Context: an optimization exercise on an open-source flow, tuned for small area, a short achievable clock period and few clock cycles. The choices shown serve that exercise and are no tape-out recipe.
Where RTL was checked, it was by simulation tests only, not by an equivalence proof against the original.
Not every run is shown, and edits may drop behaviour that the tests do not exercise.
The RTL of runs 2 and 3 was laid out without a check of its function.

<file path="run.sh">
#!/bin/bash
# synth_recipe.tcl (not shown) runs the flow's synth.tcl, then flattens the netlist and writes it again
# the make line also repeats each setting of config.mk as NAME=value (left out here)
make -C /OpenROAD-flow-scripts/flow DESIGN_CONFIG=/design/flow/config.mk WORK_HOME=/design/flow/orfs CLKGATE_MAP_FILE= SYNTH_SCRIPT=/design/flow/synth_recipe.tcl finish
</file>
<file path="config.mk">
export PLATFORM = sky130hd
export DESIGN_NAME = mips
export DESIGN_NICKNAME = mips
export VERILOG_FILES = /design/flow/design.v
export SDC_FILE = /design/flow/constraint.sdc
export NUM_CORES = 4
export LEC_CHECK = 0
export CAP_MARGIN = 20
export CORE_MARGIN = 2
export CORE_UTILIZATION = 40
export SLEW_MARGIN = 20
</file>
<file path="constraint.sdc">
create_clock -name core_clock -period 10.0 [get_ports {clk}]
set_input_delay 2.0000 -clock core_clock [delete_from_list [all_inputs] [get_ports {clk}]]
set_output_delay 2.0000 -clock core_clock [all_outputs]
set_load 0.01 [all_outputs]
</file>
<file path="design.v">
module A(clk, reset, busA_in, busA);
    input clk, reset;
    input [31:0] busA_in;
    output reg [31:0]busA;
    always @(posedge clk or posedge reset)
        if (reset)
            busA <= 32'b0;
        else
            busA <= busA_in;
endmodule
module ALU( A_in,B_in,ALUOp,zero,OV,ALUOut,opcode);
  	input [31:0]A_in,B_in;
 	input [2:0]ALUOp;
 	input [5:0]opcode;
  	output [31:0]ALUOut;
  	output zero,OV;
	reg [31:0] ALUOut;
  	assign zero = (ALUOut==0)? 1:0;
  	assign OV = (opcode == 6'b001000)?((A_in[31]==0&&B_in[31]==0&&ALUOut[31]==1) || (A_in[31]==1&&B_in[31]==1&&ALUOut[31]==0)):0;  
	always@( ALUOp or A_in or B_in )
	begin
		case(ALUOp)
			3'b000: ALUOut = A_in + B_in;
			3'b001: ALUOut = A_in - B_in;
			3'b010: ALUOut = A_in | B_in;
			3'b011: ALUOut = A_in & B_in;
			3'b100: begin
            if (A_in[31]> B_in[31])
                ALUOut = 1;
            else
              	begin
                if(A_in[31] == B_in[31])
                 	begin
                    if(((A_in[31] == 0) && ( A_in < B_in )) ||(( A_in[31]==1) && (A_in < B_in)))
                      	ALUOut = 1;
                    else
                      	ALUOut = 0;
                  	end
                else
                  ALUOut = 0;
              	end
            end
          	default: ALUOut = 0;			
		endcase		
	end
endmodule
module ALUOut(clk,reset,ALUOut_in,ALUOut);
   input clk,reset;
   input [31:0] ALUOut_in;
   output reg [31:0]ALUOut;
   always @(posedge clk or posedge reset)
       if (reset)
           ALUOut <= 32'b0;
       else
           ALUOut <= ALUOut_in;
endmodule
module B(clk,reset,busB_in,busB);
    input clk,reset;
    input [31:0] busB_in;
    output reg [31:0]busB;
    always @(posedge clk or posedge reset)
        if (reset)
            busB <= 32'b0;
        else
            busB <= busB_in;
endmodule
module DR(clk,reset,dout_DM_in,dout_DM);
    input clk,reset;
    input [31:0]dout_DM_in;
    output [31:0]dout_DM;
    reg [31:0] dout_DM;
    always@(posedge clk or posedge reset)
        if (reset)
            dout_DM <= 32'b0;
        else
            dout_DM <= dout_DM_in;
endmodule
module EXT(imm, EXTop, imm_extend);
    input [1:0]EXTop;
    input [15:0]imm;
    output [31:0]imm_extend;
    assign imm_extend=(EXTop == 2'b00)? {16'h0000,imm[15:0]}:
           (EXTop == 2'b01)? {{16{imm[15]}},imm[15:0]}:
           (EXTop == 2'b10)? {imm[15:0],16'h0000}:{{14{imm[15]}},imm[15:0],2'b00};
endmodule
module GPR(clk ,reset, RegWr, rs, rt, rd, busW, busA, busB, OV);
    input clk , reset , RegWr , OV ; 
    input [4:0]rs,rt,rd;   
    input [31:0] busW; 
    output [31:0] busA ,busB;
    reg [31:0] Regs[31:0];
    assign busA = Regs[rs];
    assign busB = Regs[rt];
    always@( posedge clk or posedge reset) begin
       	if (reset) begin
            Regs [1]<=0; Regs [2]<=0; Regs [3]<=0; Regs [4]<=0;
            Regs [5]<=0; Regs [6]<=0; Regs [7]<=0; Regs [8]<=0;
            Regs [9]<=0; Regs [10]<=0; Regs [11]<=0; Regs [12]<=0;
            Regs [13]<=0; Regs [14]<=0; Regs [15]<=0; Regs [16]<=0;
         	Regs [17]<=0; Regs [18]<=0; Regs [19]<=0; Regs [20]<=0;
         	Regs [21]<=0; Regs [22]<=0; Regs [23]<=0; Regs [24]<=0;
         	Regs [25]<=0; Regs [26]<=0; Regs [27]<=0; Regs [28]<=32'h00001800;
         	Regs [29]<=32'h00002ffc; Regs [30]<=0; Regs [31]<=0; Regs [0]<=0;
       	end
		else if (RegWr) begin
            if (!OV) begin
                if (rd != 5'd0)
                    Regs[rd] <= busW;
            end
            else
                Regs[30] <= (Regs[30] & ~1) | (OV & 1);   
        end
   	end
endmodule
module IR(clk,reset,instruction_in,IRWr,instruction);
    input clk,reset,IRWr;
    input [31:0]instruction_in;
    output reg [31:0] instruction;
    always @(posedge clk or posedge reset)
        if (reset)
            instruction <= 32'b0;
        else if(IRWr)
            instruction <= instruction_in;
endmodule
module NPC(PC, imm, jr_PC, NPC, PC_Add4, zero, NPCOp);
    input zero;
    input [1:0]NPCOp;
    input [31:0] PC,jr_PC;
    input [25:0] imm;
    output [31:0] NPC, PC_Add4;
    wire [31:0] t0, t1, t2, t3, t1_temp;
    assign PC_Add4 = PC;
    assign NPC = (NPCOp == 2'b11)? t3:
           ((NPCOp == 2'b01) && zero)? t1:
           (NPCOp == 2'b10)? t2:t0;
    assign t0 = PC + 4;  
    assign t1_temp = {{14{imm[15]}},imm[15:0],2'b00};  
    assign t1 = PC + t1_temp;  
    assign t2 = {PC_Add4[31:28],imm[25:0],2'b00};  
    assign t3 = jr_PC;  
endmodule
module PC(clk,reset,npc,pc,PCwr);
    input clk,reset,PCwr;
    input [31:0]npc;
    output [31:0]pc;
    reg [31:0]pc;
    always@(posedge clk or posedge reset) begin
        if(reset)
            pc <= 32'h0000_3000;
        else
            if(PCwr)
                pc <= npc;
    end
endmodule
module lb(DMin,LBout);
    input [31:0]DMin;
    output [31:0]LBout;
    assign LBout = {{24{DMin[7]}},DMin[7:0]};
endmodule
module sb(busB,dout_DM,SBout);
    input [31:0]busB,dout_DM;
    output [31:0]SBout;
    assign SBout={dout_DM[31:8],busB[7:0]};
endmodule
module controller(clk,reset,opcode,funct,PCWr,IRWr,GPRWr,DMWr,Bsel,EXTop,ALUOp,NPCop,WDsel,GPRsel,zero,sb_sel,lb_sel);
    input clk,reset,zero;
    input [5:0]opcode,funct;
    output PCWr,IRWr,GPRWr,DMWr,Bsel,sb_sel,lb_sel;
    output [1:0] EXTop,NPCop,WDsel,GPRsel;
    output [2:0]ALUOp;
    reg [3:0]FSM;
    wire addu,subu,ori,lw,sw,beq,j,lui,addi,addiu,slt,jal,jr,sb,lb;
    wire t0,t1,t2,t3,t4,t5,t6,t7,t8,t9;
    parameter s0=4'b0000,s1=4'b0001,s2=4'b0010,s3=4'b0011,s4=4'b0100,s5=4'b0101,s6=4'b0110,s7=4'b0111,s8=4'b1000,s9=4'b1001;
    assign addu=(opcode==6'b000000&&funct==6'b100001)?1:0;
    assign subu=(opcode==6'b000000&&funct==6'b100011)?1:0;
    assign slt =(opcode==6'b000000&&funct==6'b101010)?1:0;
    assign jr = (opcode==6'b000000&&funct==6'b001000)?1:0;
    assign addiu=(opcode==6'b001001)?1:0;
    assign addi=(opcode==6'b001000)?1:0;
    assign ori=(opcode==6'b001101)?1:0;
    assign beq=(opcode==6'b000100)?1:0;
    assign lui=(opcode==6'b001111)?1:0;
    assign jal=(opcode==6'b000011)?1:0;
    assign lw=(opcode==6'b100011)?1:0;  
    assign sw=(opcode==6'b101011)?1:0;
    assign lb=(opcode==6'b100000)?1:0;
    assign sb=(opcode==6'b101000)?1:0;
    assign j=(opcode==6'b000010)?1:0;
    always @(posedge clk or posedge reset) begin
        if(reset) 
            FSM<=s0;
        else begin
            case(FSM)
                s0:
                    FSM<=s1;
                s1:
                case(opcode)
                    6'b100011:
                        FSM<=s2; 
                    6'b100000:
                        FSM<=s2; 
                    6'b101000:
                        FSM<=s2; 
                    6'b101011:
                        FSM<=s2; 
                    6'b000000:
                        FSM<=s6; 
                    6'b001101:
                        FSM<=s6; 
                    6'b001111:
                        FSM<=s6; 
                    6'b001000:
                        FSM<=s6; 
                    6'b001001:
                        FSM<=s6; 
                    6'b000100:
                        FSM<=s8; 
                    6'b000010:
                        FSM<=s9; 
                    6'b000011:
                        FSM<=s9; 
                endcase
                s2:
                case(opcode)
                    6'b100011:
                        FSM<=s3; 
                    6'b100000:
                        FSM<=s3; 
                    6'b101000:
                        FSM<=s5; 
                    6'b101011:
                        FSM<=s5; 
                endcase
                s3:
                    FSM<=s4; 
                s4:
                    FSM<=s0; 
                s5:
                    FSM<=s0; 
                s6:
                    FSM<=s7; 
                s7:
                    FSM<=s0; 
                s8:
                    FSM<=s0; 
                s9:
                    FSM<=s0; 
            endcase
        end
    end
    assign t0=(~FSM[3])&&(~FSM[2])&&(~FSM[1])&&(~FSM[0]);  
    assign t1=(~FSM[3])&&(~FSM[2])&&(~FSM[1])&&( FSM[0]);  
    assign t2=(~FSM[3])&&(~FSM[2])&&( FSM[1])&&(~FSM[0]);  
    assign t3=(~FSM[3])&&(~FSM[2])&&( FSM[1])&&( FSM[0]);  
    assign t4=(~FSM[3])&&( FSM[2])&&(~FSM[1])&&(~FSM[0]);  
    assign t5=(~FSM[3])&&( FSM[2])&&(~FSM[1])&&( FSM[0]);  
    assign t6=(~FSM[3])&&( FSM[2])&&( FSM[1])&&(~FSM[0]);  
    assign t7=(~FSM[3])&&( FSM[2])&&( FSM[1])&&( FSM[0]);  
    assign t8=( FSM[3])&&(~FSM[2])&&(~FSM[1])&&(~FSM[0]);  
    assign t9=( FSM[3])&&(~FSM[2])&&(~FSM[1])&&( FSM[0]);  
    assign PCWr=t0||(t8&&zero)||t9||(jr&&t7);
    assign IRWr=t0;
    assign GPRWr=((lw||lb)&&t4)||((addu||subu||ori||lui||addi||addiu||slt)&&t7)||(jal&&t9);
    assign DMWr=(sw||sb)&&t5;
    assign EXTop[0]=((sw||sb)&&(t1||t2||t5))||((lw||lb)&&(t1||t2||t3||t4))||((addi||addiu)&&(t1||t6||t7));
    assign EXTop[1]=(lui&&(t1||t6||t7));
    assign Bsel=((addi||addiu||ori||lui)&&(t1||t6||t7))||((sw||sb)&&(t1||t2||t5))||((lw||lb)&&(t1||t2||t3||t4));
    assign ALUOp[0]=(subu&&(t1||t6||t7))||(beq&&(t1||t8));
    assign ALUOp[1]=((ori||lui)&&(t1||t6||t7));
    assign ALUOp[2]=(slt&&(t1||t6||t7));
    assign WDsel[0]=((lw||lb)&&(t1||t2||t3||t4));
    assign WDsel[1]=(jal&&(t1||t9));
    assign GPRsel[0]=((ori||addi||addiu||lui)&&(t1||t6||t7))||((lw||lb)&&(t1||t2||t3||t4));
    assign GPRsel[1]=(jal&&(t1||t9));
    assign NPCop[0]=(beq&&(t1||t8))||(jr&&(t1||t6||t7));
    assign NPCop[1]=((j||jal)&&(t1||t9))||(jr&&(t1||t6||t7));
    assign lb_sel=(lb&&(t1||t2||t3||t4));
    assign sb_sel=(sb&&(t1||t2||t5));
endmodule
module mips(clk,reset,imem_addr,imem_rdata,dmem_addr,dmem_wdata,dmem_we,dmem_rdata);
    input clk;
    input reset;
    output [9:0] imem_addr;
    input [31:0] imem_rdata;
    output [9:0] dmem_addr;
    output [31:0] dmem_wdata;
    output dmem_we;
    input [31:0] dmem_rdata;
    wire [31:0] busA, busA_in;
    wire [31:0] busB, busB_in;
    wire [31:0] imm_extend;
    wire [31:0] ALUout,ALUout_in;
    wire [31:0] dout;
    wire [31:0] instruction;
    wire [31:0] busW;
    wire [31:0] PC;
    wire [31:0] NPC;
    wire [31:0] PC_add4;
    wire PCwr, IRwr, DMwr, GPRwr, Bsel, zero, ov, sb_sel, lb_sel;
    wire [2:0] ALUOp;
    wire [1:0] NPCop,EXTop,WDsel,GPRsel;
    wire [4:0] rd;
    wire [31:0] B;
    wire [31:0] DM_RD, SBout, LBout;
    wire [31:0] dout_DM, dout_DM_in;
    wire [31:0] din;
    assign rd=(GPRsel==2'b00)?instruction[15:11]:(GPRsel==2'b01)?instruction[20:16]:(GPRsel==2'b10)?31:0;
    assign busW=(WDsel==2'b00)?ALUout:(WDsel==2'b01)?dout_DM:(WDsel==2'b10)?PC_add4:0;
    assign B=(Bsel==0)?busB:imm_extend;
    assign din=(sb_sel)?SBout:busB;
    assign dout_DM_in=(lb_sel)?LBout:DM_RD;
    PC PC1(clk,reset,NPC,PC,PCwr);
    assign imem_addr = PC[9:0];
    assign dout = imem_rdata;
    IR IR1(clk,reset,dout,IRwr,instruction);
    controller controller1(clk,reset,instruction[31:26],instruction[5:0],PCwr,IRwr,GPRwr,DMwr,Bsel,EXTop,ALUOp,NPCop,WDsel,GPRsel,zero,sb_sel,lb_sel);
    NPC NPC1(PC,instruction[25:0],busA,NPC,PC_add4,zero,NPCop);
    GPR GPR1(clk,reset,GPRwr,instruction[25:21],instruction[20:16],rd,busW,busA_in,busB_in,ov);
    A A1(clk,reset,busA_in,busA);
    B B1(clk,reset,busB_in,busB);
    EXT EXT1(instruction[15:0],EXTop,imm_extend);
    ALU ALU1(busA,B,ALUOp,zero,ov,ALUout_in,instruction[31:26]);
    ALUOut ALUout1(clk,reset,ALUout_in,ALUout);
    assign dmem_addr = ALUout[9:0];
    assign dmem_wdata = din;
    assign dmem_we = DMwr;
    assign DM_RD = dmem_rdata;
    sb sb1(busB,DM_RD,SBout);
    lb lb1(DM_RD,LBout);
    DR DR1(clk,reset,dout_DM_in,dout_DM);
endmodule
</file>
**Run 1: floorplan with the power grid**

Scale: 1 px per um. Pins as bars on the die edge.
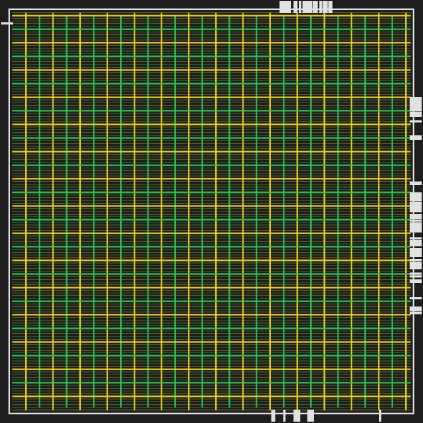
VDD: drawn in green. VSS: drawn in yellow.
119 signal pins sit on the boundary. 147 met1 rails follow the rows. 29 straps on met4.

**Run 1: placed cells, one color a class**

Scale: 1 px per um. Fill, decap, tap and diode cells in gray.
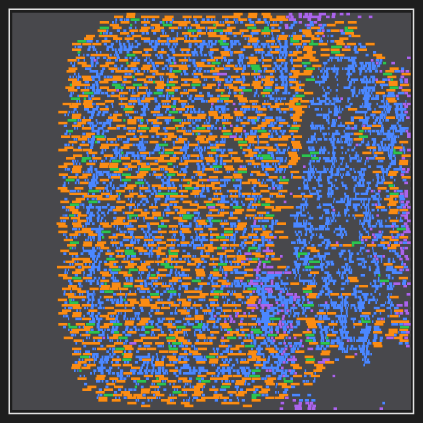
clock drivers and dummy loads: drawn in green, cells 240, share of their area 6.5%. all other logic: drawn in blue, cells 5,006, share of their area 45%. flip-flops: drawn in orange, cells 1,220, share of their area 44%. other buffers and delay cells: drawn in purple, cells 307, share of their area 4.2%.

**Run 1: clock wires, drivers and flops**

Scale: 1 px per um.
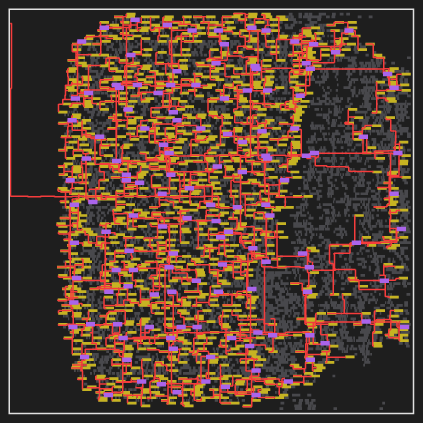
flip-flops: drawn in yellow, count 1,220. clock wires: drawn in red, length 16,600 um. cells driving clock nets: drawn in purple, count 133.
There are 134 routed clock nets.

==> flow_metrics.py, run 1 <==
metrics = {
    "clock_network": {
        "clk_path_buf_depth": 3,
        "path_clk_slew_ps": 60,
        "cts_tree": "built",
    },
    "synth": {
        "ys_types": 92,
        "synth.avg_cell_area_um2": 9.21,
        "ys_ff_latch": 1220,
        "yosysWarnings": 10,
        "synth_ff_type": "dfrtp_1",
        "yosysSeqAreaShare": 0.480,
        "synth_top_family_by_area": "compound AO/OA/AOI/OAI gates",
        "synthSimpleGateAreaFrac": 0.139,
        "synth_edf_count": 0,
    },
    "worst_setup_path": {
        "start_kind": "register",
        "worst-r2r-setup-slack_ps": 1310,
        "crit_type": "register to register",
        "max_stage_delay_ps": 840,
    },
    "routing": {
        "drtAntennaViolNets": 0,
        "drc": 0,
        "drt-wirelength-per-cell_um": 37.1,
        "via_per_inst": 7.03,
        "drt_wl_total_um": 328000,
        "vias": 62256,
    },
    "timing": {
        "fin_crit_ps": 8690,
        "hold_violations": 0,
        "slew_violations": 0,
        "fin_crit_sh": 0.869,
        "worst_slack_ps": 1310,
        "maxSlewHeadroom": 0.152,
        "worst_slew_pin_slew_ps": 1270,
    },
    "global_routing": {
        "grt-busiest-layer": "met2",
        "grt.overflow.total": 0,
        "use_met2": 0.545,
        "antenna_found_initial": 20,
        "grt_pass1_wl_um": 453000,
        "gr-usage-met1": 0.482,
    },
    "floorplan": {
        "die_x_um": 403,
        "start_util": 0.402,
        "core_um2": 158000,
        "fp.dieArea_um2": 162000,
        "die_height_um": 403,
    },
    "final_layout": {
        "drive_gt1_frac": 0.0997,
        "finalInstanceArea_um2": 71700,
        "final_nets": 6863,
        "finish.utilization": 0.453,
        "layout_commonest_cell": "dfrtp_1",
    },
    "placed_design": {
        "placed_cell_area_um2": 67000,
        "hpwl_um": 186000,
    },
    "outcome": {
        "outcome": "no timing/DRC/antenna violations",
    },
}
Testbench counts for the RTL of run 1, summed over its fixed seeds: cycles 140,804.
## run 1: layout make-up
cell class	instances	area, um^2
antenna	11	27.5
clock buffer	196	3930
clock inverter	44	569
fill	15166	86500
inverter	118	447
multi-input combinational	4888	30600
sequential	1220	30500
tap	2072	2590
timing repair buffer	307	2900
## run 1: synth_stat cells (11+ instances only)
cell	count	share of area
xor2_1	27	0.0037
o32a_1	64	0.010
o31ai_1	12	0.0014
o21a_1	25	0.0030
dfstp_2	15	0.0062
nand2_1	505	0.030
a21o_1	30	0.0035
a22o_1	353	0.049
a22oi_1	330	0.039
or2_2	26	0.0026
buf_1	34	0.0020
nand4_1	156	0.015
nor3_1	38	0.0030
mux2_2	70	0.012
nor4_1	26	0.0026
and2_1	12	0.0012
nand2b_1	21	0.0021
and3_1	13	0.0013
o211ai_1	14	0.0017
or4_1	11	0.0013
mux2i_1	38	0.0060
nand3_1	119	0.0094
a221oi_1	323	0.044
nor2_1	942	0.056
xnor2_1	39	0.0054
o21ai_1	37	0.0029
o221ai_1	18	0.0025
dfrtp_1	1205	0.47
or3_1	21	0.0021
inv_1	117	0.0069
a21oi_1	920	0.072
ha_1	126	0.025
o21ai_0	346	0.027
nor2b_1	22	0.0022
clkbuf_1	559	0.033
a211oi_1	12	0.0014
a221o_1	21	0.0033
buf_4	31	0.0037
buf_2	48	0.0038
## run 1: final timing paths
check                               startpoint          endpoint  depth (start not counted)
max reg2reg                IR1.instruction[27]         PC1.pc[6]                         28
min                           GPR1.Regs[0][27]  GPR1.Regs[0][27]                          0
min in group asynchronous                reset        PC1.pc[29]                          2
max in group asynchronous                reset   GPR1.Regs[1][6]                          5
min reg2reg                   GPR1.Regs[0][27]  GPR1.Regs[0][27]                          0
max                        IR1.instruction[27]         PC1.pc[6]                         28
## run 1: layer usage
metal | part of all wire | up-vias
li1 | - | 24965
met2 | 0.40 | 5417
met3 | 0.15 | 1856
met1 | 0.36 | 29984
met5 | 0.0015 | -
met4 | 0.092 | 34
## run 1: cell families (layout without fill, tap and decap cells)
family	count (synthesis)	after routing
and+or+nand+nor	1972	1972
buffers and inverters	797	665
AOI/OAI and AO/OA	2609	2609
DFF	1220	1220
xor gates and xnor gates	66	66
muxes	112	112
other	0	11
adders and majority gates	129	129
## run 1: critical path: cells and delay by family, from the launching register on
kind	cells	cell delay (ps)
AO/OA/AOI/OAI	10	3050
adder cells (fa/ha/maj)	1	580
AND/OR/NAND/NOR	10	2690
multiplexers	2	500
buffers and inverters	5	1340
flip-flops	1	350
## run 1: registers in the layout, summed over array words and instances, names as in the netlist
signal,count
PC1.pc,32
ALUout1.ALUOut,32
A1.busA,32
controller1.FSM,4
DR1.dout_DM,32
GPR1.Regs,1024
B1.busB,32
IR1.instruction,32
**Run 1: wiring by layer**

Scale: 1 px per um.
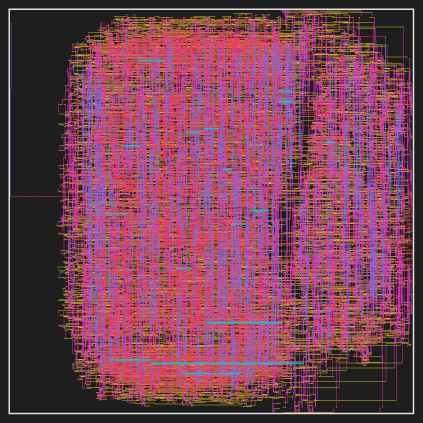

==> inputs of run 2 (changes only) <==
==> design.v (replaced) <==
module GPR(clk, reset, we, waddr, wdata, ov_set, rs, rt, busA, busB);
    input clk, reset, we, ov_set;
    input [4:0] waddr, rs, rt;
    input [31:0] wdata;
    output [31:0] busA, busB;
    wire [1023:0] q;      
    wire [31:0] v;        
    assign q[31:0] = 32'b0;
    assign v[0] = 1'b1;
    genvar i;
    generate
        for (i = 1; i < 32; i = i + 1) begin : r
            if (i == 30) begin : rst
                reg [31:0] d;
                always @(posedge clk or posedge reset) begin
                    if (reset)
                        d <= 32'b0;
                    else begin
                        if (we && waddr == 5'd30)
                            d[31:1] <= wdata[31:1];
                        if ((we && waddr == 5'd30) || ov_set)
                            d[0] <= wdata[0] | ov_set;
                    end
                end
                assign q[32*i +: 32] = d;
                assign v[i] = 1'b1;
            end else begin : plain
                reg [31:0] d;
                reg val;
                always @(posedge clk)
                    if (we && waddr == i)
                        d <= wdata;
                always @(posedge clk or posedge reset)
                    if (reset)
                        val <= 1'b0;
                    else if (we && waddr == i)
                        val <= 1'b1;
                assign q[32*i +: 32] = d;
                assign v[i] = val;
            end
        end
    endgenerate
    function [31:0] init_val;
        input [4:0] a;
        init_val = (a == 5'd28) ? 32'h00001800 :
                   (a == 5'd29) ? 32'h00002ffc : 32'b0;
    endfunction
    wire [31:0] qa = q[32*rs +: 32];
    wire [31:0] qb = q[32*rt +: 32];
    wire va = v[rs];
    wire vb = v[rt];
    assign busA = va ? qa : init_val(rs);
    assign busB = vb ? qb : init_val(rt);
endmodule
module mips(clk,reset,imem_addr,imem_rdata,dmem_addr,dmem_wdata,dmem_we,dmem_rdata);
    input clk;
    input reset;
    output [9:0] imem_addr;
    input [31:0] imem_rdata;
    output [9:0] dmem_addr;
    output [31:0] dmem_wdata;
    output dmem_we;
    input [31:0] dmem_rdata;
    reg [31:0] pc;
    reg [31:0] ir;
    wire [5:0] op = ir[31:26];
    wire [4:0] rs = ir[25:21];
    wire [4:0] rt = ir[20:16];
    wire [4:0] rd = ir[15:11];
    wire [5:0] fn = ir[5:0];
    wire [15:0] imm = ir[15:0];
    wire [31:0] se = {{16{imm[15]}}, imm};
    wire mem    = op[5];
    wire store  = op[5] & op[3];
    wire load   = op[5] & ~op[3];
    wire word   = op[0];                         
    wire itype  = ~op[5] & op[3];                
    wire logic_i = op[2];                        
    wire is_lui = op[1];                         
    wire addi   = itype & ~op[2] & ~op[0];
    wire rtype  = ~op[5] & ~op[3] & ~op[2] & ~op[1];
    wire alu_r  = rtype & fn[5];                 
    wire jr     = rtype & ~fn[5] & fn[3];
    wire beq    = ~op[5] & ~op[3] & op[2];
    wire jmp    = ~op[5] & ~op[3] & ~op[2] & op[1];   
    wire jal    = jmp & op[0];
    wire sub    = fn[1];                         
    wire slt    = fn[3];                         
    wire [31:0] a, b;
    wire we;
    wire [4:0] waddr;
    wire [31:0] wdata;
    wire ov_set;
    GPR GPR1(.clk(clk), .reset(reset), .we(we), .waddr(waddr), .wdata(wdata),
             .ov_set(ov_set), .rs(rs), .rt(rt), .busA(a), .busB(b));
    wire [31:0] bop = alu_r ? (sub ? ~b : b) : se;
    wire [31:0] sum = a + bop + {31'b0, alu_r & sub};
    wire ov = (a[31] == se[31]) & (sum[31] != a[31]);
    wire lt = (a[31] != b[31]) ? a[31] : sum[31];
    wire [31:0] pc4 = pc + 32'd4;
    wire [31:0] load_val = word ? dmem_rdata : {{24{dmem_rdata[7]}}, dmem_rdata[7:0]};
    wire [31:0] logic_val = is_lui ? {imm, 16'b0} : (a | {16'b0, imm});
    wire [31:0] add_val = (addi & ov) ? b : sum;
    assign wdata = load   ? load_val :
                   jal    ? pc4 :
                   (itype & logic_i) ? logic_val :
                   (alu_r & slt) ? {31'b0, lt} :
                   add_val;
    assign we = load | jal | itype | alu_r;
    assign waddr = jal ? 5'd31 : rtype ? rd : rt;
    assign ov_set = addi & ov;
    wire [9:0] maddr = a[9:0] + imm[9:0];
    assign dmem_addr = maddr;
    assign dmem_we = store;
    assign dmem_wdata = {word ? b[31:8] : dmem_rdata[31:8], b[7:0]};
    wire taken = beq & (a == b);
    wire [31:0] btarget = pc4 + {se[29:0], 2'b00};
    wire [31:0] jtarget = {pc4[31:28], ir[25:0], 2'b00};
    wire [31:0] npc = jr ? a : taken ? btarget : jmp ? jtarget : pc4;
    assign imem_addr = npc[9:0];
    always @(posedge clk or posedge reset) begin
        if (reset) begin
            pc <= 32'h00002ffc;
            ir <= 32'b0;
        end else begin
            pc <= npc;
            ir <= imem_rdata;
        end
    end
endmodule
**Run 2: wiring by layer**

Scale: 1 px per um.
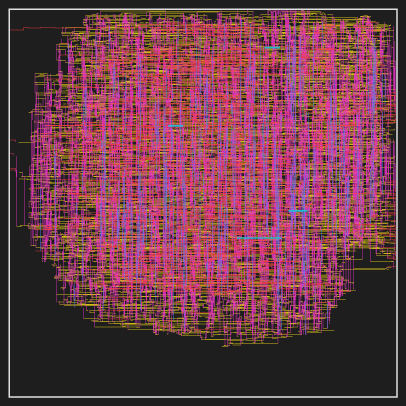
met1: drawn in yellow, wire length 83.0 mm. met5: drawn in cyan, wire length 88.3 um. met4: drawn in blue, wire length 12,100 um. met3: drawn in red, wire length 28.4 mm. met2: drawn in magenta, wire length 97.0 mm.

**Run 2: track usage over the die**

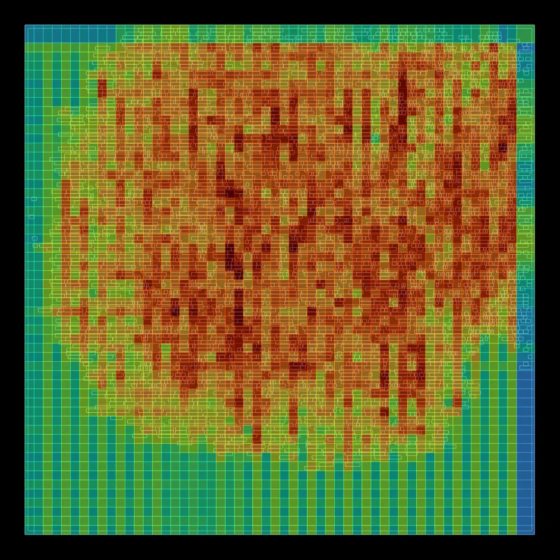
wire per inst: 36.0 um
met3 global-route usage: 0.0894
met2 Usage GRT: 0.441

==> run 2 against run 1 <==
Count of clock-buffer cells in the layout shrank 52. Flip-flop and latch count fell by 135. Final cell count decreased by 31%. Global-route usage decreased by 10 points. Design area down 7.6%. Largest cell class is now registers. Non-clock buffer count unchanged. Synthesized area fell by 8.1%.
==> flow_metrics.py, run 2 <==
metrics = {
    "timing": {
        "worst_slew_pin_slew_ps": 1270,
        "fin_crit_sh": 0.936,
        "maxSlewHeadroom": 0.149,
        "worst_slack_ps": 636,
        "fin_crit_ps": 9360,
        "hold_violations": 0,
        "slew_violations": 0,
    },
    "routing": {
        "via_per_inst": 6.69,
        "vias": 40948,
        "drtAntennaViolNets": 0,
        "drt_wl_total_um": 221000,
    },
    "synth": {
        "synth.avg_cell_area_um2": 14.7,
        "yosysMostFrequentCell": "edfxtp_1",
        "ys_types": 96,
        "yosysSeqAreaShare": 0.547,
        "synthTopCellsByCount": "edfxtp_1 (960), mux4_2 (427), nor2_1 (217)",
        "synth_ff_type": "edfxtp_1",
        "yosysWarnings": 2,
        "ys_ff_latch": 1085,
        "synth_edf_count": 960,
        "yosysTopAreaCellShare": 0.494,
    },
    "final_layout": {
        "final-seq-area_um2": 32000,
        "fillers": 12822,
        "drive_gt1_frac": 0.260,
        "multi_input_area_um2": 24800,
        "reg_top3": "GPR1.r.plain.d: 960 flops, GPR1.r.rst.d: 32 flops, pc: 32 flops",
        "largest_reg_flops": 960,
    },
    "floorplan": {
        "fp.dieArea_um2": 149000,
        "start_util": 0.402,
        "core_um2": 145000,
        "die_x_um": 386,
    },
    "global_routing": {
        "antenna_found_initial": 10,
        "grt.overflow.total": 0,
    },
    "worst_setup_path": {
        "crit_type": "register to output pin",
        "worst-r2r-setup-slack_ps": 1560,
        "start_kind": "register",
    },
    "outcome": {
        "outcome": "no timing/DRC/antenna violations",
    },
    "placed_design": {
        "hpwl_um": 142000,
    },
    "clock_network": {
        "cts_tree": "built",
        "clk_path_buf_depth": 3,
    },
}
-- run 2: cell types whose count changed in the layout (fill, tap and decap cells not counted), moves of 300 or more --
cell      change
a21oi_1     -739
a22o_1      -347
dfrtp_1    -1103
edfxtp_1    +960
mux4_2      +427
nand2_1     -300
nor2_1      -692
-- run 2: critical path, stage by stage, from the launching register on --
cell and delay (ps):
dfrtp_2 950, buf_4 630, or3_1 670, a221o_1 210
o21ai_0 110, nor4_2 880, mux2_2 420, xnor2_1 160
nand3_1 170, or4_4 550, and4bb_4 510, nor3_1 70
o32ai_1 450, clkdlybuf4s50_1 760
-- run 2: layout make-up --
class / count / share of cell area
clock inverters: 69 / 0.0126
repair buffers: 307 / 0.0411
clock buffers: 144 / 0.0466
well taps: 1917 / 0.0362
inverters: 79 / 0.00456
multi-input cells: 2518 / 0.375
flip-flops and latches: 1085 / 0.483
diodes: 3 / 0.000113
-- run 2: cell families (layout without fill, tap and decap cells) --
kind of cell | after synthesis | after routing | share of synthesized area
xor+xnor | 136 | 136 | 0.0204
simple gates | 799 | 799 | 0.0673
other cells | 0 | 3 | 0
compound gates | 782 | 782 | 0.0933
mux | 718 | 718 | 0.218
flops | 1085 | 1085 | 0.547
buf+inv | 360 | 599 | 0.0351
fa+ha+maj | 83 | 83 | 0.0183
-- run 2: metrics by stage --
| stage | cells | instance area, um^2 |
|---|---|---|
| after detailed placement | 5905 | 62200 |
| after global routing | 6119 | 66200 |
| after global placement | 5905 | 62200 |
| after floorplan | 3963 | 58400 |
| after CTS | 6118 | 66200 |
| final | 6122 | 66200 |
-- run 2: metal layers --
metal / GRT usage / wire length [um] / vias up
met3: 0.0894 / 28400 / 609
met1: 0.392 / 83000 / 21216
met2: 0.441 / 97000 / 2758
met5: 0 / 88 / -
met4: 0.135 / 12100 / 8
li1: - / - / 16357
-- run 2: final timing paths --
check | startpoint | to | cells after the start
min in group asynchronous | reset | GPR1.r[30].rst.d[2] | 2
hold / removal | GPR1.r[17].plain.val | GPR1.r[17].plain.val | 1
hold reg to reg | GPR1.r[17].plain.val | GPR1.r[17].plain.val | 1
max in group asynchronous | reset | ir[1] | 3
setup / recovery | ir[20] | imem_addr[4] | 13
setup reg to reg | ir[20] | GPR1.r[30].rst.d[14] | 20
**Run 2: placed cells, one color a class**

Scale: 1 px per um. Fill, decap, tap and diode cells in gray.
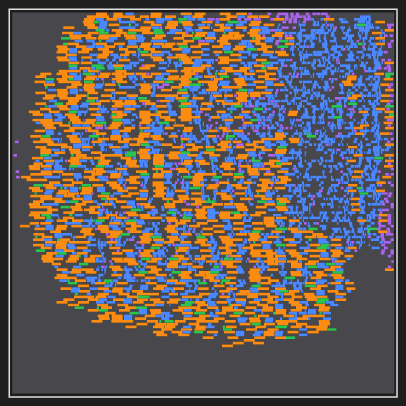

--- run 3 (changed files replaced; the others as in run 2) ---
==> design.v <==
module GPR(clk, reset, we, waddr, wdata, ov_set,
           sa, fa, ia28, ia29, sb, fb, ib28, ib29, fwd, busA, busB, valid);
    input clk, reset, we, ov_set;
    input [4:0] waddr;
    input [31:0] wdata;
    input [31:1] sa, sb;           
    input fa, fb;                  
    input ia28, ia29, ib28, ib29;  
    input [31:0] fwd;
    output [31:0] busA, busB;
    output [31:1] valid;           
    wire [31:0] q [1:31];
    genvar i;
    generate
        for (i = 1; i < 32; i = i + 1) begin : r
            if (i == 30) begin : rst
                reg [31:0] d;
                always @(posedge clk or posedge reset) begin
                    if (reset)
                        d <= 32'b0;
                    else begin
                        if (we && waddr == 5'd30)
                            d[31:1] <= wdata[31:1];
                        if ((we && waddr == 5'd30) || ov_set)
                            d[0] <= wdata[0] | ov_set;
                    end
                end
                assign q[i] = d;
                assign valid[i] = 1'b1;
            end else begin : plain
                reg [31:0] d;
                reg val;
                always @(posedge clk)
                    if (we && waddr == i)
                        d <= wdata;
                always @(posedge clk or posedge reset)
                    if (reset)
                        val <= 1'b0;
                    else if (we && waddr == i)
                        val <= 1'b1;
                assign q[i] = d;
                assign valid[i] = val;
            end
        end
    endgenerate
    reg [31:0] ra, rb;
    integer k;
    always @* begin
        ra = ({32{fa}} & fwd) | ({32{ia28}} & 32'h00001800) | ({32{ia29}} & 32'h00002ffc);
        rb = ({32{fb}} & fwd) | ({32{ib28}} & 32'h00001800) | ({32{ib29}} & 32'h00002ffc);
        for (k = 1; k < 32; k = k + 1) begin
            ra = ra | ({32{sa[k]}} & q[k]);
            rb = rb | ({32{sb[k]}} & q[k]);
        end
    end
    assign busA = ra;
    assign busB = rb;
endmodule
module mips(clk,reset,imem_addr,imem_rdata,dmem_addr,dmem_wdata,dmem_we,dmem_rdata);
    input clk;
    input reset;
    output [9:0] imem_addr;
    input [31:0] imem_rdata;
    output [9:0] dmem_addr;
    output [31:0] dmem_wdata;
    output dmem_we;
    input [31:0] dmem_rdata;
    reg [9:0]  fpc;            
    reg [9:0]  ras;            
    reg [31:0] ir;             
    reg        ir_v;           
    reg [31:0] pc_x;           
    reg [31:1] sa, sb;         
    reg        fa, fb;         
    reg        ia28, ia29, ib28, ib29;   
    reg        ldu;            
    reg        r30dep;         
    reg [9:0]  m_addr;
    reg [31:0] m_res;          
    reg        m_we;           
    reg        m_sb1;          
    reg        m_load, m_word, m_rwe, m_ov;
    reg [4:0]  m_waddr;
    wire [5:0] op = ir[31:26];
    wire [4:0] rs = ir[25:21];
    wire [4:0] rt = ir[20:16];
    wire [4:0] rd = ir[15:11];
    wire [5:0] fn = ir[5:0];
    wire [15:0] imm = ir[15:0];
    wire [31:0] se = {{16{imm[15]}}, imm};
    wire store  = op[5] & op[3];
    wire load   = op[5] & ~op[3];
    wire word   = op[0];                         
    wire itype  = ~op[5] & op[3];                
    wire logic_i = itype & op[2];                
    wire is_lui = op[1];
    wire addi   = itype & ~op[2] & ~op[0];
    wire rtype  = ~op[5] & ~op[3] & ~op[2] & ~op[1];
    wire alu_r  = rtype & fn[5];                 
    wire jr     = rtype & ~fn[5] & fn[3];
    wire beq    = ~op[5] & ~op[3] & op[2];
    wire jmp    = ~op[5] & ~op[3] & ~op[2] & op[1];   
    wire jal    = jmp & op[0];
    wire sub    = fn[1];                         
    wire slt    = fn[3];
    wire same   = (rs == rt);
    wire stall  = ldu | m_sb1 | (r30dep & m_ov);
    wire commit = ir_v & ~stall;
    wire x_rwe  = load | jal | itype | alu_r;
    wire [4:0] x_waddr = jal ? 5'd31 : rtype ? rd : rt;
    wire [31:0] a, b;
    wire [31:1] valid;
    wire [31:0] wdata;
    GPR GPR1(.clk(clk), .reset(reset), .we(m_rwe), .waddr(m_waddr), .wdata(wdata),
             .ov_set(m_ov), .sa(sa), .fa(fa), .ia28(ia28), .ia29(ia29),
             .sb(sb), .fb(fb), .ib28(ib28), .ib29(ib29), .fwd(m_res),
             .busA(a), .busB(b), .valid(valid));
    wire [31:0] bop = alu_r ? (sub ? ~b : b) : se;
    wire [31:0] sum = a + bop + {31'b0, alu_r & sub};
    wire ov = (a[31] == se[31]) & (sum[31] != a[31]);
    wire lt = (a[31] != b[31]) ? a[31] : sum[31];
    wire [31:0] pc4 = pc_x + 32'd4;
    wire [31:0] res = jal     ? pc4 :
                      logic_i ? (is_lui ? {imm, 16'b0} : (a | {16'b0, imm})) :
                      (alu_r & slt) ? {31'b0, lt} :
                      store   ? b :
                      (addi & ov) ? b : sum;
    wire [9:0] maddr = a[9:0] + imm[9:0];
    wire eq = (a == b);
    wire [31:0] btarget = pc4 + {se[29:0], 2'b00};
    wire [31:0] jtarget = {pc4[31:28], ir[25:0], 2'b00};
    wire [31:0] npc = jr ? a : (beq & eq) ? btarget : jmp ? jtarget : pc4;
    wire redirect = commit & ((jr & (a[9:0] != fpc)) | (beq & ~same & eq));
    wire [9:0] rtarget = jr ? a[9:0] : btarget[9:0];
    wire [5:0] f_op = imem_rdata[31:26];
    wire [4:0] f_rs = imem_rdata[25:21];
    wire [4:0] f_rt = imem_rdata[20:16];
    wire f_j    = ~f_op[5] & ~f_op[3] & ~f_op[2] & f_op[1];
    wire f_jal  = f_j & f_op[0];
    wire f_beqs = ~f_op[5] & ~f_op[3] & f_op[2] & (f_rs == f_rt);
    wire f_jr   = ~f_op[5] & ~f_op[3] & ~f_op[2] & ~f_op[1] & ~imem_rdata[5] & imem_rdata[3];
    wire [9:0] fpc4 = fpc + 10'd4;
    wire [9:0] fpred = f_j    ? {imem_rdata[7:0], 2'b00} :
                       f_beqs ? fpc4 + {imem_rdata[7:0], 2'b00} :
                       f_jr   ? ras : fpc4;
    wire [4:0] n_rs = stall ? rs : f_rs;
    wire [4:0] n_rt = stall ? rt : f_rt;
    wire x_fwd = commit & x_rwe & ~load & (x_waddr != 5'd0);
    wire n_fa = x_fwd & (x_waddr == n_rs);
    wire n_fb = x_fwd & (x_waddr == n_rt);
    wire n_ldu = commit & load & (rt != 5'd0) & ((rt == n_rs) | (rt == n_rt));
    wire n_r30 = commit & addi & ((n_rs == 5'd30) | (n_rt == 5'd30));
    wire [31:1] n_valid;
    wire [31:1] n_sa, n_sb;
    genvar i;
    generate
        for (i = 1; i < 32; i = i + 1) begin : sel
            assign n_valid[i] = valid[i] | (m_rwe & (m_waddr == i));
            assign n_sa[i] = (n_rs == i) & n_valid[i] & ~n_fa;
            assign n_sb[i] = (n_rt == i) & n_valid[i] & ~n_fb;
        end
    endgenerate
    assign wdata = m_load ? (m_word ? dmem_rdata : {{24{dmem_rdata[7]}}, dmem_rdata[7:0]}) : m_res;
    assign dmem_addr = m_addr;
    assign dmem_wdata = m_res;
    assign dmem_we = m_we;
    assign imem_addr = fpc;
    always @(posedge clk or posedge reset) begin
        if (reset) begin
            fpc <= 10'h000;
            ras <= 10'h000;
            ir <= 32'b0;
            ir_v <= 1'b0;
            pc_x <= 32'h00003000;
            sa <= 31'b0; sb <= 31'b0;
            fa <= 1'b0; fb <= 1'b0;
            ia28 <= 1'b0; ia29 <= 1'b0; ib28 <= 1'b0; ib29 <= 1'b0;
            ldu <= 1'b0; r30dep <= 1'b0;
        end else begin
            sa <= n_sa; sb <= n_sb;
            fa <= n_fa; fb <= n_fb;
            ia28 <= (n_rs == 5'd28) & ~n_valid[28] & ~n_fa;
            ia29 <= (n_rs == 5'd29) & ~n_valid[29] & ~n_fa;
            ib28 <= (n_rt == 5'd28) & ~n_valid[28] & ~n_fb;
            ib29 <= (n_rt == 5'd29) & ~n_valid[29] & ~n_fb;
            ldu <= n_ldu;
            r30dep <= n_r30;
            if (commit)
                pc_x <= npc;
            if (!stall) begin
                if (redirect) begin
                    fpc <= rtarget;
                    ir_v <= 1'b0;
                end else begin
                    fpc <= fpred;
                    ir_v <= 1'b1;
                    if (f_jal)
                        ras <= fpc4;
                end
                ir <= imem_rdata;
            end
        end
    end
    always @(posedge clk or posedge reset) begin
        if (reset) begin
            m_addr <= 10'b0;
            m_res <= 32'b0;
            m_we <= 1'b0;
            m_sb1 <= 1'b0;
            m_load <= 1'b0;
            m_word <= 1'b0;
            m_rwe <= 1'b0;
            m_ov <= 1'b0;
            m_waddr <= 5'b0;
        end else if (m_sb1) begin
            m_sb1 <= 1'b0;
            m_we <= 1'b1;
            m_res[31:8] <= dmem_rdata[31:8];
        end else if (commit) begin
            m_addr <= maddr;
            m_res <= res;
            m_we <= store & word;
            m_sb1 <= store & ~word;
            m_load <= load;
            m_word <= word;
            m_rwe <= x_rwe;
            m_ov <= addi & ov;
            m_waddr <= x_waddr;
        end else begin
            m_we <= 1'b0;
            m_sb1 <= 1'b0;
            m_load <= 1'b0;
            m_rwe <= 1'b0;
            m_ov <= 1'b0;
        end
    end
endmodule
==> config.mk <==
export PLATFORM = sky130hd
export DESIGN_NAME = mips
export DESIGN_NICKNAME = mips
export VERILOG_FILES = /design/flow/design.v
export SDC_FILE = /design/flow/constraint.sdc
export NUM_CORES = 4
export LEC_CHECK = 0
export CAP_MARGIN = 20
export CORE_MARGIN = 2
export CORE_UTILIZATION = 40
export SETUP_SLACK_MARGIN = 5
export SLEW_MARGIN = 20
**Run 3: placed cells, one color a class**

Scale: 1 px per um. Fill, decap, tap and diode cells in gray.
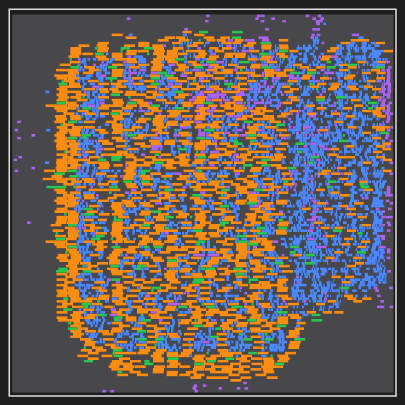
clock drivers and dummy loads: drawn in green, cells 249, share of their area 6.9%. other buffers and delay cells: drawn in purple, cells 454, share of their area 7.1%. all other logic: drawn in blue, cells 3,135, share of their area 33%. flip-flops: drawn in orange, cells 1,229, share of their area 53%.
fraction of area in registers: 0.510
Finished Core Util: 0.487
core area: 144,000 um^2
design area: 70,100 um^2

==> run 3 against run 2 <==
Still clean on timing, DRC and antenna. Final cell count rose by 14%. Setup slack improved by 4100 ps. Via count rose by 28%. Critical path type is now register to register. Non-clock buffer count rose by 147. Critical endpoint is now m_res[19]. Design area rose by 5.9%. Core utilization rose by 3.1 points. Sequential share of layout area rose by 2.7 points.
==> flow_metrics.py, run 3 <==
metrics = {
    "outcome": {
        "outcome": "no timing/DRC/antenna violations",
    },
    "final_layout": {
        "drive_gt1_frac": 0.173,
        "largest_reg_flops": 960,
    },
    "synth": {
        "synth_edf_count": 960,
        "ys_types": 74,
        "ys_ff_latch": 1229,
        "yosysTopAreaCellShare": 0.496,
        "yosysSeqAreaShare": 0.612,
        "yosysWarnings": 2,
    },
    "worst_setup_path": {
        "crit_type": "register to register",
        "start_kind": "register",
    },
    "floorplan": {
        "die_x_um": 385,
    },
    "timing": {
        "hold_violations": 0,
        "maxSlewHeadroom": 0.190,
        "worst_slew_pin_slew_ps": 1220,
        "fin_crit_ps": 5250,
    },
    "routing": {
        "drtAntennaViolNets": 0,
        "vias": 52519,
    },
    "placed_design": {
        "placed_cell_area_um2": 62000,
    },
    "global_routing": {
        "grt.overflow.total": 0,
    },
    "clock_network": {
        "cts_tree": "built",
    },
}
**Run 3: placement view**

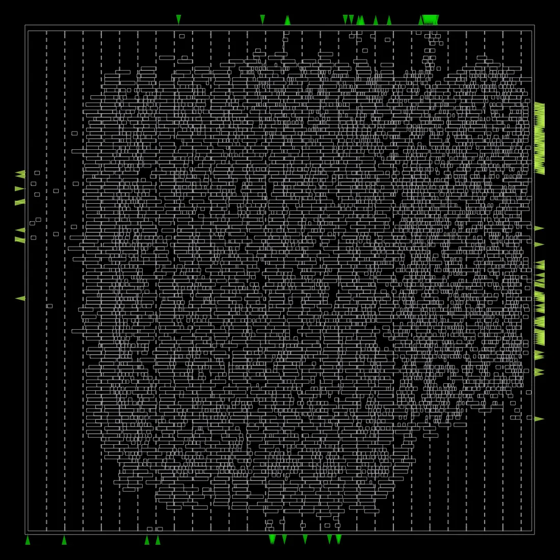
count of flip-flops and latches: 1,229
Layout fillers: 12,558
Rows: 139
n_taps: 1,903

-- run 3: cell count changes in the layout (fill, tap and decap cells not counted), sizes merged, moves of 87 or more --
| cell | before | now |
|---|---|---|
| a22oi | 44 | 731 |
| mux4 | 431 | 0 |
| nand4 | 16 | 206 |
| dfrtp | 114 | 267 |
| buf | 190 | 333 |
| mux2i | 164 | 26 |
| a22o | 6 | 128 |
| a221oi | 60 | 147 |
-- run 3: routing by layer --
metal	vias to the layer above	global-route usage	routed length, um
met3	1891	0.205	55600
met1	25291	0.458	95200
met2	5970	0.529	116000
met4	20	0.290	30100
met5	-	0.0179	542
li1	19347	-	-
-- run 3: cells by family after synthesis --
logic type                 after synthesis  synth area share
AOI/OAI and AO/OA                     1626             0.201
DFF                                   1229             0.612
and+or+nand+nor                       1022            0.0877
buffers and inverters                  434            0.0319
xor gates and xnor gates               210            0.0316
adders and majority gates               92            0.0204
muxes                                   79            0.0154
-- run 3: metrics by stage --
step	setup WS [ps]	std cells
final	4750	6982
after CTS	4980	6931
after detailed placement	3250	6547
after floorplan	4450	4692
after global routing	4570	6972
after global placement	3250	6547
-- run 3: timing repair --
item,in CTS,in global routing
gates cloned,4,2
hold buffers,0,0
buffers inserted,131,35
setup endpoints to repair,55,44
pin swaps,40,70
gates resized for setup,245,138
-- run 3: worst max-delay path, cell delays in order (launching register included) --
cell and delay (ps):
dfrtp_2 420, buf_12 220, a22o_1 230, a221oi_1 270
nand4_1 190, or3_4 540, xnor2_2 180, o21ai_2 130
ha_2 290, o211ai_1 230, o211ai_1 120, buf_4 170
a31oi_4 170, o21a_1 180, o31ai_1 80, buf_4 150
a21oi_4 180, xnor2_1 130, buf_4 180, o21ai_4 80
buf_12 150, buf_4 130, buf_6 130, buf_16 140
o31a_1 280, o21ai_1 120
-- run 3: area by class of cell --
type                            count  area (um^2)
Clock buffer                      191         4010
Timing Repair Buffer              454         4820
Antenna cell                       12         30.0
Clock inverter                     58          647
Fill cell                       12558        73900
Sequential cell                  1229        35800
Inverter                          105          398
Multi-Input combinational cell   3030        22000
Tap cell                         1903         2380
-- run 3: worst paths after layout --
| path | slack (ps) | depth (start not counted) | start | to |
|---|---|---|---|---|
| hold / removal | 460 | 2 | GPR1.r[19].plain.val | GPR1.r[19].plain.val |
| min in group asynchronous | 1520 | 2 | reset | ras[2] |
| setup reg to reg | 4750 | 25 | sb[25] | m_res[19] |
| hold reg to reg | 460 | 2 | GPR1.r[19].plain.val | GPR1.r[19].plain.val |
| max in group asynchronous | 7130 | 4 | reset | GPR1.r[30].rst.d[30] |
| setup / recovery | 4750 | 25 | sb[25] | m_res[19] |
**Run 3: clock wires, drivers and flops**

Scale: 1 px per um.
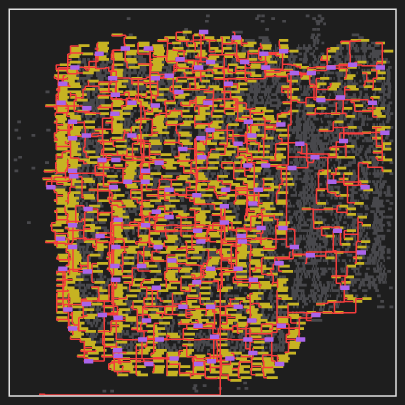

==> run 4: a larger rewrite; changed files in full <==
==> design.v <==
module ALU(a, b, cin, sum);
    input [31:0] a, b;
    input cin;
    output [31:0] sum;
    wire [31:0] g0 = a & b;
    wire [31:0] p0 = a ^ b;
    wire [31:0] g1, p1, g2, p2, g3, p3, g4, p4, g5;
    wire [31:0] gi = {g0[31:1], g0[0] | (p0[0] & cin)};
    genvar i;
    generate
        for (i = 0; i < 32; i = i + 1) begin : l1
            if (i >= 1) begin : c
                assign g1[i] = gi[i] | (p0[i] & gi[i-1]);
                assign p1[i] = p0[i] & p0[i-1];
            end else begin : n
                assign g1[i] = gi[i];
                assign p1[i] = p0[i];
            end
        end
        for (i = 0; i < 32; i = i + 1) begin : l2
            if (i >= 2) begin : c
                assign g2[i] = g1[i] | (p1[i] & g1[i-2]);
                assign p2[i] = p1[i] & p1[i-2];
            end else begin : n
                assign g2[i] = g1[i];
                assign p2[i] = p1[i];
            end
        end
        for (i = 0; i < 32; i = i + 1) begin : l3
            if (i >= 4) begin : c
                assign g3[i] = g2[i] | (p2[i] & g2[i-4]);
                assign p3[i] = p2[i] & p2[i-4];
            end else begin : n
                assign g3[i] = g2[i];
                assign p3[i] = p2[i];
            end
        end
        for (i = 0; i < 32; i = i + 1) begin : l4
            if (i >= 8) begin : c
                assign g4[i] = g3[i] | (p3[i] & g3[i-8]);
                assign p4[i] = p3[i] & p3[i-8];
            end else begin : n
                assign g4[i] = g3[i];
                assign p4[i] = p3[i];
            end
        end
        for (i = 0; i < 32; i = i + 1) begin : l5
            if (i >= 16) begin : c
                assign g5[i] = g4[i] | (p4[i] & g4[i-16]);
            end else begin : n
                assign g5[i] = g4[i];
            end
        end
    endgenerate
    assign sum = p0 ^ {g5[30:0], cin};
endmodule
module GPR(clk, reset, we, waddr, wdata, ov_set,
           sa, fa, ia28, ia29, sb, fb, ib28, ib29, fwd, busA, busB, valid);
    input clk, reset, we, ov_set;
    input [4:0] waddr;
    input [31:0] wdata;
    input [31:1] sa, sb;           
    input fa, fb;                  
    input ia28, ia29, ib28, ib29;  
    input [31:0] fwd;
    output [31:0] busA, busB;
    output [31:1] valid;           
    wire [31:0] q [1:31];
    genvar i;
    generate
        for (i = 1; i < 32; i = i + 1) begin : r
            if (i == 30) begin : rst
                reg [31:0] d;
                always @(posedge clk or posedge reset) begin
                    if (reset)
                        d <= 32'b0;
                    else begin
                        if (we && waddr == 5'd30)
                            d[31:1] <= wdata[31:1];
                        if ((we && waddr == 5'd30) || ov_set)
                            d[0] <= wdata[0] | ov_set;
                    end
                end
                assign q[i] = d;
                assign valid[i] = 1'b1;
            end else begin : plain
                reg [31:0] d;
                reg val;
                always @(posedge clk)
                    if (we && waddr == i)
                        d <= wdata;
                always @(posedge clk or posedge reset)
                    if (reset)
                        val <= 1'b0;
                    else if (we && waddr == i)
                        val <= 1'b1;
                assign q[i] = d;
                assign valid[i] = val;
            end
        end
    endgenerate
    reg [31:0] ra, rb;
    integer k;
    always @* begin
        ra = ({32{fa}} & fwd) | ({32{ia28}} & 32'h00001800) | ({32{ia29}} & 32'h00002ffc);
        rb = ({32{fb}} & fwd) | ({32{ib28}} & 32'h00001800) | ({32{ib29}} & 32'h00002ffc);
        for (k = 1; k < 32; k = k + 1) begin
            ra = ra | ({32{sa[k]}} & q[k]);
            rb = rb | ({32{sb[k]}} & q[k]);
        end
    end
    assign busA = ra;
    assign busB = rb;
endmodule
module mips(clk,reset,imem_addr,imem_rdata,dmem_addr,dmem_wdata,dmem_we,dmem_rdata);
    input clk;
    input reset;
    output [9:0] imem_addr;
    input [31:0] imem_rdata;
    output [9:0] dmem_addr;
    output [31:0] dmem_wdata;
    output dmem_we;
    input [31:0] dmem_rdata;
    reg [9:0]  fpc;            
    reg [9:0]  ras;            
    reg [31:0] ir;             
    reg        ir_v;           
    reg [31:0] pc_x;           
    reg [31:1] sa, sb;         
    reg        fa, fb;         
    reg        ia28, ia29, ib28, ib29;   
    reg        ldu;            
    reg        adep;           
    reg [9:0]  m_addr;
    reg [31:0] m_res;          
    reg        m_we;           
    reg        m_sb1;          
    reg        m_load, m_word, m_rwe, m_ov;
    reg [4:0]  m_waddr;
    wire [5:0] f_op = imem_rdata[31:26];
    wire [4:0] f_rs = imem_rdata[25:21];
    wire [4:0] f_rt = imem_rdata[20:16];
    wire [4:0] f_rd = imem_rdata[15:11];
    wire [5:0] f_fn = imem_rdata[5:0];
    wire f_store  = f_op[5] & f_op[3];
    wire f_load   = f_op[5] & ~f_op[3];
    wire f_itype  = ~f_op[5] & f_op[3];                  
    wire f_logic  = f_itype & f_op[2];                   
    wire f_addi   = f_itype & ~f_op[2] & ~f_op[0];
    wire f_rtype  = ~f_op[5] & ~f_op[3] & ~f_op[2] & ~f_op[1];
    wire f_alur   = f_rtype & f_fn[5];                   
    wire f_jr     = f_rtype & ~f_fn[5] & f_fn[3];
    wire f_beq    = ~f_op[5] & ~f_op[3] & f_op[2];
    wire f_same   = (f_rs == f_rt);
    wire f_j      = ~f_op[5] & ~f_op[3] & ~f_op[2] & f_op[1];   
    wire f_jal    = f_j & f_op[0];
    wire f_sub    = f_fn[1];                             
    wire f_slt    = f_alur & f_fn[3];
    wire f_rwe    = f_load | f_jal | f_itype | f_alur;
    wire [4:0] f_waddr = f_jal ? 5'd31 : f_rtype ? f_rd : f_rt;
    reg c_store, c_load, c_word, c_addi, c_jr, c_beq, c_beqd, c_jmp;
    reg c_rwe, c_fwd, c_ldu;
    reg [4:0] c_waddr;
    reg c_bb, c_bnb, c_bse;                  
    reg c_rpc4, c_rlogic, c_rlui, c_rslt, c_rb, c_rsum;   
    always @(posedge clk) begin
        if (!stall) begin
            c_store <= f_store;
            c_load <= f_load;
            c_word <= f_op[0];
            c_addi <= f_addi;
            c_jr <= f_jr;
            c_beq <= f_beq;
            c_beqd <= f_beq & ~f_same;
            c_jmp <= f_j;
            c_rwe <= f_rwe;
            c_fwd <= f_rwe & ~f_load & (f_waddr != 5'd0);
            c_ldu <= f_load & (f_rt != 5'd0);
            c_waddr <= f_waddr;
            c_bb <= f_alur & ~f_sub;
            c_bnb <= f_alur & f_sub;
            c_bse <= ~f_alur;
            c_rpc4 <= f_jal;
            c_rlogic <= f_logic;
            c_rlui <= f_op[1];
            c_rslt <= f_slt;
            c_rb <= f_store;
            c_rsum <= ~(f_jal | f_logic | f_slt | f_store);
        end
    end
    wire [4:0] rs = ir[25:21];
    wire [4:0] rt = ir[20:16];
    wire [15:0] imm = ir[15:0];
    wire [31:0] se = {{16{imm[15]}}, imm};
    wire stall  = ldu | m_sb1 | (adep & m_ov);
    wire commit = ir_v & ~stall;
    wire [31:0] a, b;
    wire [31:1] valid;
    wire [31:0] wdata;
    wire m_wen = m_rwe & ~m_ov;
    GPR GPR1(.clk(clk), .reset(reset), .we(m_wen), .waddr(m_waddr), .wdata(wdata),
             .ov_set(m_ov), .sa(sa), .fa(fa), .ia28(ia28), .ia29(ia29),
             .sb(sb), .fb(fb), .ib28(ib28), .ib29(ib29), .fwd(m_res),
             .busA(a), .busB(b), .valid(valid));
    wire [31:0] bop = ({32{c_bb}} & b) | ({32{c_bnb}} & ~b) | ({32{c_bse}} & se);
    wire [31:0] sum;
    ALU ALU1(.a(a), .b(bop), .cin(c_bnb), .sum(sum));
    wire ov = (a[31] == se[31]) & (sum[31] != a[31]);
    wire lt = (a[31] != b[31]) ? a[31] : sum[31];
    wire [31:0] pc4 = pc_x + 32'd4;
    wire [31:0] logic_val = c_rlui ? {imm, 16'b0} : (a | {16'b0, imm});
    wire [31:0] res = ({32{c_rpc4}} & pc4) | ({32{c_rlogic}} & logic_val) |
                      {31'b0, c_rslt & lt} | ({32{c_rb}} & b) | ({32{c_rsum}} & sum);
    wire [9:0] maddr = a[9:0] + imm[9:0];
    wire eq = (a == b);
    wire [31:0] btarget = pc4 + {se[29:0], 2'b00};
    wire [31:0] jtarget = {pc4[31:28], ir[25:0], 2'b00};
    wire [31:0] npc = c_jr ? a : (c_beq & eq) ? btarget : c_jmp ? jtarget : pc4;
    wire redirect = commit & ((c_jr & (a[9:0] != fpc)) | (c_beqd & eq));
    wire [9:0] rtarget = c_jr ? a[9:0] : btarget[9:0];
    wire [9:0] fpc4 = fpc + 10'd4;
    wire [9:0] fpred = f_j                ? {imem_rdata[7:0], 2'b00} :
                       (f_beq & f_same)   ? fpc4 + {imem_rdata[7:0], 2'b00} :
                       f_jr               ? ras : fpc4;
    wire [4:0] n_rs = stall ? rs : f_rs;
    wire [4:0] n_rt = stall ? rt : f_rt;
    wire x_fwd = commit & c_fwd;
    wire n_fa = x_fwd & (c_waddr == n_rs);
    wire n_fb = x_fwd & (c_waddr == n_rt);
    wire n_ldu = commit & c_ldu & ((c_waddr == n_rs) | (c_waddr == n_rt));
    wire n_adep = commit & c_addi & ((n_rs == 5'd30) | (n_rt == 5'd30) |
                                     (c_waddr == n_rs) | (c_waddr == n_rt));
    wire [31:1] n_valid;
    wire [31:1] n_sa, n_sb;
    genvar i;
    generate
        for (i = 1; i < 32; i = i + 1) begin : sel
            assign n_valid[i] = valid[i] | (m_wen & (m_waddr == i));
            assign n_sa[i] = (n_rs == i) & n_valid[i] & ~n_fa;
            assign n_sb[i] = (n_rt == i) & n_valid[i] & ~n_fb;
        end
    endgenerate
    assign wdata = m_load ? (m_word ? dmem_rdata : {{24{dmem_rdata[7]}}, dmem_rdata[7:0]}) : m_res;
    assign dmem_addr = m_addr;
    assign dmem_wdata = m_res;
    assign dmem_we = m_we;
    assign imem_addr = fpc;
    always @(posedge clk or posedge reset) begin
        if (reset) begin
            fpc <= 10'h000;
            ir_v <= 1'b0;
            pc_x <= 32'h00003000;
            ldu <= 1'b0;
            adep <= 1'b0;
        end else begin
            ldu <= n_ldu;
            adep <= n_adep;
            if (commit)
                pc_x <= npc;
            if (!stall) begin
                if (redirect) begin
                    fpc <= rtarget;
                    ir_v <= 1'b0;
                end else begin
                    fpc <= fpred;
                    ir_v <= 1'b1;
                end
            end
        end
    end
    always @(posedge clk) begin
        sa <= n_sa; sb <= n_sb;
        fa <= n_fa; fb <= n_fb;
        ia28 <= (n_rs == 5'd28) & ~n_valid[28] & ~n_fa;
        ia29 <= (n_rs == 5'd29) & ~n_valid[29] & ~n_fa;
        ib28 <= (n_rt == 5'd28) & ~n_valid[28] & ~n_fb;
        ib29 <= (n_rt == 5'd29) & ~n_valid[29] & ~n_fb;
        if (!stall) begin
            ir <= imem_rdata;
            if (!redirect && f_jal)
                ras <= fpc4;
        end
    end
    always @(posedge clk or posedge reset) begin
        if (reset) begin
            m_we <= 1'b0;
            m_sb1 <= 1'b0;
            m_rwe <= 1'b0;
            m_ov <= 1'b0;
        end else if (m_sb1) begin
            m_sb1 <= 1'b0;
            m_we <= 1'b1;
        end else if (commit) begin
            m_we <= c_store & c_word;
            m_sb1 <= c_store & ~c_word;
            m_rwe <= c_rwe;
            m_ov <= c_addi & ov;
        end else begin
            m_we <= 1'b0;
            m_sb1 <= 1'b0;
            m_rwe <= 1'b0;
            m_ov <= 1'b0;
        end
    end
    always @(posedge clk) begin
        if (m_sb1)
            m_res[31:8] <= dmem_rdata[31:8];
        else begin
            m_addr <= maddr;
            m_res <= res;
            m_load <= c_load;
            m_word <= c_word;
            m_waddr <= c_waddr;
        end
    end
endmodule
**Run 4: clock wires, drivers and flops**

Scale: 1 px per um.
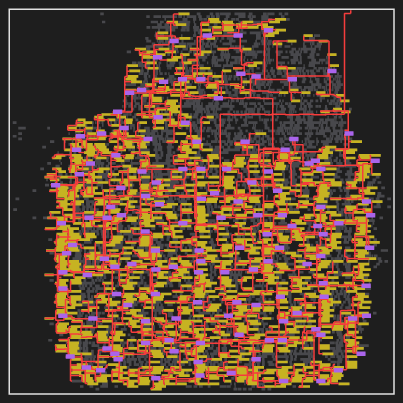
flip-flops: drawn in yellow, count 1,248. clock wires: drawn in red, length 15,400 um. cells driving clock nets: drawn in purple, count 133.
There are 134 routed clock nets. Position of the flops: all over the die.
clk_skew: 49.5 ps

==> run 4 against run 3 <==
Highest routed layer unchanged. Synthesized cell count fell by 4.6%. Still clean on timing, DRC and antenna. First-iteration DRC count is 3.5% higher. Core utilization shrank 0.55 points. Maximum frequency up 3.4%. Sequential share of layout area up 1.5 points. Final cell count shrank 3.4%.
==> flow_metrics.py, run 4 <==
metrics = {
    "synth": {
        "ys_types": 85,
        "synth_edf_count": 1045,
        "synthArstFlopShare": 0.0889,
        "yosysSeqAreaShare": 0.626,
        "ys_ff_latch": 1248,
        "yosysTopAreaCellShare": 0.545,
        "synthTopCellsByCount": "edfxtp_1 (1,045), a22oi_1 (797), nand4_1 (225)",
        "yosysWarnings": 2,
        "synth.avg_cell_area_um2": 12.9,
        "yosysMostFrequentCell": "edfxtp_1",
    },
    "worst_setup_path": {
        "cp_num_buf_inv": 4,
        "critPathTopFamily": "compound AO/OA/AOI/OAI gates",
        "critPathMaxFanout": 27,
        "start_kind": "register",
        "max_stage_delay_ps": 520,
        "slowest_stage": "dfxtp_2",
        "critPathCaptureType": "register",
        "crit_type": "register to register",
        "crit_chain": "buf_12, a22oi_1, nand4_1, nor4_1, buf_4, nor2b_1, a221o_1, ha_1, o211ai_1, nor2_1, o21a_1, o221ai_2, o21ai_2, a21oi_2, buf_6, o311a_4, a211oi_4, buf_6, nor2_1, a311o_1",
    },
    "placed_design": {
        "dp_cells": 6384,
        "placed_cell_area_um2": 61700,
    },
    "floorplan": {
        "die_x_um": 383,
        "core_um2": 143000,
        "num_rows": 139,
        "die_height_um": 383,
    },
    "final_layout": {
        "finalInstanceArea_um2": 68900,
        "layout_common_cells": "edfxtp_1 (1,045), a22oi_1 (789), nand4_1 (225)",
        "stdcell_count": 6746,
        "drive_gt1_frac": 0.166,
        "layout_commonest_cell": "edfxtp_1",
        "largest_reg_flops": 960,
        "area_growth_pct": 19.7,
        "finish.utilization": 0.481,
    },
    "global_routing": {
        "grt.overflow.total": 0,
        "first_global_vias": 46416,
        "grt_max_degree": 76,
    },
    "timing": {
        "hold_violations": 0,
        "fin_crit_ps": 5080,
        "setup_violations": 0,
        "worst_slew_pin_slew_ps": 1240,
        "rsz0062_at_grt": "true",
        "maxSlewHeadroom": 0.169,
    },
    "routing": {
        "vias": 50776,
        "drtAntennaViolNets": 0,
        "drt_wl_total_um": 295000,
        "drt_iter0_drc": 11229,
    },
    "clock_network": {
        "cts_tree": "built",
        "path_clk_slew_ps": 60,
        "hold_buffers": 0,
        "htreeDepth": 4,
        "insertion_delay_ps": 820,
    },
    "outcome": {
        "outcome": "no timing/DRC/antenna violations",
    },
}
Testbench counts for the RTL of run 4, summed over its fixed seeds: cycles 39,464.
**Run 4: wiring by layer**

Scale: 1 px per um.
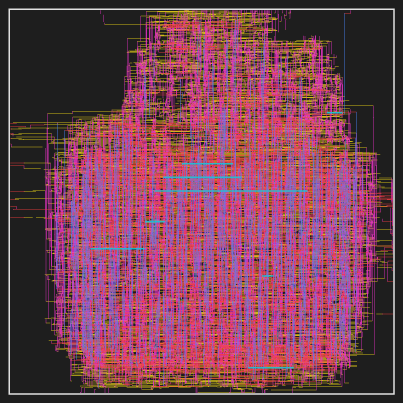
met5: drawn in cyan, wire length 416 um. met4: drawn in blue, wire length 29.2 mm. met3: drawn in red, wire length 54.5 mm. met1: drawn in yellow, wire length 97.7 mm. met2: drawn in magenta, wire length 113 mm.

[run 4: changes by cell type in the layout (fill, tap and decap cells not counted), moves of 39 or more]
cell | before | now
a221oi_1 | 124 | 85
a22oi_1 | 725 | 789
dfrtp_1 | 201 | 109
dfrtp_4 | 47 | 0
dfxtp_4 | 0 | 42
edfxtp_1 | 960 | 1045
mux2i_1 | 23 | 83
nor2_1 | 186 | 141
o21ai_0 | 158 | 81
xnor2_1 | 132 | 85
[run 4: timing repair]
action	in CTS	in global routing
gates resized for setup	173	163
pin swaps	21	54
setup endpoints to repair	28	30
buffers inserted	44	54
cloned	1	3
[run 4: worst paths after layout]
check / start / slack [ps] / cells past startpoint / end
max: sb[11] / 4920 / 20 / m_res[0]
max in group asynchronous: reset / 6690 / 3 / GPR1.r[30].rst.d[23]
min in group asynchronous: reset / 1750 / 2 / fpc[7]
max reg2reg: sb[11] / 4920 / 20 / m_res[0]
min: c_load / 450 / 0 / m_load
min reg2reg: c_load / 450 / 0 / m_load
[run 4: layout make-up]
cell class / count / area, um^2
diodes: 12 / 30.0
clock buffers: 182 / 3790
clock inverters: 65 / 736
fillers: 12481 / 74300
inverters: 130 / 493
multi-input cells: 2810 / 21100
flip-flops and latches: 1248 / 36200
well taps: 1903 / 2380
repair buffers: 396 / 4150
[run 4: metrics by stage]
step	worst slack [ps]	hold WS (ps)
final	4920	446
after global routing	4920	458
after CTS	4930	453
after detailed placement	3690	441
after global placement	3700	438
after floorplan	5070	400
[run 4: per-layer routing]
| metal | wire (um) | track usage | vias to the layer above |
|---|---|---|---|
| li1 | - | - | 18682 |
| met5 | 415 | 0.00794 | - |
| met2 | 113000 | 0.521 | 5770 |
| met1 | 97700 | 0.479 | 24604 |
| met3 | 54500 | 0.191 | 1704 |
| met4 | 29200 | 0.272 | 16 |
[run 4: logic make-up after synthesis]
kind of cell,Yosys count,share of synthesized area
fa+ha+maj,92,0.0207
mux,126,0.0229
buf+inv,420,0.0312
flops,1248,0.626
simple gates,942,0.0852
xor+xnor,155,0.0236
compound gates,1495,0.191
**Run 4: track usage over the die**

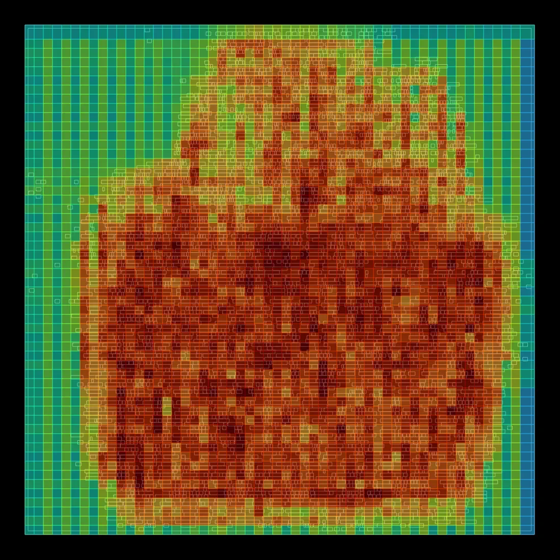

## Run 5: files that changed since run 4, shown whole
removed: run.sh
==> design.v <==
module ALU(a, b, cin, sum);
    input [31:0] a, b;
    input cin;
    output [31:0] sum;
    wire [31:0] g0 = a & b;
    wire [31:0] p0 = a ^ b;
    wire [31:0] g1, p1, g2, p2, g3, p3, g4, p4, g5;
    wire [31:0] gi = {g0[31:1], g0[0] | (p0[0] & cin)};
    genvar i;
    generate
        for (i = 0; i < 32; i = i + 1) begin : l1
            if (i >= 1) begin : c
                assign g1[i] = gi[i] | (p0[i] & gi[i-1]);
                assign p1[i] = p0[i] & p0[i-1];
            end else begin : n
                assign g1[i] = gi[i];
                assign p1[i] = p0[i];
            end
        end
        for (i = 0; i < 32; i = i + 1) begin : l2
            if (i >= 2) begin : c
                assign g2[i] = g1[i] | (p1[i] & g1[i-2]);
                assign p2[i] = p1[i] & p1[i-2];
            end else begin : n
                assign g2[i] = g1[i];
                assign p2[i] = p1[i];
            end
        end
        for (i = 0; i < 32; i = i + 1) begin : l3
            if (i >= 4) begin : c
                assign g3[i] = g2[i] | (p2[i] & g2[i-4]);
                assign p3[i] = p2[i] & p2[i-4];
            end else begin : n
                assign g3[i] = g2[i];
                assign p3[i] = p2[i];
            end
        end
        for (i = 0; i < 32; i = i + 1) begin : l4
            if (i >= 8) begin : c
                assign g4[i] = g3[i] | (p3[i] & g3[i-8]);
                assign p4[i] = p3[i] & p3[i-8];
            end else begin : n
                assign g4[i] = g3[i];
                assign p4[i] = p3[i];
            end
        end
        for (i = 0; i < 32; i = i + 1) begin : l5
            if (i >= 16) begin : c
                assign g5[i] = g4[i] | (p4[i] & g4[i-16]);
            end else begin : n
                assign g5[i] = g4[i];
            end
        end
    endgenerate
    assign sum = p0 ^ {g5[30:0], cin};
endmodule
module GPR(clk, reset, we, waddr, wdata, ov_set,
           sa, fa, ia28, ia29, sb, fb, ib28, ib29, fwd, busA, busB, valid);
    input clk, reset, we, ov_set;
    input [4:0] waddr;
    input [31:0] wdata;
    input [31:1] sa, sb;           
    input fa, fb;                  
    input ia28, ia29, ib28, ib29;  
    input [31:0] fwd;
    output [31:0] busA, busB;
    output [31:1] valid;           
    wire [31:0] q [1:31];
    genvar i;
    generate
        for (i = 1; i < 32; i = i + 1) begin : r
            if (i == 30) begin : rst
                reg [31:0] d;
                always @(posedge clk or posedge reset) begin
                    if (reset)
                        d <= 32'b0;
                    else begin
                        if (we && waddr == 5'd30)
                            d[31:1] <= wdata[31:1];
                        if ((we && waddr == 5'd30) || ov_set)
                            d[0] <= wdata[0] | ov_set;
                    end
                end
                assign q[i] = d;
                assign valid[i] = 1'b1;
            end else begin : plain
                reg [31:0] d;
                reg val;
                always @(posedge clk)
                    if (we && waddr == i)
                        d <= wdata;
                always @(posedge clk or posedge reset)
                    if (reset)
                        val <= 1'b0;
                    else if (we && waddr == i)
                        val <= 1'b1;
                assign q[i] = d;
                assign valid[i] = val;
            end
        end
    endgenerate
    reg [31:0] ra, rb;
    integer k;
    always @* begin
        ra = ({32{fa}} & fwd) | ({32{ia28}} & 32'h00001800) | ({32{ia29}} & 32'h00002ffc);
        rb = ({32{fb}} & fwd) | ({32{ib28}} & 32'h00001800) | ({32{ib29}} & 32'h00002ffc);
        for (k = 1; k < 32; k = k + 1) begin
            ra = ra | ({32{sa[k]}} & q[k]);
            rb = rb | ({32{sb[k]}} & q[k]);
        end
    end
    assign busA = ra;
    assign busB = rb;
endmodule
module mips(clk,reset,imem_addr,imem_rdata,dmem_addr,dmem_wdata,dmem_we,dmem_rdata);
    input clk;
    input reset;
    output [9:0] imem_addr;
    input [31:0] imem_rdata;
    output [9:0] dmem_addr;
    output [31:0] dmem_wdata;
    output dmem_we;
    input [31:0] dmem_rdata;
    reg [9:0]  fpc;            
    reg [9:0]  ras;            
    reg        r_v;            
    reg [31:0] r_ir;
    reg [9:0]  r_pc;           
    reg [31:1] sa, sb;         
    reg        fa, fb;         
    reg        ia28, ia29, ib28, ib29;   
    reg        x_v;            
    reg [31:0] x_ir;
    reg [31:0] xa, xb;         
    reg [31:0] xbop;           
    reg        xfa, xfb;       
    reg        xfbop;          
    reg [31:0] pc_x;
    reg [9:0]  m_addr;
    reg [31:0] m_res;          
    reg        m_we;           
    reg        m_sb1;          
    reg        m_load, m_word, m_rwe, m_ov;
    reg [4:0]  m_waddr;
    function [22:0] decode;
        input [31:0] w;
        reg [5:0] op, fn;
        reg store, load, itype, logic_i, addi, rtype, alur, jr, beq, same, j, jal, sub, slt, rwe;
        reg [4:0] waddr;
        begin
            op = w[31:26];
            fn = w[5:0];
            store = op[5] & op[3];
            load = op[5] & ~op[3];
            itype = ~op[5] & op[3];
            logic_i = itype & op[2];
            addi = itype & ~op[2] & ~op[0];
            rtype = ~op[5] & ~op[3] & ~op[2] & ~op[1];
            alur = rtype & fn[5];
            jr = rtype & ~fn[5] & fn[3];
            beq = ~op[5] & ~op[3] & op[2];
            same = (w[25:21] == w[20:16]);
            j = ~op[5] & ~op[3] & ~op[2] & op[1];
            jal = j & op[0];
            sub = fn[1];
            slt = alur & fn[3];
            rwe = load | jal | itype | alur;
            waddr = jal ? 5'd31 : rtype ? w[15:11] : w[20:16];
            decode = {store, load, op[0], addi, jr, beq, beq & ~same, j,
                      rwe & (waddr != 5'd0), alur & ~sub, alur & sub, ~alur,
                      jal, logic_i, op[1], slt, store,
                      ~(jal | logic_i | slt | store), waddr};
        end
    endfunction
    reg [22:0] r_c, x_c;
    wire x_store  = x_c[22];
    wire x_load   = x_c[21];
    wire x_word   = x_c[20];
    wire x_addi   = x_c[19];
    wire x_jr     = x_c[18];
    wire x_beq    = x_c[17];
    wire x_beqd   = x_c[16];
    wire x_jmp    = x_c[15];
    wire x_rwe    = x_c[14];
    wire x_bb     = x_c[13];
    wire x_bnb    = x_c[12];
    wire x_bse    = x_c[11];
    wire x_rpc4   = x_c[10];
    wire x_rlogic = x_c[9];
    wire x_rlui   = x_c[8];
    wire x_rslt   = x_c[7];
    wire x_rb     = x_c[6];
    wire x_rsum   = x_c[5];
    wire [4:0] x_waddr = x_c[4:0];
    wire r_rwe    = r_c[14];
    wire r_load   = r_c[21];
    wire [4:0] r_waddr = r_c[4:0];
    wire [4:0] r_rs = r_ir[25:21];
    wire [4:0] r_rt = r_ir[20:16];
    wire ldu = r_v & x_v & x_load & x_rwe & ((x_waddr == r_rs) | (x_waddr == r_rt));
    wire flush = m_ov;                        
    wire x_commit = x_v & ~m_sb1 & ~flush;
    wire hold_r = m_sb1 | ldu;                
    wire [31:0] wdata = m_load ? (m_word ? dmem_rdata : {{24{dmem_rdata[7]}}, dmem_rdata[7:0]}) : m_res;
    wire m_wen = m_rwe & ~m_ov;
    wire [31:0] ra, rb;
    wire [31:1] valid;
    GPR GPR1(.clk(clk), .reset(reset), .we(m_wen), .waddr(m_waddr), .wdata(wdata),
             .ov_set(m_ov), .sa(sa), .fa(fa), .ia28(ia28), .ia29(ia29),
             .sb(sb), .fb(fb), .ib28(ib28), .ib29(ib29), .fwd(wdata),
             .busA(ra), .busB(rb), .valid(valid));
    wire x_byp = x_v & x_rwe & ~x_load;
    wire n_xfa = x_byp & (x_waddr == r_rs);
    wire n_xfb = x_byp & (x_waddr == r_rt);
    wire r_bb  = r_c[13];
    wire r_bnb = r_c[12];
    wire [31:0] r_se = {{16{r_ir[15]}}, r_ir[15:0]};
    wire [31:0] n_bop = r_bb ? rb : r_bnb ? ~rb : r_se;
    wire [31:0] a = xfa ? m_res : xa;
    wire [31:0] b = xfb ? m_res : xb;
    wire [15:0] imm = x_ir[15:0];
    wire [31:0] se = {{16{imm[15]}}, imm};
    wire [31:0] bop = xfbop ? (m_res ^ {32{x_bnb}}) : xbop;
    wire [31:0] sum;
    ALU ALU1(.a(a), .b(bop), .cin(x_bnb), .sum(sum));
    wire ov = (a[31] == se[31]) & (sum[31] != a[31]);
    wire lt = (a[31] != b[31]) ? a[31] : sum[31];
    wire [31:0] pc4 = pc_x + 32'd4;
    wire [31:0] logic_val = x_rlui ? {imm, 16'b0} : (a | {16'b0, imm});
    wire [31:0] res = ({32{x_rpc4}} & pc4) | ({32{x_rlogic}} & logic_val) |
                      {31'b0, x_rslt & lt} | ({32{x_rb}} & b) | ({32{x_rsum}} & sum);
    wire [9:0] maddr = a[9:0] + imm[9:0];
    wire eq = (a == b);
    wire [31:0] btarget = pc4 + {se[29:0], 2'b00};
    wire [31:0] jtarget = {pc4[31:28], x_ir[25:0], 2'b00};
    wire [31:0] npc = x_jr ? a : (x_beq & eq) ? btarget : x_jmp ? jtarget : pc4;
    wire redirect = x_commit & ((x_jr & (~r_v | (a[9:0] != r_pc))) | (x_beqd & eq));
    wire [9:0] rtarget = x_jr ? a[9:0] : btarget[9:0];
    wire [31:0] w = imem_rdata;
    wire f_j    = ~w[31] & ~w[29] & ~w[28] & w[27];
    wire f_jal  = f_j & w[26];
    wire f_beqs = ~w[31] & ~w[29] & w[28] & (w[25:21] == w[20:16]);
    wire f_jr   = ~w[31] & ~w[29] & ~w[28] & ~w[27] & ~w[5] & w[3];
    wire [9:0] fpc4 = fpc + 10'd4;
    wire [9:0] fpred = f_j  ? {w[7:0], 2'b00} :
                       f_beqs ? fpc4 + {w[7:0], 2'b00} :
                       f_jr ? ras : fpc4;
    wire [4:0] n_rs = hold_r ? r_rs : w[25:21];
    wire [4:0] n_rt = hold_r ? r_rt : w[20:16];
    wire n_mw = x_commit & x_rwe;
    wire n_fa = n_mw & (x_waddr == n_rs);
    wire n_fb = n_mw & (x_waddr == n_rt);
    wire [31:1] n_valid;
    wire [31:1] n_sa, n_sb;
    genvar i;
    generate
        for (i = 1; i < 32; i = i + 1) begin : sel
            assign n_valid[i] = valid[i] | (m_wen & (m_waddr == i));
            assign n_sa[i] = (n_rs == i) & n_valid[i] & ~n_fa;
            assign n_sb[i] = (n_rt == i) & n_valid[i] & ~n_fb;
        end
    endgenerate
    assign dmem_addr = m_addr;
    assign dmem_wdata = m_res;
    assign dmem_we = m_we;
    assign imem_addr = fpc;
    always @(posedge clk or posedge reset) begin
        if (reset) begin
            fpc <= 10'h000;
            r_v <= 1'b0;
            x_v <= 1'b0;
            pc_x <= 32'h00003000;
        end else begin
            if (x_commit)
                pc_x <= npc;
            if (flush) begin
                fpc <= pc_x[9:0];
                r_v <= 1'b0;
                x_v <= 1'b0;
            end else if (m_sb1) begin
            end else if (redirect) begin
                fpc <= rtarget;
                r_v <= 1'b0;
                x_v <= 1'b0;
            end else if (ldu) begin
                x_v <= 1'b0;
            end else begin
                fpc <= fpred;
                r_v <= 1'b1;
                x_v <= r_v;
            end
        end
    end
    always @(posedge clk) begin
        sa <= n_sa; sb <= n_sb;
        fa <= n_fa; fb <= n_fb;
        ia28 <= (n_rs == 5'd28) & ~n_valid[28] & ~n_fa;
        ia29 <= (n_rs == 5'd29) & ~n_valid[29] & ~n_fa;
        ib28 <= (n_rt == 5'd28) & ~n_valid[28] & ~n_fb;
        ib29 <= (n_rt == 5'd29) & ~n_valid[29] & ~n_fb;
        if (!hold_r) begin
            r_ir <= w;
            r_c <= decode(w);
            r_pc <= fpc;
            if (!redirect && !flush && f_jal)
                ras <= fpc4;
        end
        if (!m_sb1) begin
            x_ir <= r_ir;
            x_c <= r_c;
            xa <= ra;
            xb <= rb;
            xbop <= n_bop;
            xfa <= n_xfa;
            xfb <= n_xfb;
            xfbop <= n_xfb & (r_bb | r_bnb);
        end
    end
    always @(posedge clk or posedge reset) begin
        if (reset) begin
            m_we <= 1'b0;
            m_sb1 <= 1'b0;
            m_rwe <= 1'b0;
            m_ov <= 1'b0;
        end else if (m_sb1) begin
            m_sb1 <= 1'b0;
            m_we <= 1'b1;
        end else if (x_commit) begin
            m_we <= x_store & x_word;
            m_sb1 <= x_store & ~x_word;
            m_rwe <= x_rwe;
            m_ov <= x_addi & ov;
        end else begin
            m_we <= 1'b0;
            m_sb1 <= 1'b0;
            m_rwe <= 1'b0;
            m_ov <= 1'b0;
        end
    end
    always @(posedge clk) begin
        if (m_sb1)
            m_res[31:8] <= dmem_rdata[31:8];
        else begin
            m_addr <= maddr;
            m_res <= res;
            m_load <= x_load;
            m_word <= x_word;
            m_waddr <= x_waddr;
        end
    end
endmodule
==> flow/run.sh <==
#!/bin/bash
set -euo pipefail
bash standard.sh SETUP_SLACK_MARGIN=6.5 "BUFFER_PORTS_ARGS=-buffer_cell sky130_fd_sc_hd__buf_4" finish > standard_flow.log 2>&1
==> standard.sh <==
#!/bin/bash
# synth_recipe.tcl (not shown) runs the flow's synth.tcl, then flattens the netlist and writes it again
# the make line also repeats each setting of config.mk as NAME=value (left out here)
make -C /OpenROAD-flow-scripts/flow DESIGN_CONFIG=/design/flow/config.mk WORK_HOME=/design/flow/orfs CLKGATE_MAP_FILE= SYNTH_SCRIPT=/design/flow/synth_recipe.tcl "${@:-finish}"
==> config.mk <==
export PLATFORM = sky130hd
export DESIGN_NAME = mips
export DESIGN_NICKNAME = mips
export VERILOG_FILES = /design/flow/design.v
export SDC_FILE = /design/flow/constraint.sdc
export NUM_CORES = 4
export LEC_CHECK = 0
export CAP_MARGIN = 20
export CORE_MARGIN = 2
export CORE_UTILIZATION = 40
export SLEW_MARGIN = 20
**Run 5: track usage over the die**

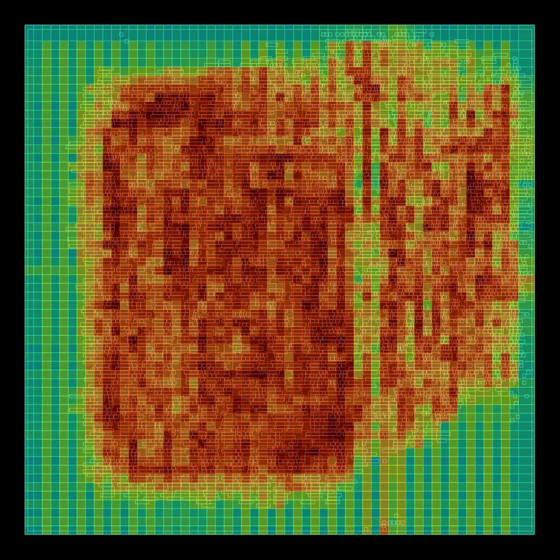
GRT Max-Usage Layer: met2
met2 Usage GRT: 0.509

==> run 5 against run 4 <==
Die area increased by 12%. Global-route usage decreased by 2.0 points. Critical path depth shrank 5. Synthesized cell count rose by 9.3%. Wire length up 6.6%. Sequential share of layout area is 0.37 points lower. Core utilization rose by 0.53 points. Critical endpoint unchanged. Highest routed layer unchanged.
==> flow_metrics.py, run 5 <==
metrics = {
    "worst_setup_path": {
        "critPathCaptureType": "register",
        "slowest_stage": "edfxtp_1",
        "r2r_start": "xfa",
        "r2r_end": "m_res[0]",
        "cp_num_buf_inv": 3,
        "critPathTopFamily": "compound AO/OA/AOI/OAI gates",
        "max_stage_delay_ps": 490,
    },
    "synth": {
        "yosysWarnings": 2,
        "synthSimpleGateAreaFrac": 0.0664,
        "yosysTopAreaCellShare": 0.556,
        "synth.avg_cell_area_um2": 13.2,
        "synthArstFlopShare": 0.0786,
    },
    "final_layout": {
        "stdcell_count": 7493,
        "drive_gt1_frac": 0.231,
        "area_growth_pct": 20.8,
    },
    "placed_design": {
        "dp_cells": 6960,
    },
    "floorplan": {
        "die_height_um": 406,
        "die_x_um": 406,
    },
    "timing": {
        "worst_slew_pin_slew_ps": 1230,
        "fin_crit_ps": 3900,
        "maxSlewHeadroom": 0.181,
        "rsz0062_at_grt": "true",
    },
    "outcome": {
        "outcome": "no timing/DRC/antenna violations",
    },
    "clock_network": {
        "insertion_delay_ps": 830,
        "htreeDepth": 4,
        "path_clk_slew_ps": 60,
    },
    "worst_hold_path": {
        "hold_depth": 0,
    },
}
Testbench counts for the RTL of run 5, summed over its fixed seeds: cycles 40,750.
**Run 5: placed cells, one color a class**

Scale: 1 px per um. Fill, decap, tap and diode cells in gray.
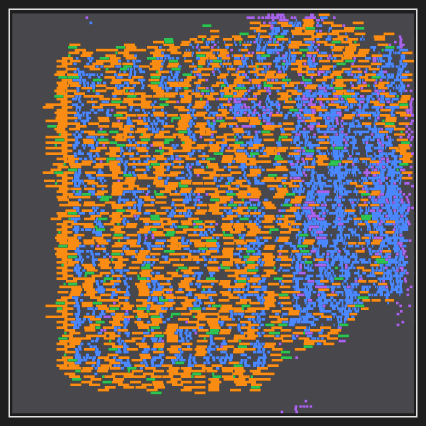
flip-flops: drawn in orange, cells 1,399, share of their area 54%. all other logic: drawn in blue, cells 3,195, share of their area 34%. clock drivers and dummy loads: drawn in green, cells 277, share of their area 6.6%. other buffers and delay cells: drawn in purple, cells 450, share of their area 5.3%.
Rows: 147
fraction of area in registers: 0.522

## run 5: cell types whose count changed after synthesis, sizes merged, moves of 48 or more
cell / previous run / this run
a21oi: 181 / 229
a221oi: 114 / 401
a22o: 96 / 377
a22oi: 797 / 188
buf: 150 / 63
clkbuf: 140 / 263
edfxtp: 1045 / 1197
nand4: 226 / 149
xnor2: 87 / 138
## run 5: area by class of cell
cell class                      count  area (um^2)  area share
Sequential cell                  1399        40800       0.522
Multi-Input combinational cell   3037        25000       0.320
Clock buffer                      198         4080      0.0522
Timing Repair Buffer              450         3970      0.0509
Tap cell                         2160         2700      0.0346
Clock inverter                     79          921      0.0118
Inverter                          158          617     0.00790
Antenna cell                       12         30.0    0.000385
## run 5: worst max path at each step
stage | to | slack (ps) | cells after the start
after floorplan | fpc[9] | 5870 | 11
after global placement | m_res[0] | 4820 | 13
after detailed placement | m_res[0] | 4790 | 13
after CTS | m_res[0] | 6160 | 14
after global routing | m_res[30] | 5990 | 17
final | m_res[0] | 6100 | 15
## run 5: what timing repair did
item,in CTS,in global routing
endpoints found under the setup margin,198,212
resized for setup,260,166
pin swaps,111,118
endpoints found under the hold margin,0,0
cloned,25,9
setup buffers,136,74
## run 5: per-stage QoR
stage                     hold slack (ps)  utilization  cell area (um^2)  setup slack [ps]
after floorplan                       400            -             65500              5870
after global placement                401        0.429             68900              4820
after detailed placement              405        0.430             69000              4790
after CTS                             419        0.477             76600              6160
after global routing                  424        0.486             78100              5990
final                                 418        0.486             78100              6100
## run 5: per-layer routing
| metal | track usage | up-vias | share of wire |
|---|---|---|---|
| met2 | 0.509 | 5883 | 0.40 |
| met3 | 0.181 | 1811 | 0.18 |
| met4 | 0.254 | 26 | 0.095 |
| li1 | - | 20787 | - |
| met1 | 0.442 | 26886 | 0.33 |
| met5 | 0.0256 | - | 0.0016 |
## run 5: cell families after synthesis
logic type,Yosys count
AO/OA/AOI/OAI,1708
XOR/XNOR,198
adder cells (fa/ha/maj),93
buffers and inverters,484
flip-flops,1399
multiplexers,157
AND/OR/NAND/NOR,856
**Run 5: placement view**

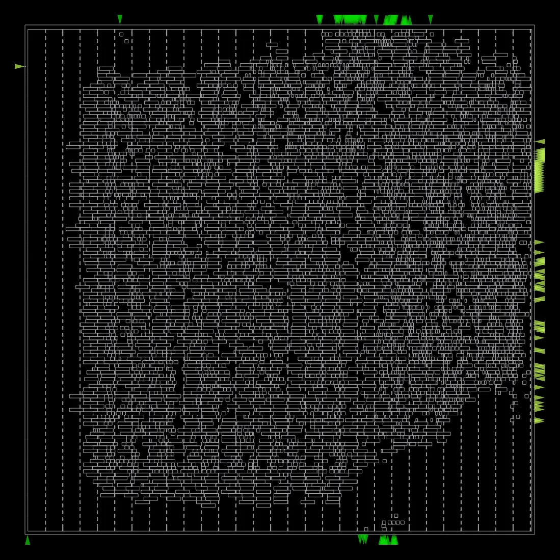

==> inputs of run 6 (changes only) <==
--- a/design.v
+++ b/design.v
@@ -132,7 +132,7 @@
     reg        x_v;            
     reg [31:0] x_ir;
-    reg [31:0] xa, xb;         
+    reg [31:0] xa;             
     reg [31:0] xbop;           
-    reg        xfa, xfb;       
+    reg        xfa;            
     reg        xfbop;          
     reg [31:0] pc_x;
@@ -146,5 +146,5 @@
         input [31:0] w;
         reg [5:0] op, fn;
-        reg store, load, itype, logic_i, addi, rtype, alur, jr, beq, same, j, jal, sub, slt, rwe;
+        reg store, load, itype, logic_i, addi, rtype, alur, jr, beq, same, j, jal, sub, slt, rwe, bb, bnb;
         reg [4:0] waddr;
         begin
@@ -165,8 +165,10 @@
             sub = fn[1];
             slt = alur & fn[3];
+            bb = (alur & ~sub) | store;
+            bnb = (alur & sub) | beq;
             rwe = load | jal | itype | alur;
             waddr = jal ? 5'd31 : rtype ? w[15:11] : w[20:16];
             decode = {store, load, op[0], addi, jr, beq, beq & ~same, j,
-                      rwe & (waddr != 5'd0), alur & ~sub, alur & sub, ~alur,
+                      rwe & (waddr != 5'd0), bb, bnb, ~(bb | bnb),
                       jal, logic_i, op[1], slt, store,
                       ~(jal | logic_i | slt | store), waddr};
@@ -218,8 +220,8 @@
     wire [31:0] n_bop = r_bb ? rb : r_bnb ? ~rb : r_se;
     wire [31:0] a = xfa ? m_res : xa;
-    wire [31:0] b = xfb ? m_res : xb;
     wire [15:0] imm = x_ir[15:0];
     wire [31:0] se = {{16{imm[15]}}, imm};
     wire [31:0] bop = xfbop ? (m_res ^ {32{x_bnb}}) : xbop;
+    wire [31:0] b = bop ^ {32{x_bnb}};     
     wire [31:0] sum;
     ALU ALU1(.a(a), .b(bop), .cin(x_bnb), .sum(sum));
@@ -310,8 +312,6 @@
             x_c <= r_c;
             xa <= ra;
-            xb <= rb;
             xbop <= n_bop;
             xfa <= n_xfa;
-            xfb <= n_xfb;
             xfbop <= n_xfb & (r_bb | r_bnb);
         end
**Run 6: placement view**

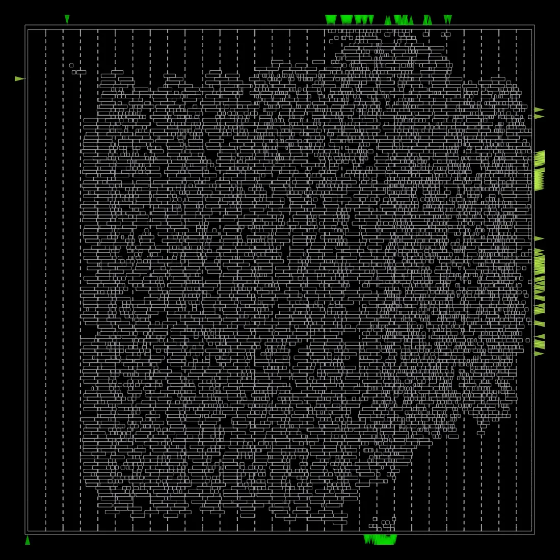
n_taps: 2,072
Layout fillers: 13,489
count of flip-flops and latches: 1,366
Rows: 146

==> run 6 against run 5 <==
Still clean. Count of clock-buffer cells in the layout is 17 lower. Register-to-register slack better by 80 ps. Design area decreased by 1.4%. Critical path depth increased by 3. Sequential share of layout area decreased by 0.56 points. Synthesized cell count up 0.12%. Via count shrank 0.80%. Critical endpoint is now m_res[30]. Largest cell class unchanged.
==> flow_metrics.py, run 6 <==
metrics = {
    "synth": {
        "yosysTopAreaCellShare": 0.548,
        "synthArstFlopShare": 0.0805,
        "synth.avg_cell_area_um2": 13.0,
        "synthTopCellsByCount": "edfxtp_1 (1,164), a221oi_1 (407), a22o_1 (384)",
        "yosysWarnings": 2,
    },
    "timing": {
        "worst_slack_ps": 6180,
        "rsz0062_at_grt": "true",
        "fin_crit_ps": 3820,
        "maxSlewHeadroom": 0.141,
        "fin_hold_ws_ps": 417,
        "worst_slew_pin_slew_ps": 1290,
    },
    "placed_design": {
        "pre_cts_slack_ps": 4240,
        "dp_cells": 6857,
        "placed_cell_area_um2": 67600,
    },
    "clock_network": {
        "htreeDepth": 4,
        "insertion_delay_ps": 830,
        "path_clk_slew_ps": 60,
    },
    "final_layout": {
        "stdcell_count": 7382,
        "area_growth_pct": 20.7,
        "top_register": "GPR1.r.plain.d",
    },
    "routing": {
        "drt_iter0_drc": 11330,
        "drt-wirelength-per-cell_um": 41.6,
        "drtAntennaViolNets": 0,
    },
    "job": {
        "max_cap_violations": 0,
    },
    "floorplan": {
        "die_x_um": 403,
    },
    "worst_setup_path": {
        "critPathCaptureType": "register",
        "crit_type": "register to register",
    },
    "outcome": {
        "outcome": "no timing/DRC/antenna violations",
    },
    "worst_hold_path": {
        "worstHoldPathType": "register to register",
    },
}
Testbench counts for the RTL of run 6, summed over its fixed seeds: cycles 40,750.
**Run 6: placed cells, one color a class**

Scale: 1 px per um. Fill, decap, tap and diode cells in gray.
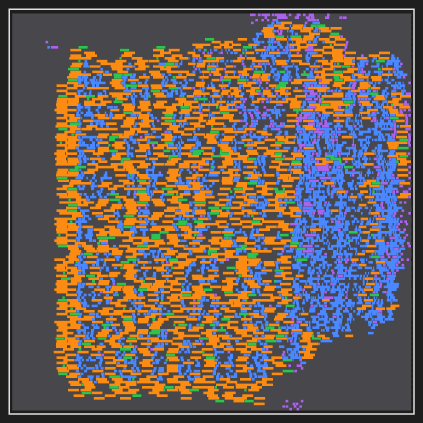
Finished Core Util: 0.486
core area: 158,000 um^2
design area: 77,000 um^2
fraction of area in registers: 0.516

==> run 6: worst paths after layout <==
check,from,to,cells after the start
max in group asynchronous,reset,pc_x[10],3
hold reg to reg,r_c[3],x_c[3],0
min in group asynchronous,reset,GPR1.r[30].rst.d[4],3
setup reg to reg,x_c[12],m_res[30],18
setup / recovery,x_c[12],m_res[30],18
hold / removal,r_c[3],x_c[3],0
==> run 6: area by class of cell <==
class | instances | area (um^2) | share of cell area
flip-flops and latches | 1366 | 39700 | 0.516
multi-input cells | 3085 | 25400 | 0.330
clock buffers | 181 | 3780 | 0.0491
repair buffers | 433 | 3770 | 0.0490
well taps | 2072 | 2590 | 0.0337
clock inverters | 85 | 1080 | 0.0141
inverters | 142 | 584 | 0.00759
diodes | 17 | 42.5 | 0.000553
repair inverters | 1 | 8.76 | 0.000114
==> run 6: logic make-up (layout without fill, tap and decap cells) <==
logic type	count (synthesis)	count (layout)	share of synthesized area
AND/OR/NAND/NOR	881	883	0.0689
AO/OA/AOI/OAI	1746	1769	0.212
XOR/XNOR	226	226	0.0313
other	0	17	0
buffers and inverters	475	842	0.0303
adder cells (fa/ha/maj)	92	92	0.0186
flip-flops	1366	1366	0.620
multiplexers	115	115	0.0192
==> run 6: layer usage <==
layer / part of all wire / routed length [um] / GRT usage / vias to the layer above
met5: 0.0014 / 445 / 0.00714 / -
met1: 0.34 / 104000 / 0.437 / 26956
met2: 0.41 / 125000 / 0.512 / 5660
met4: 0.085 / 26100 / 0.225 / 17
li1: - / - / - / 20663
met3: 0.17 / 52100 / 0.174 / 1654
==> run 6: timing repair <==
action / in CTS / in global routing
resized for setup: 252 / 225
pin swaps: 107 / 138
cloned: 27 / 8
buffers inserted: 106 / 100
setup endpoints to repair: 261 / 177
==> run 6: worst max-delay path, cell delays in order, from the launching register on <==
cell and delay, ps:
edfxtp_1 440, buf_12 170, xnor2_4 150, nor2_2 50, a21oi_2 160, fa_2 260
inv_2 40, fa_2 340, a21o_1 170, a21oi_2 150, o21bai_2 120, a41o_4 320
a21oi_4 220, nor3_4 70, o31a_1 260, or4_4 430, a21o_1 170, nand3_1 90
a2bb2oi_1 60
**Run 6: track usage over the die**

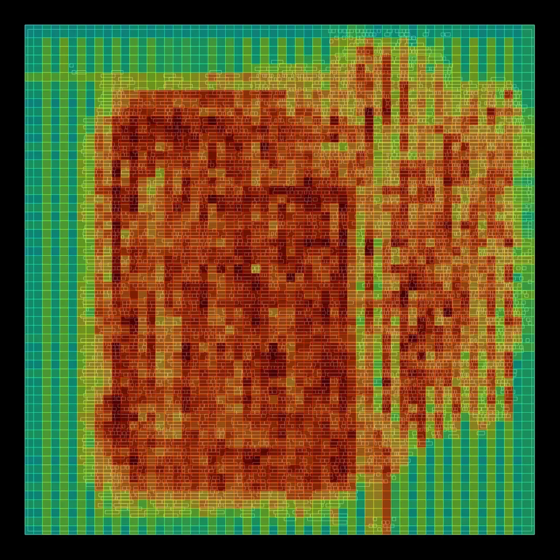

==> inputs of run 7 (changes only) <==
--- a/design.v
+++ b/design.v
@@ -129,4 +129,5 @@
     reg [31:1] sa, sb;         
     reg        fa, fb;         
+    reg        ldm;            
     reg        ia28, ia29, ib28, ib29;   
     reg        x_v;            
@@ -203,5 +204,6 @@
     wire flush = m_ov;                        
     wire x_commit = x_v & ~m_sb1 & ~flush;
-    wire hold_r = m_sb1 | ldu;                
+    wire hold_r = m_sb1 | ldu | (ldm & r_v);  
+    wire r_wait = ldu | (ldm & r_v);
     wire [31:0] wdata = m_load ? (m_word ? dmem_rdata : {{24{dmem_rdata[7]}}, dmem_rdata[7:0]}) : m_res;
     wire m_wen = m_rwe & ~m_ov;
@@ -210,5 +212,5 @@
     GPR GPR1(.clk(clk), .reset(reset), .we(m_wen), .waddr(m_waddr), .wdata(wdata),
              .ov_set(m_ov), .sa(sa), .fa(fa), .ia28(ia28), .ia29(ia29),
-             .sb(sb), .fb(fb), .ib28(ib28), .ib29(ib29), .fwd(wdata),
+             .sb(sb), .fb(fb), .ib28(ib28), .ib29(ib29), .fwd(m_res),
              .busA(ra), .busB(rb), .valid(valid));
     wire x_byp = x_v & x_rwe & ~x_load;
@@ -250,5 +252,6 @@
     wire [4:0] n_rs = hold_r ? r_rs : w[25:21];
     wire [4:0] n_rt = hold_r ? r_rt : w[20:16];
-    wire n_mw = x_commit & x_rwe;
+    wire n_mw = x_commit & x_rwe & ~x_load;
+    wire n_ldm = x_commit & x_rwe & x_load & ((x_waddr == n_rs) | (x_waddr == n_rt));
     wire n_fa = n_mw & (x_waddr == n_rs);
     wire n_fb = n_mw & (x_waddr == n_rt);
@@ -285,5 +288,5 @@
                 r_v <= 1'b0;
                 x_v <= 1'b0;
-            end else if (ldu) begin
+            end else if (r_wait) begin
                 x_v <= 1'b0;
             end else begin
@@ -297,4 +300,5 @@
         sa <= n_sa; sb <= n_sb;
         fa <= n_fa; fb <= n_fb;
+        ldm <= n_ldm;
         ia28 <= (n_rs == 5'd28) & ~n_valid[28] & ~n_fa;
         ia29 <= (n_rs == 5'd29) & ~n_valid[29] & ~n_fa;
**Run 7: track usage over the die**

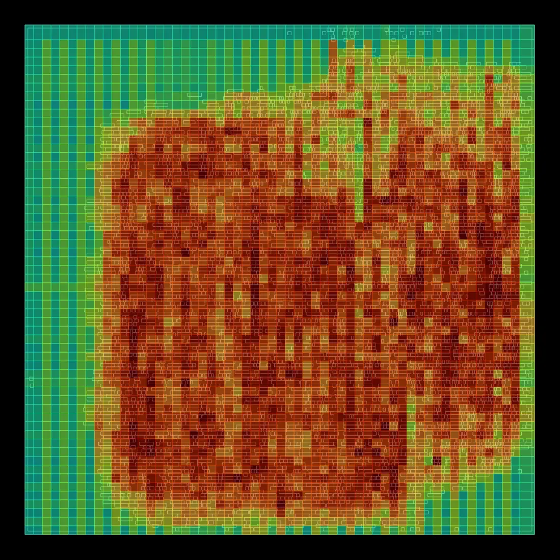
met3 global-route usage: 0.176
met2 Usage GRT: 0.539
met1 Use GR: 0.451
Finished Core Util: 0.484
wire per inst: 42.0 um

==> run 7 against run 6 <==
Synthesized area grew 0.86%. Non-clock buffer count grew 49. Critical endpoint is now m_res[0]. Largest cell class unchanged. Setup slack worse by 86 ps. Still clean on timing, DRC and antenna. Synthesized cell count up 4.2%. Count of clock-buffer cells in the layout rose by 7.
==> flow_metrics.py, run 7 <==
metrics = {
    "routing": {
        "drtAntennaViolNets": 0,
        "drt_iter0_drc": 10707,
    },
    "synth": {
        "ys_ff_latch": 1367,
        "ys_types": 89,
        "yosysSeqAreaShare": 0.615,
        "yosysWarnings": 2,
        "syn-instance-count": 5106,
        "yosysTopAreaCellShare": 0.543,
        "synth.avg_cell_area_um2": 12.6,
        "synthArstFlopShare": 0.0805,
        "synthTopCellsByCount": "edfxtp_1 (1,164), a22oi_1 (574), clkbuf_1 (289)",
        "synthesis.area_um2": 64300,
    },
    "worst_setup_path": {
        "required_ps": 10560,
        "crit_type": "register to register",
        "r2r_start": "xfa",
        "startpoint": "xfa",
        "critPathCaptureType": "register",
        "start_kind": "register",
    },
    "timing": {
        "worst_slew_pin_slew_ps": 1350,
        "fin_crit_ps": 3910,
        "maxSlewHeadroom": 0.0951,
        "worst_slack_ps": 6090,
    },
    "floorplan": {
        "start_util": 0.402,
        "die_x_um": 405,
        "die_height_um": 405,
    },
    "placed_design": {
        "pre_cts_slack_ps": 4000,
        "dp_cells": 7181,
        "placed_cell_area_um2": 68500,
    },
    "final_layout": {
        "multi_input_area_um2": 25400,
        "finalInstanceArea_um2": 77600,
        "largest_reg_flops": 960,
        "area_growth_pct": 20.6,
        "final-seq-area_um2": 39800,
        "top_register": "GPR1.r.plain.d",
        "final_nets": 5533,
        "stdcell_count": 7667,
    },
    "worst_hold_path": {
        "worstHoldPathType": "register to register",
        "hold_path_startpoint": "r_c[7]",
    },
    "global_routing": {
        "grt.overflow.total": 0,
        "grt.total_usage": 0.381,
    },
    "outcome": {
        "outcome": "no timing/DRC/antenna violations",
    },
    "clock_network": {
        "htreeDepth": 4,
        "insertion_delay_ps": 820,
        "clock-sinks": 1367,
    },
    "job": {
        "max_cap_violations": 0,
    },
}
Testbench counts for the RTL of run 7, summed over its fixed seeds: cycles 40,879.
**Run 7: placement view**

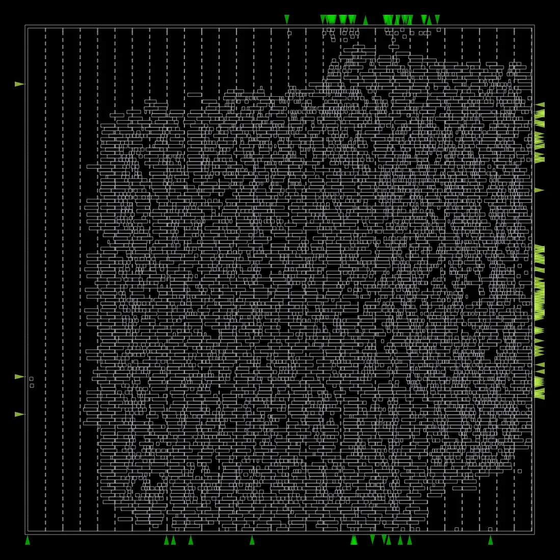
Layout fillers: 13,987
core area: 160,000 um^2
n_taps: 2,160
Rows: 147

## run 7: stage by stage
stage          hold slack, ps
3_3_place_gp              401
4_1_cts                   414
6_report                  414
2_1_floorplan             400
5_1_grt                   413
3_5_place_dp              405
## run 7: worst paths after layout
kind	slack (ps)	depth (start not counted)	endpoint
worst max-delay path	6090	18	m_res[0]
worst min-delay path	410	0	x_c[7]
worst max register to register	6090	18	m_res[0]
worst min register to register	410	0	x_c[7]
max in group asynchronous	7290	3	fpc[7]
min in group asynchronous	1340	2	GPR1.r[30].rst.d[8]
## run 7: cells by family after synthesis
family,count (synthesis),share of synthesized area
AO/OA/AOI/OAI,1762,0.203
flip-flops,1367,0.615
AND/OR/NAND/NOR,1058,0.0840
buffers and inverters,500,0.0310
XOR/XNOR,216,0.0294
multiplexers,111,0.0184
adder cells (fa/ha/maj),92,0.0185
## run 7: cell type report
cell class,count,share of cell area
inverters,138,0.00706
clock inverters,81,0.0115
repair buffers,482,0.0552
flip-flops and latches,1367,0.513
well taps,2160,0.0348
clock buffers,188,0.0512
diodes,9,0.000290
multi-input cells,3242,0.327
## run 7: timing repair
| item | 4_1_cts | 5_1_grt |
|---|---|---|
| hold buffers | 0 | 0 |
| pin swaps | 84 | 81 |
| resized for setup | 289 | 165 |
| hold endpoints to repair | 0 | 0 |
| gates cloned | 11 | 5 |
| endpoints found under the setup margin | 131 | 194 |
| buffers inserted | 136 | 56 |
## run 7: layer usage
layer	vias up	part of all wire	GRT usage
met5	-	0.000078	0
met4	4	0.10	0.282
met3	1807	0.17	0.176
met2	5849	0.40	0.539
met1	27537	0.32	0.451
li1	21250	-	-
## run 7: worst max-delay path: stages (launching register included)
cell        delay [ps]
edfxtp_1           420
buf_12             180
buf_12             120
buf_16             140
nand2_4             70
a21boi_4           170
buf_6              120
clkinvlp_4         100
ha_4               220
o211a_1            210
o31a_1             130
o41a_1             400
o211ai_1           200
buf_4              190
a31o_4             180
a31oi_4            120
xnor2_2            190
mux2i_2            200
a221o_1            300

[re-timing with driven ports]
No port has a modelled driver above. Below, the same layouts with a new extraction and two added sets of constraints. Step 1: set_driving_cell puts a clkbuf_16 on clk and a buf_2 on each other input, an assumption about the parent block. Step 2 adds t to the input delays and takes it off the output delays; t is the mean of the earliest and latest rising clock arrival at the registers after step 1. Input paths then give back, and output paths get back, about the clock's delay inside the block. Three values: ideal, step 1, step 2; two values: the first two.
run	t (ns)	setup WS [ns]	hold WS [ns]	worst data-port slew with drivers (ns)	cell pins on the clock port's net
run 1	0.869	1.311 / 1.311 / 1.311	0.406 / 0.406 / 0.406	0.08	1
run 2	0.822	0.636 / 0.552 / 1.374	0.485 / 0.485 / 0.485	0.07	1
run 3	0.867	4.751 / 4.751 / 4.751	0.460 / 0.460 / 0.460	0.10	1
run 4	0.875	4.924 / 4.924 / 4.844	0.446 / 0.446 / 0.446	0.14	1
run 5	0.900	6.095 / 6.095 / 5.364	0.418 / 0.418 / 0.418	0.07	1
run 6	0.891	6.180 / 6.180 / 5.482	0.417 / 0.417 / 0.417	0.09	1
run 7	0.887	6.094 / 6.094 / 5.695	0.414 / 0.414 / 0.414	0.08	1
After both steps setup and hold are still met in every run listed. The setup slack of run 5, which loses most, moves by 0.000 ns with the drivers and by -0.731 ns with both steps.
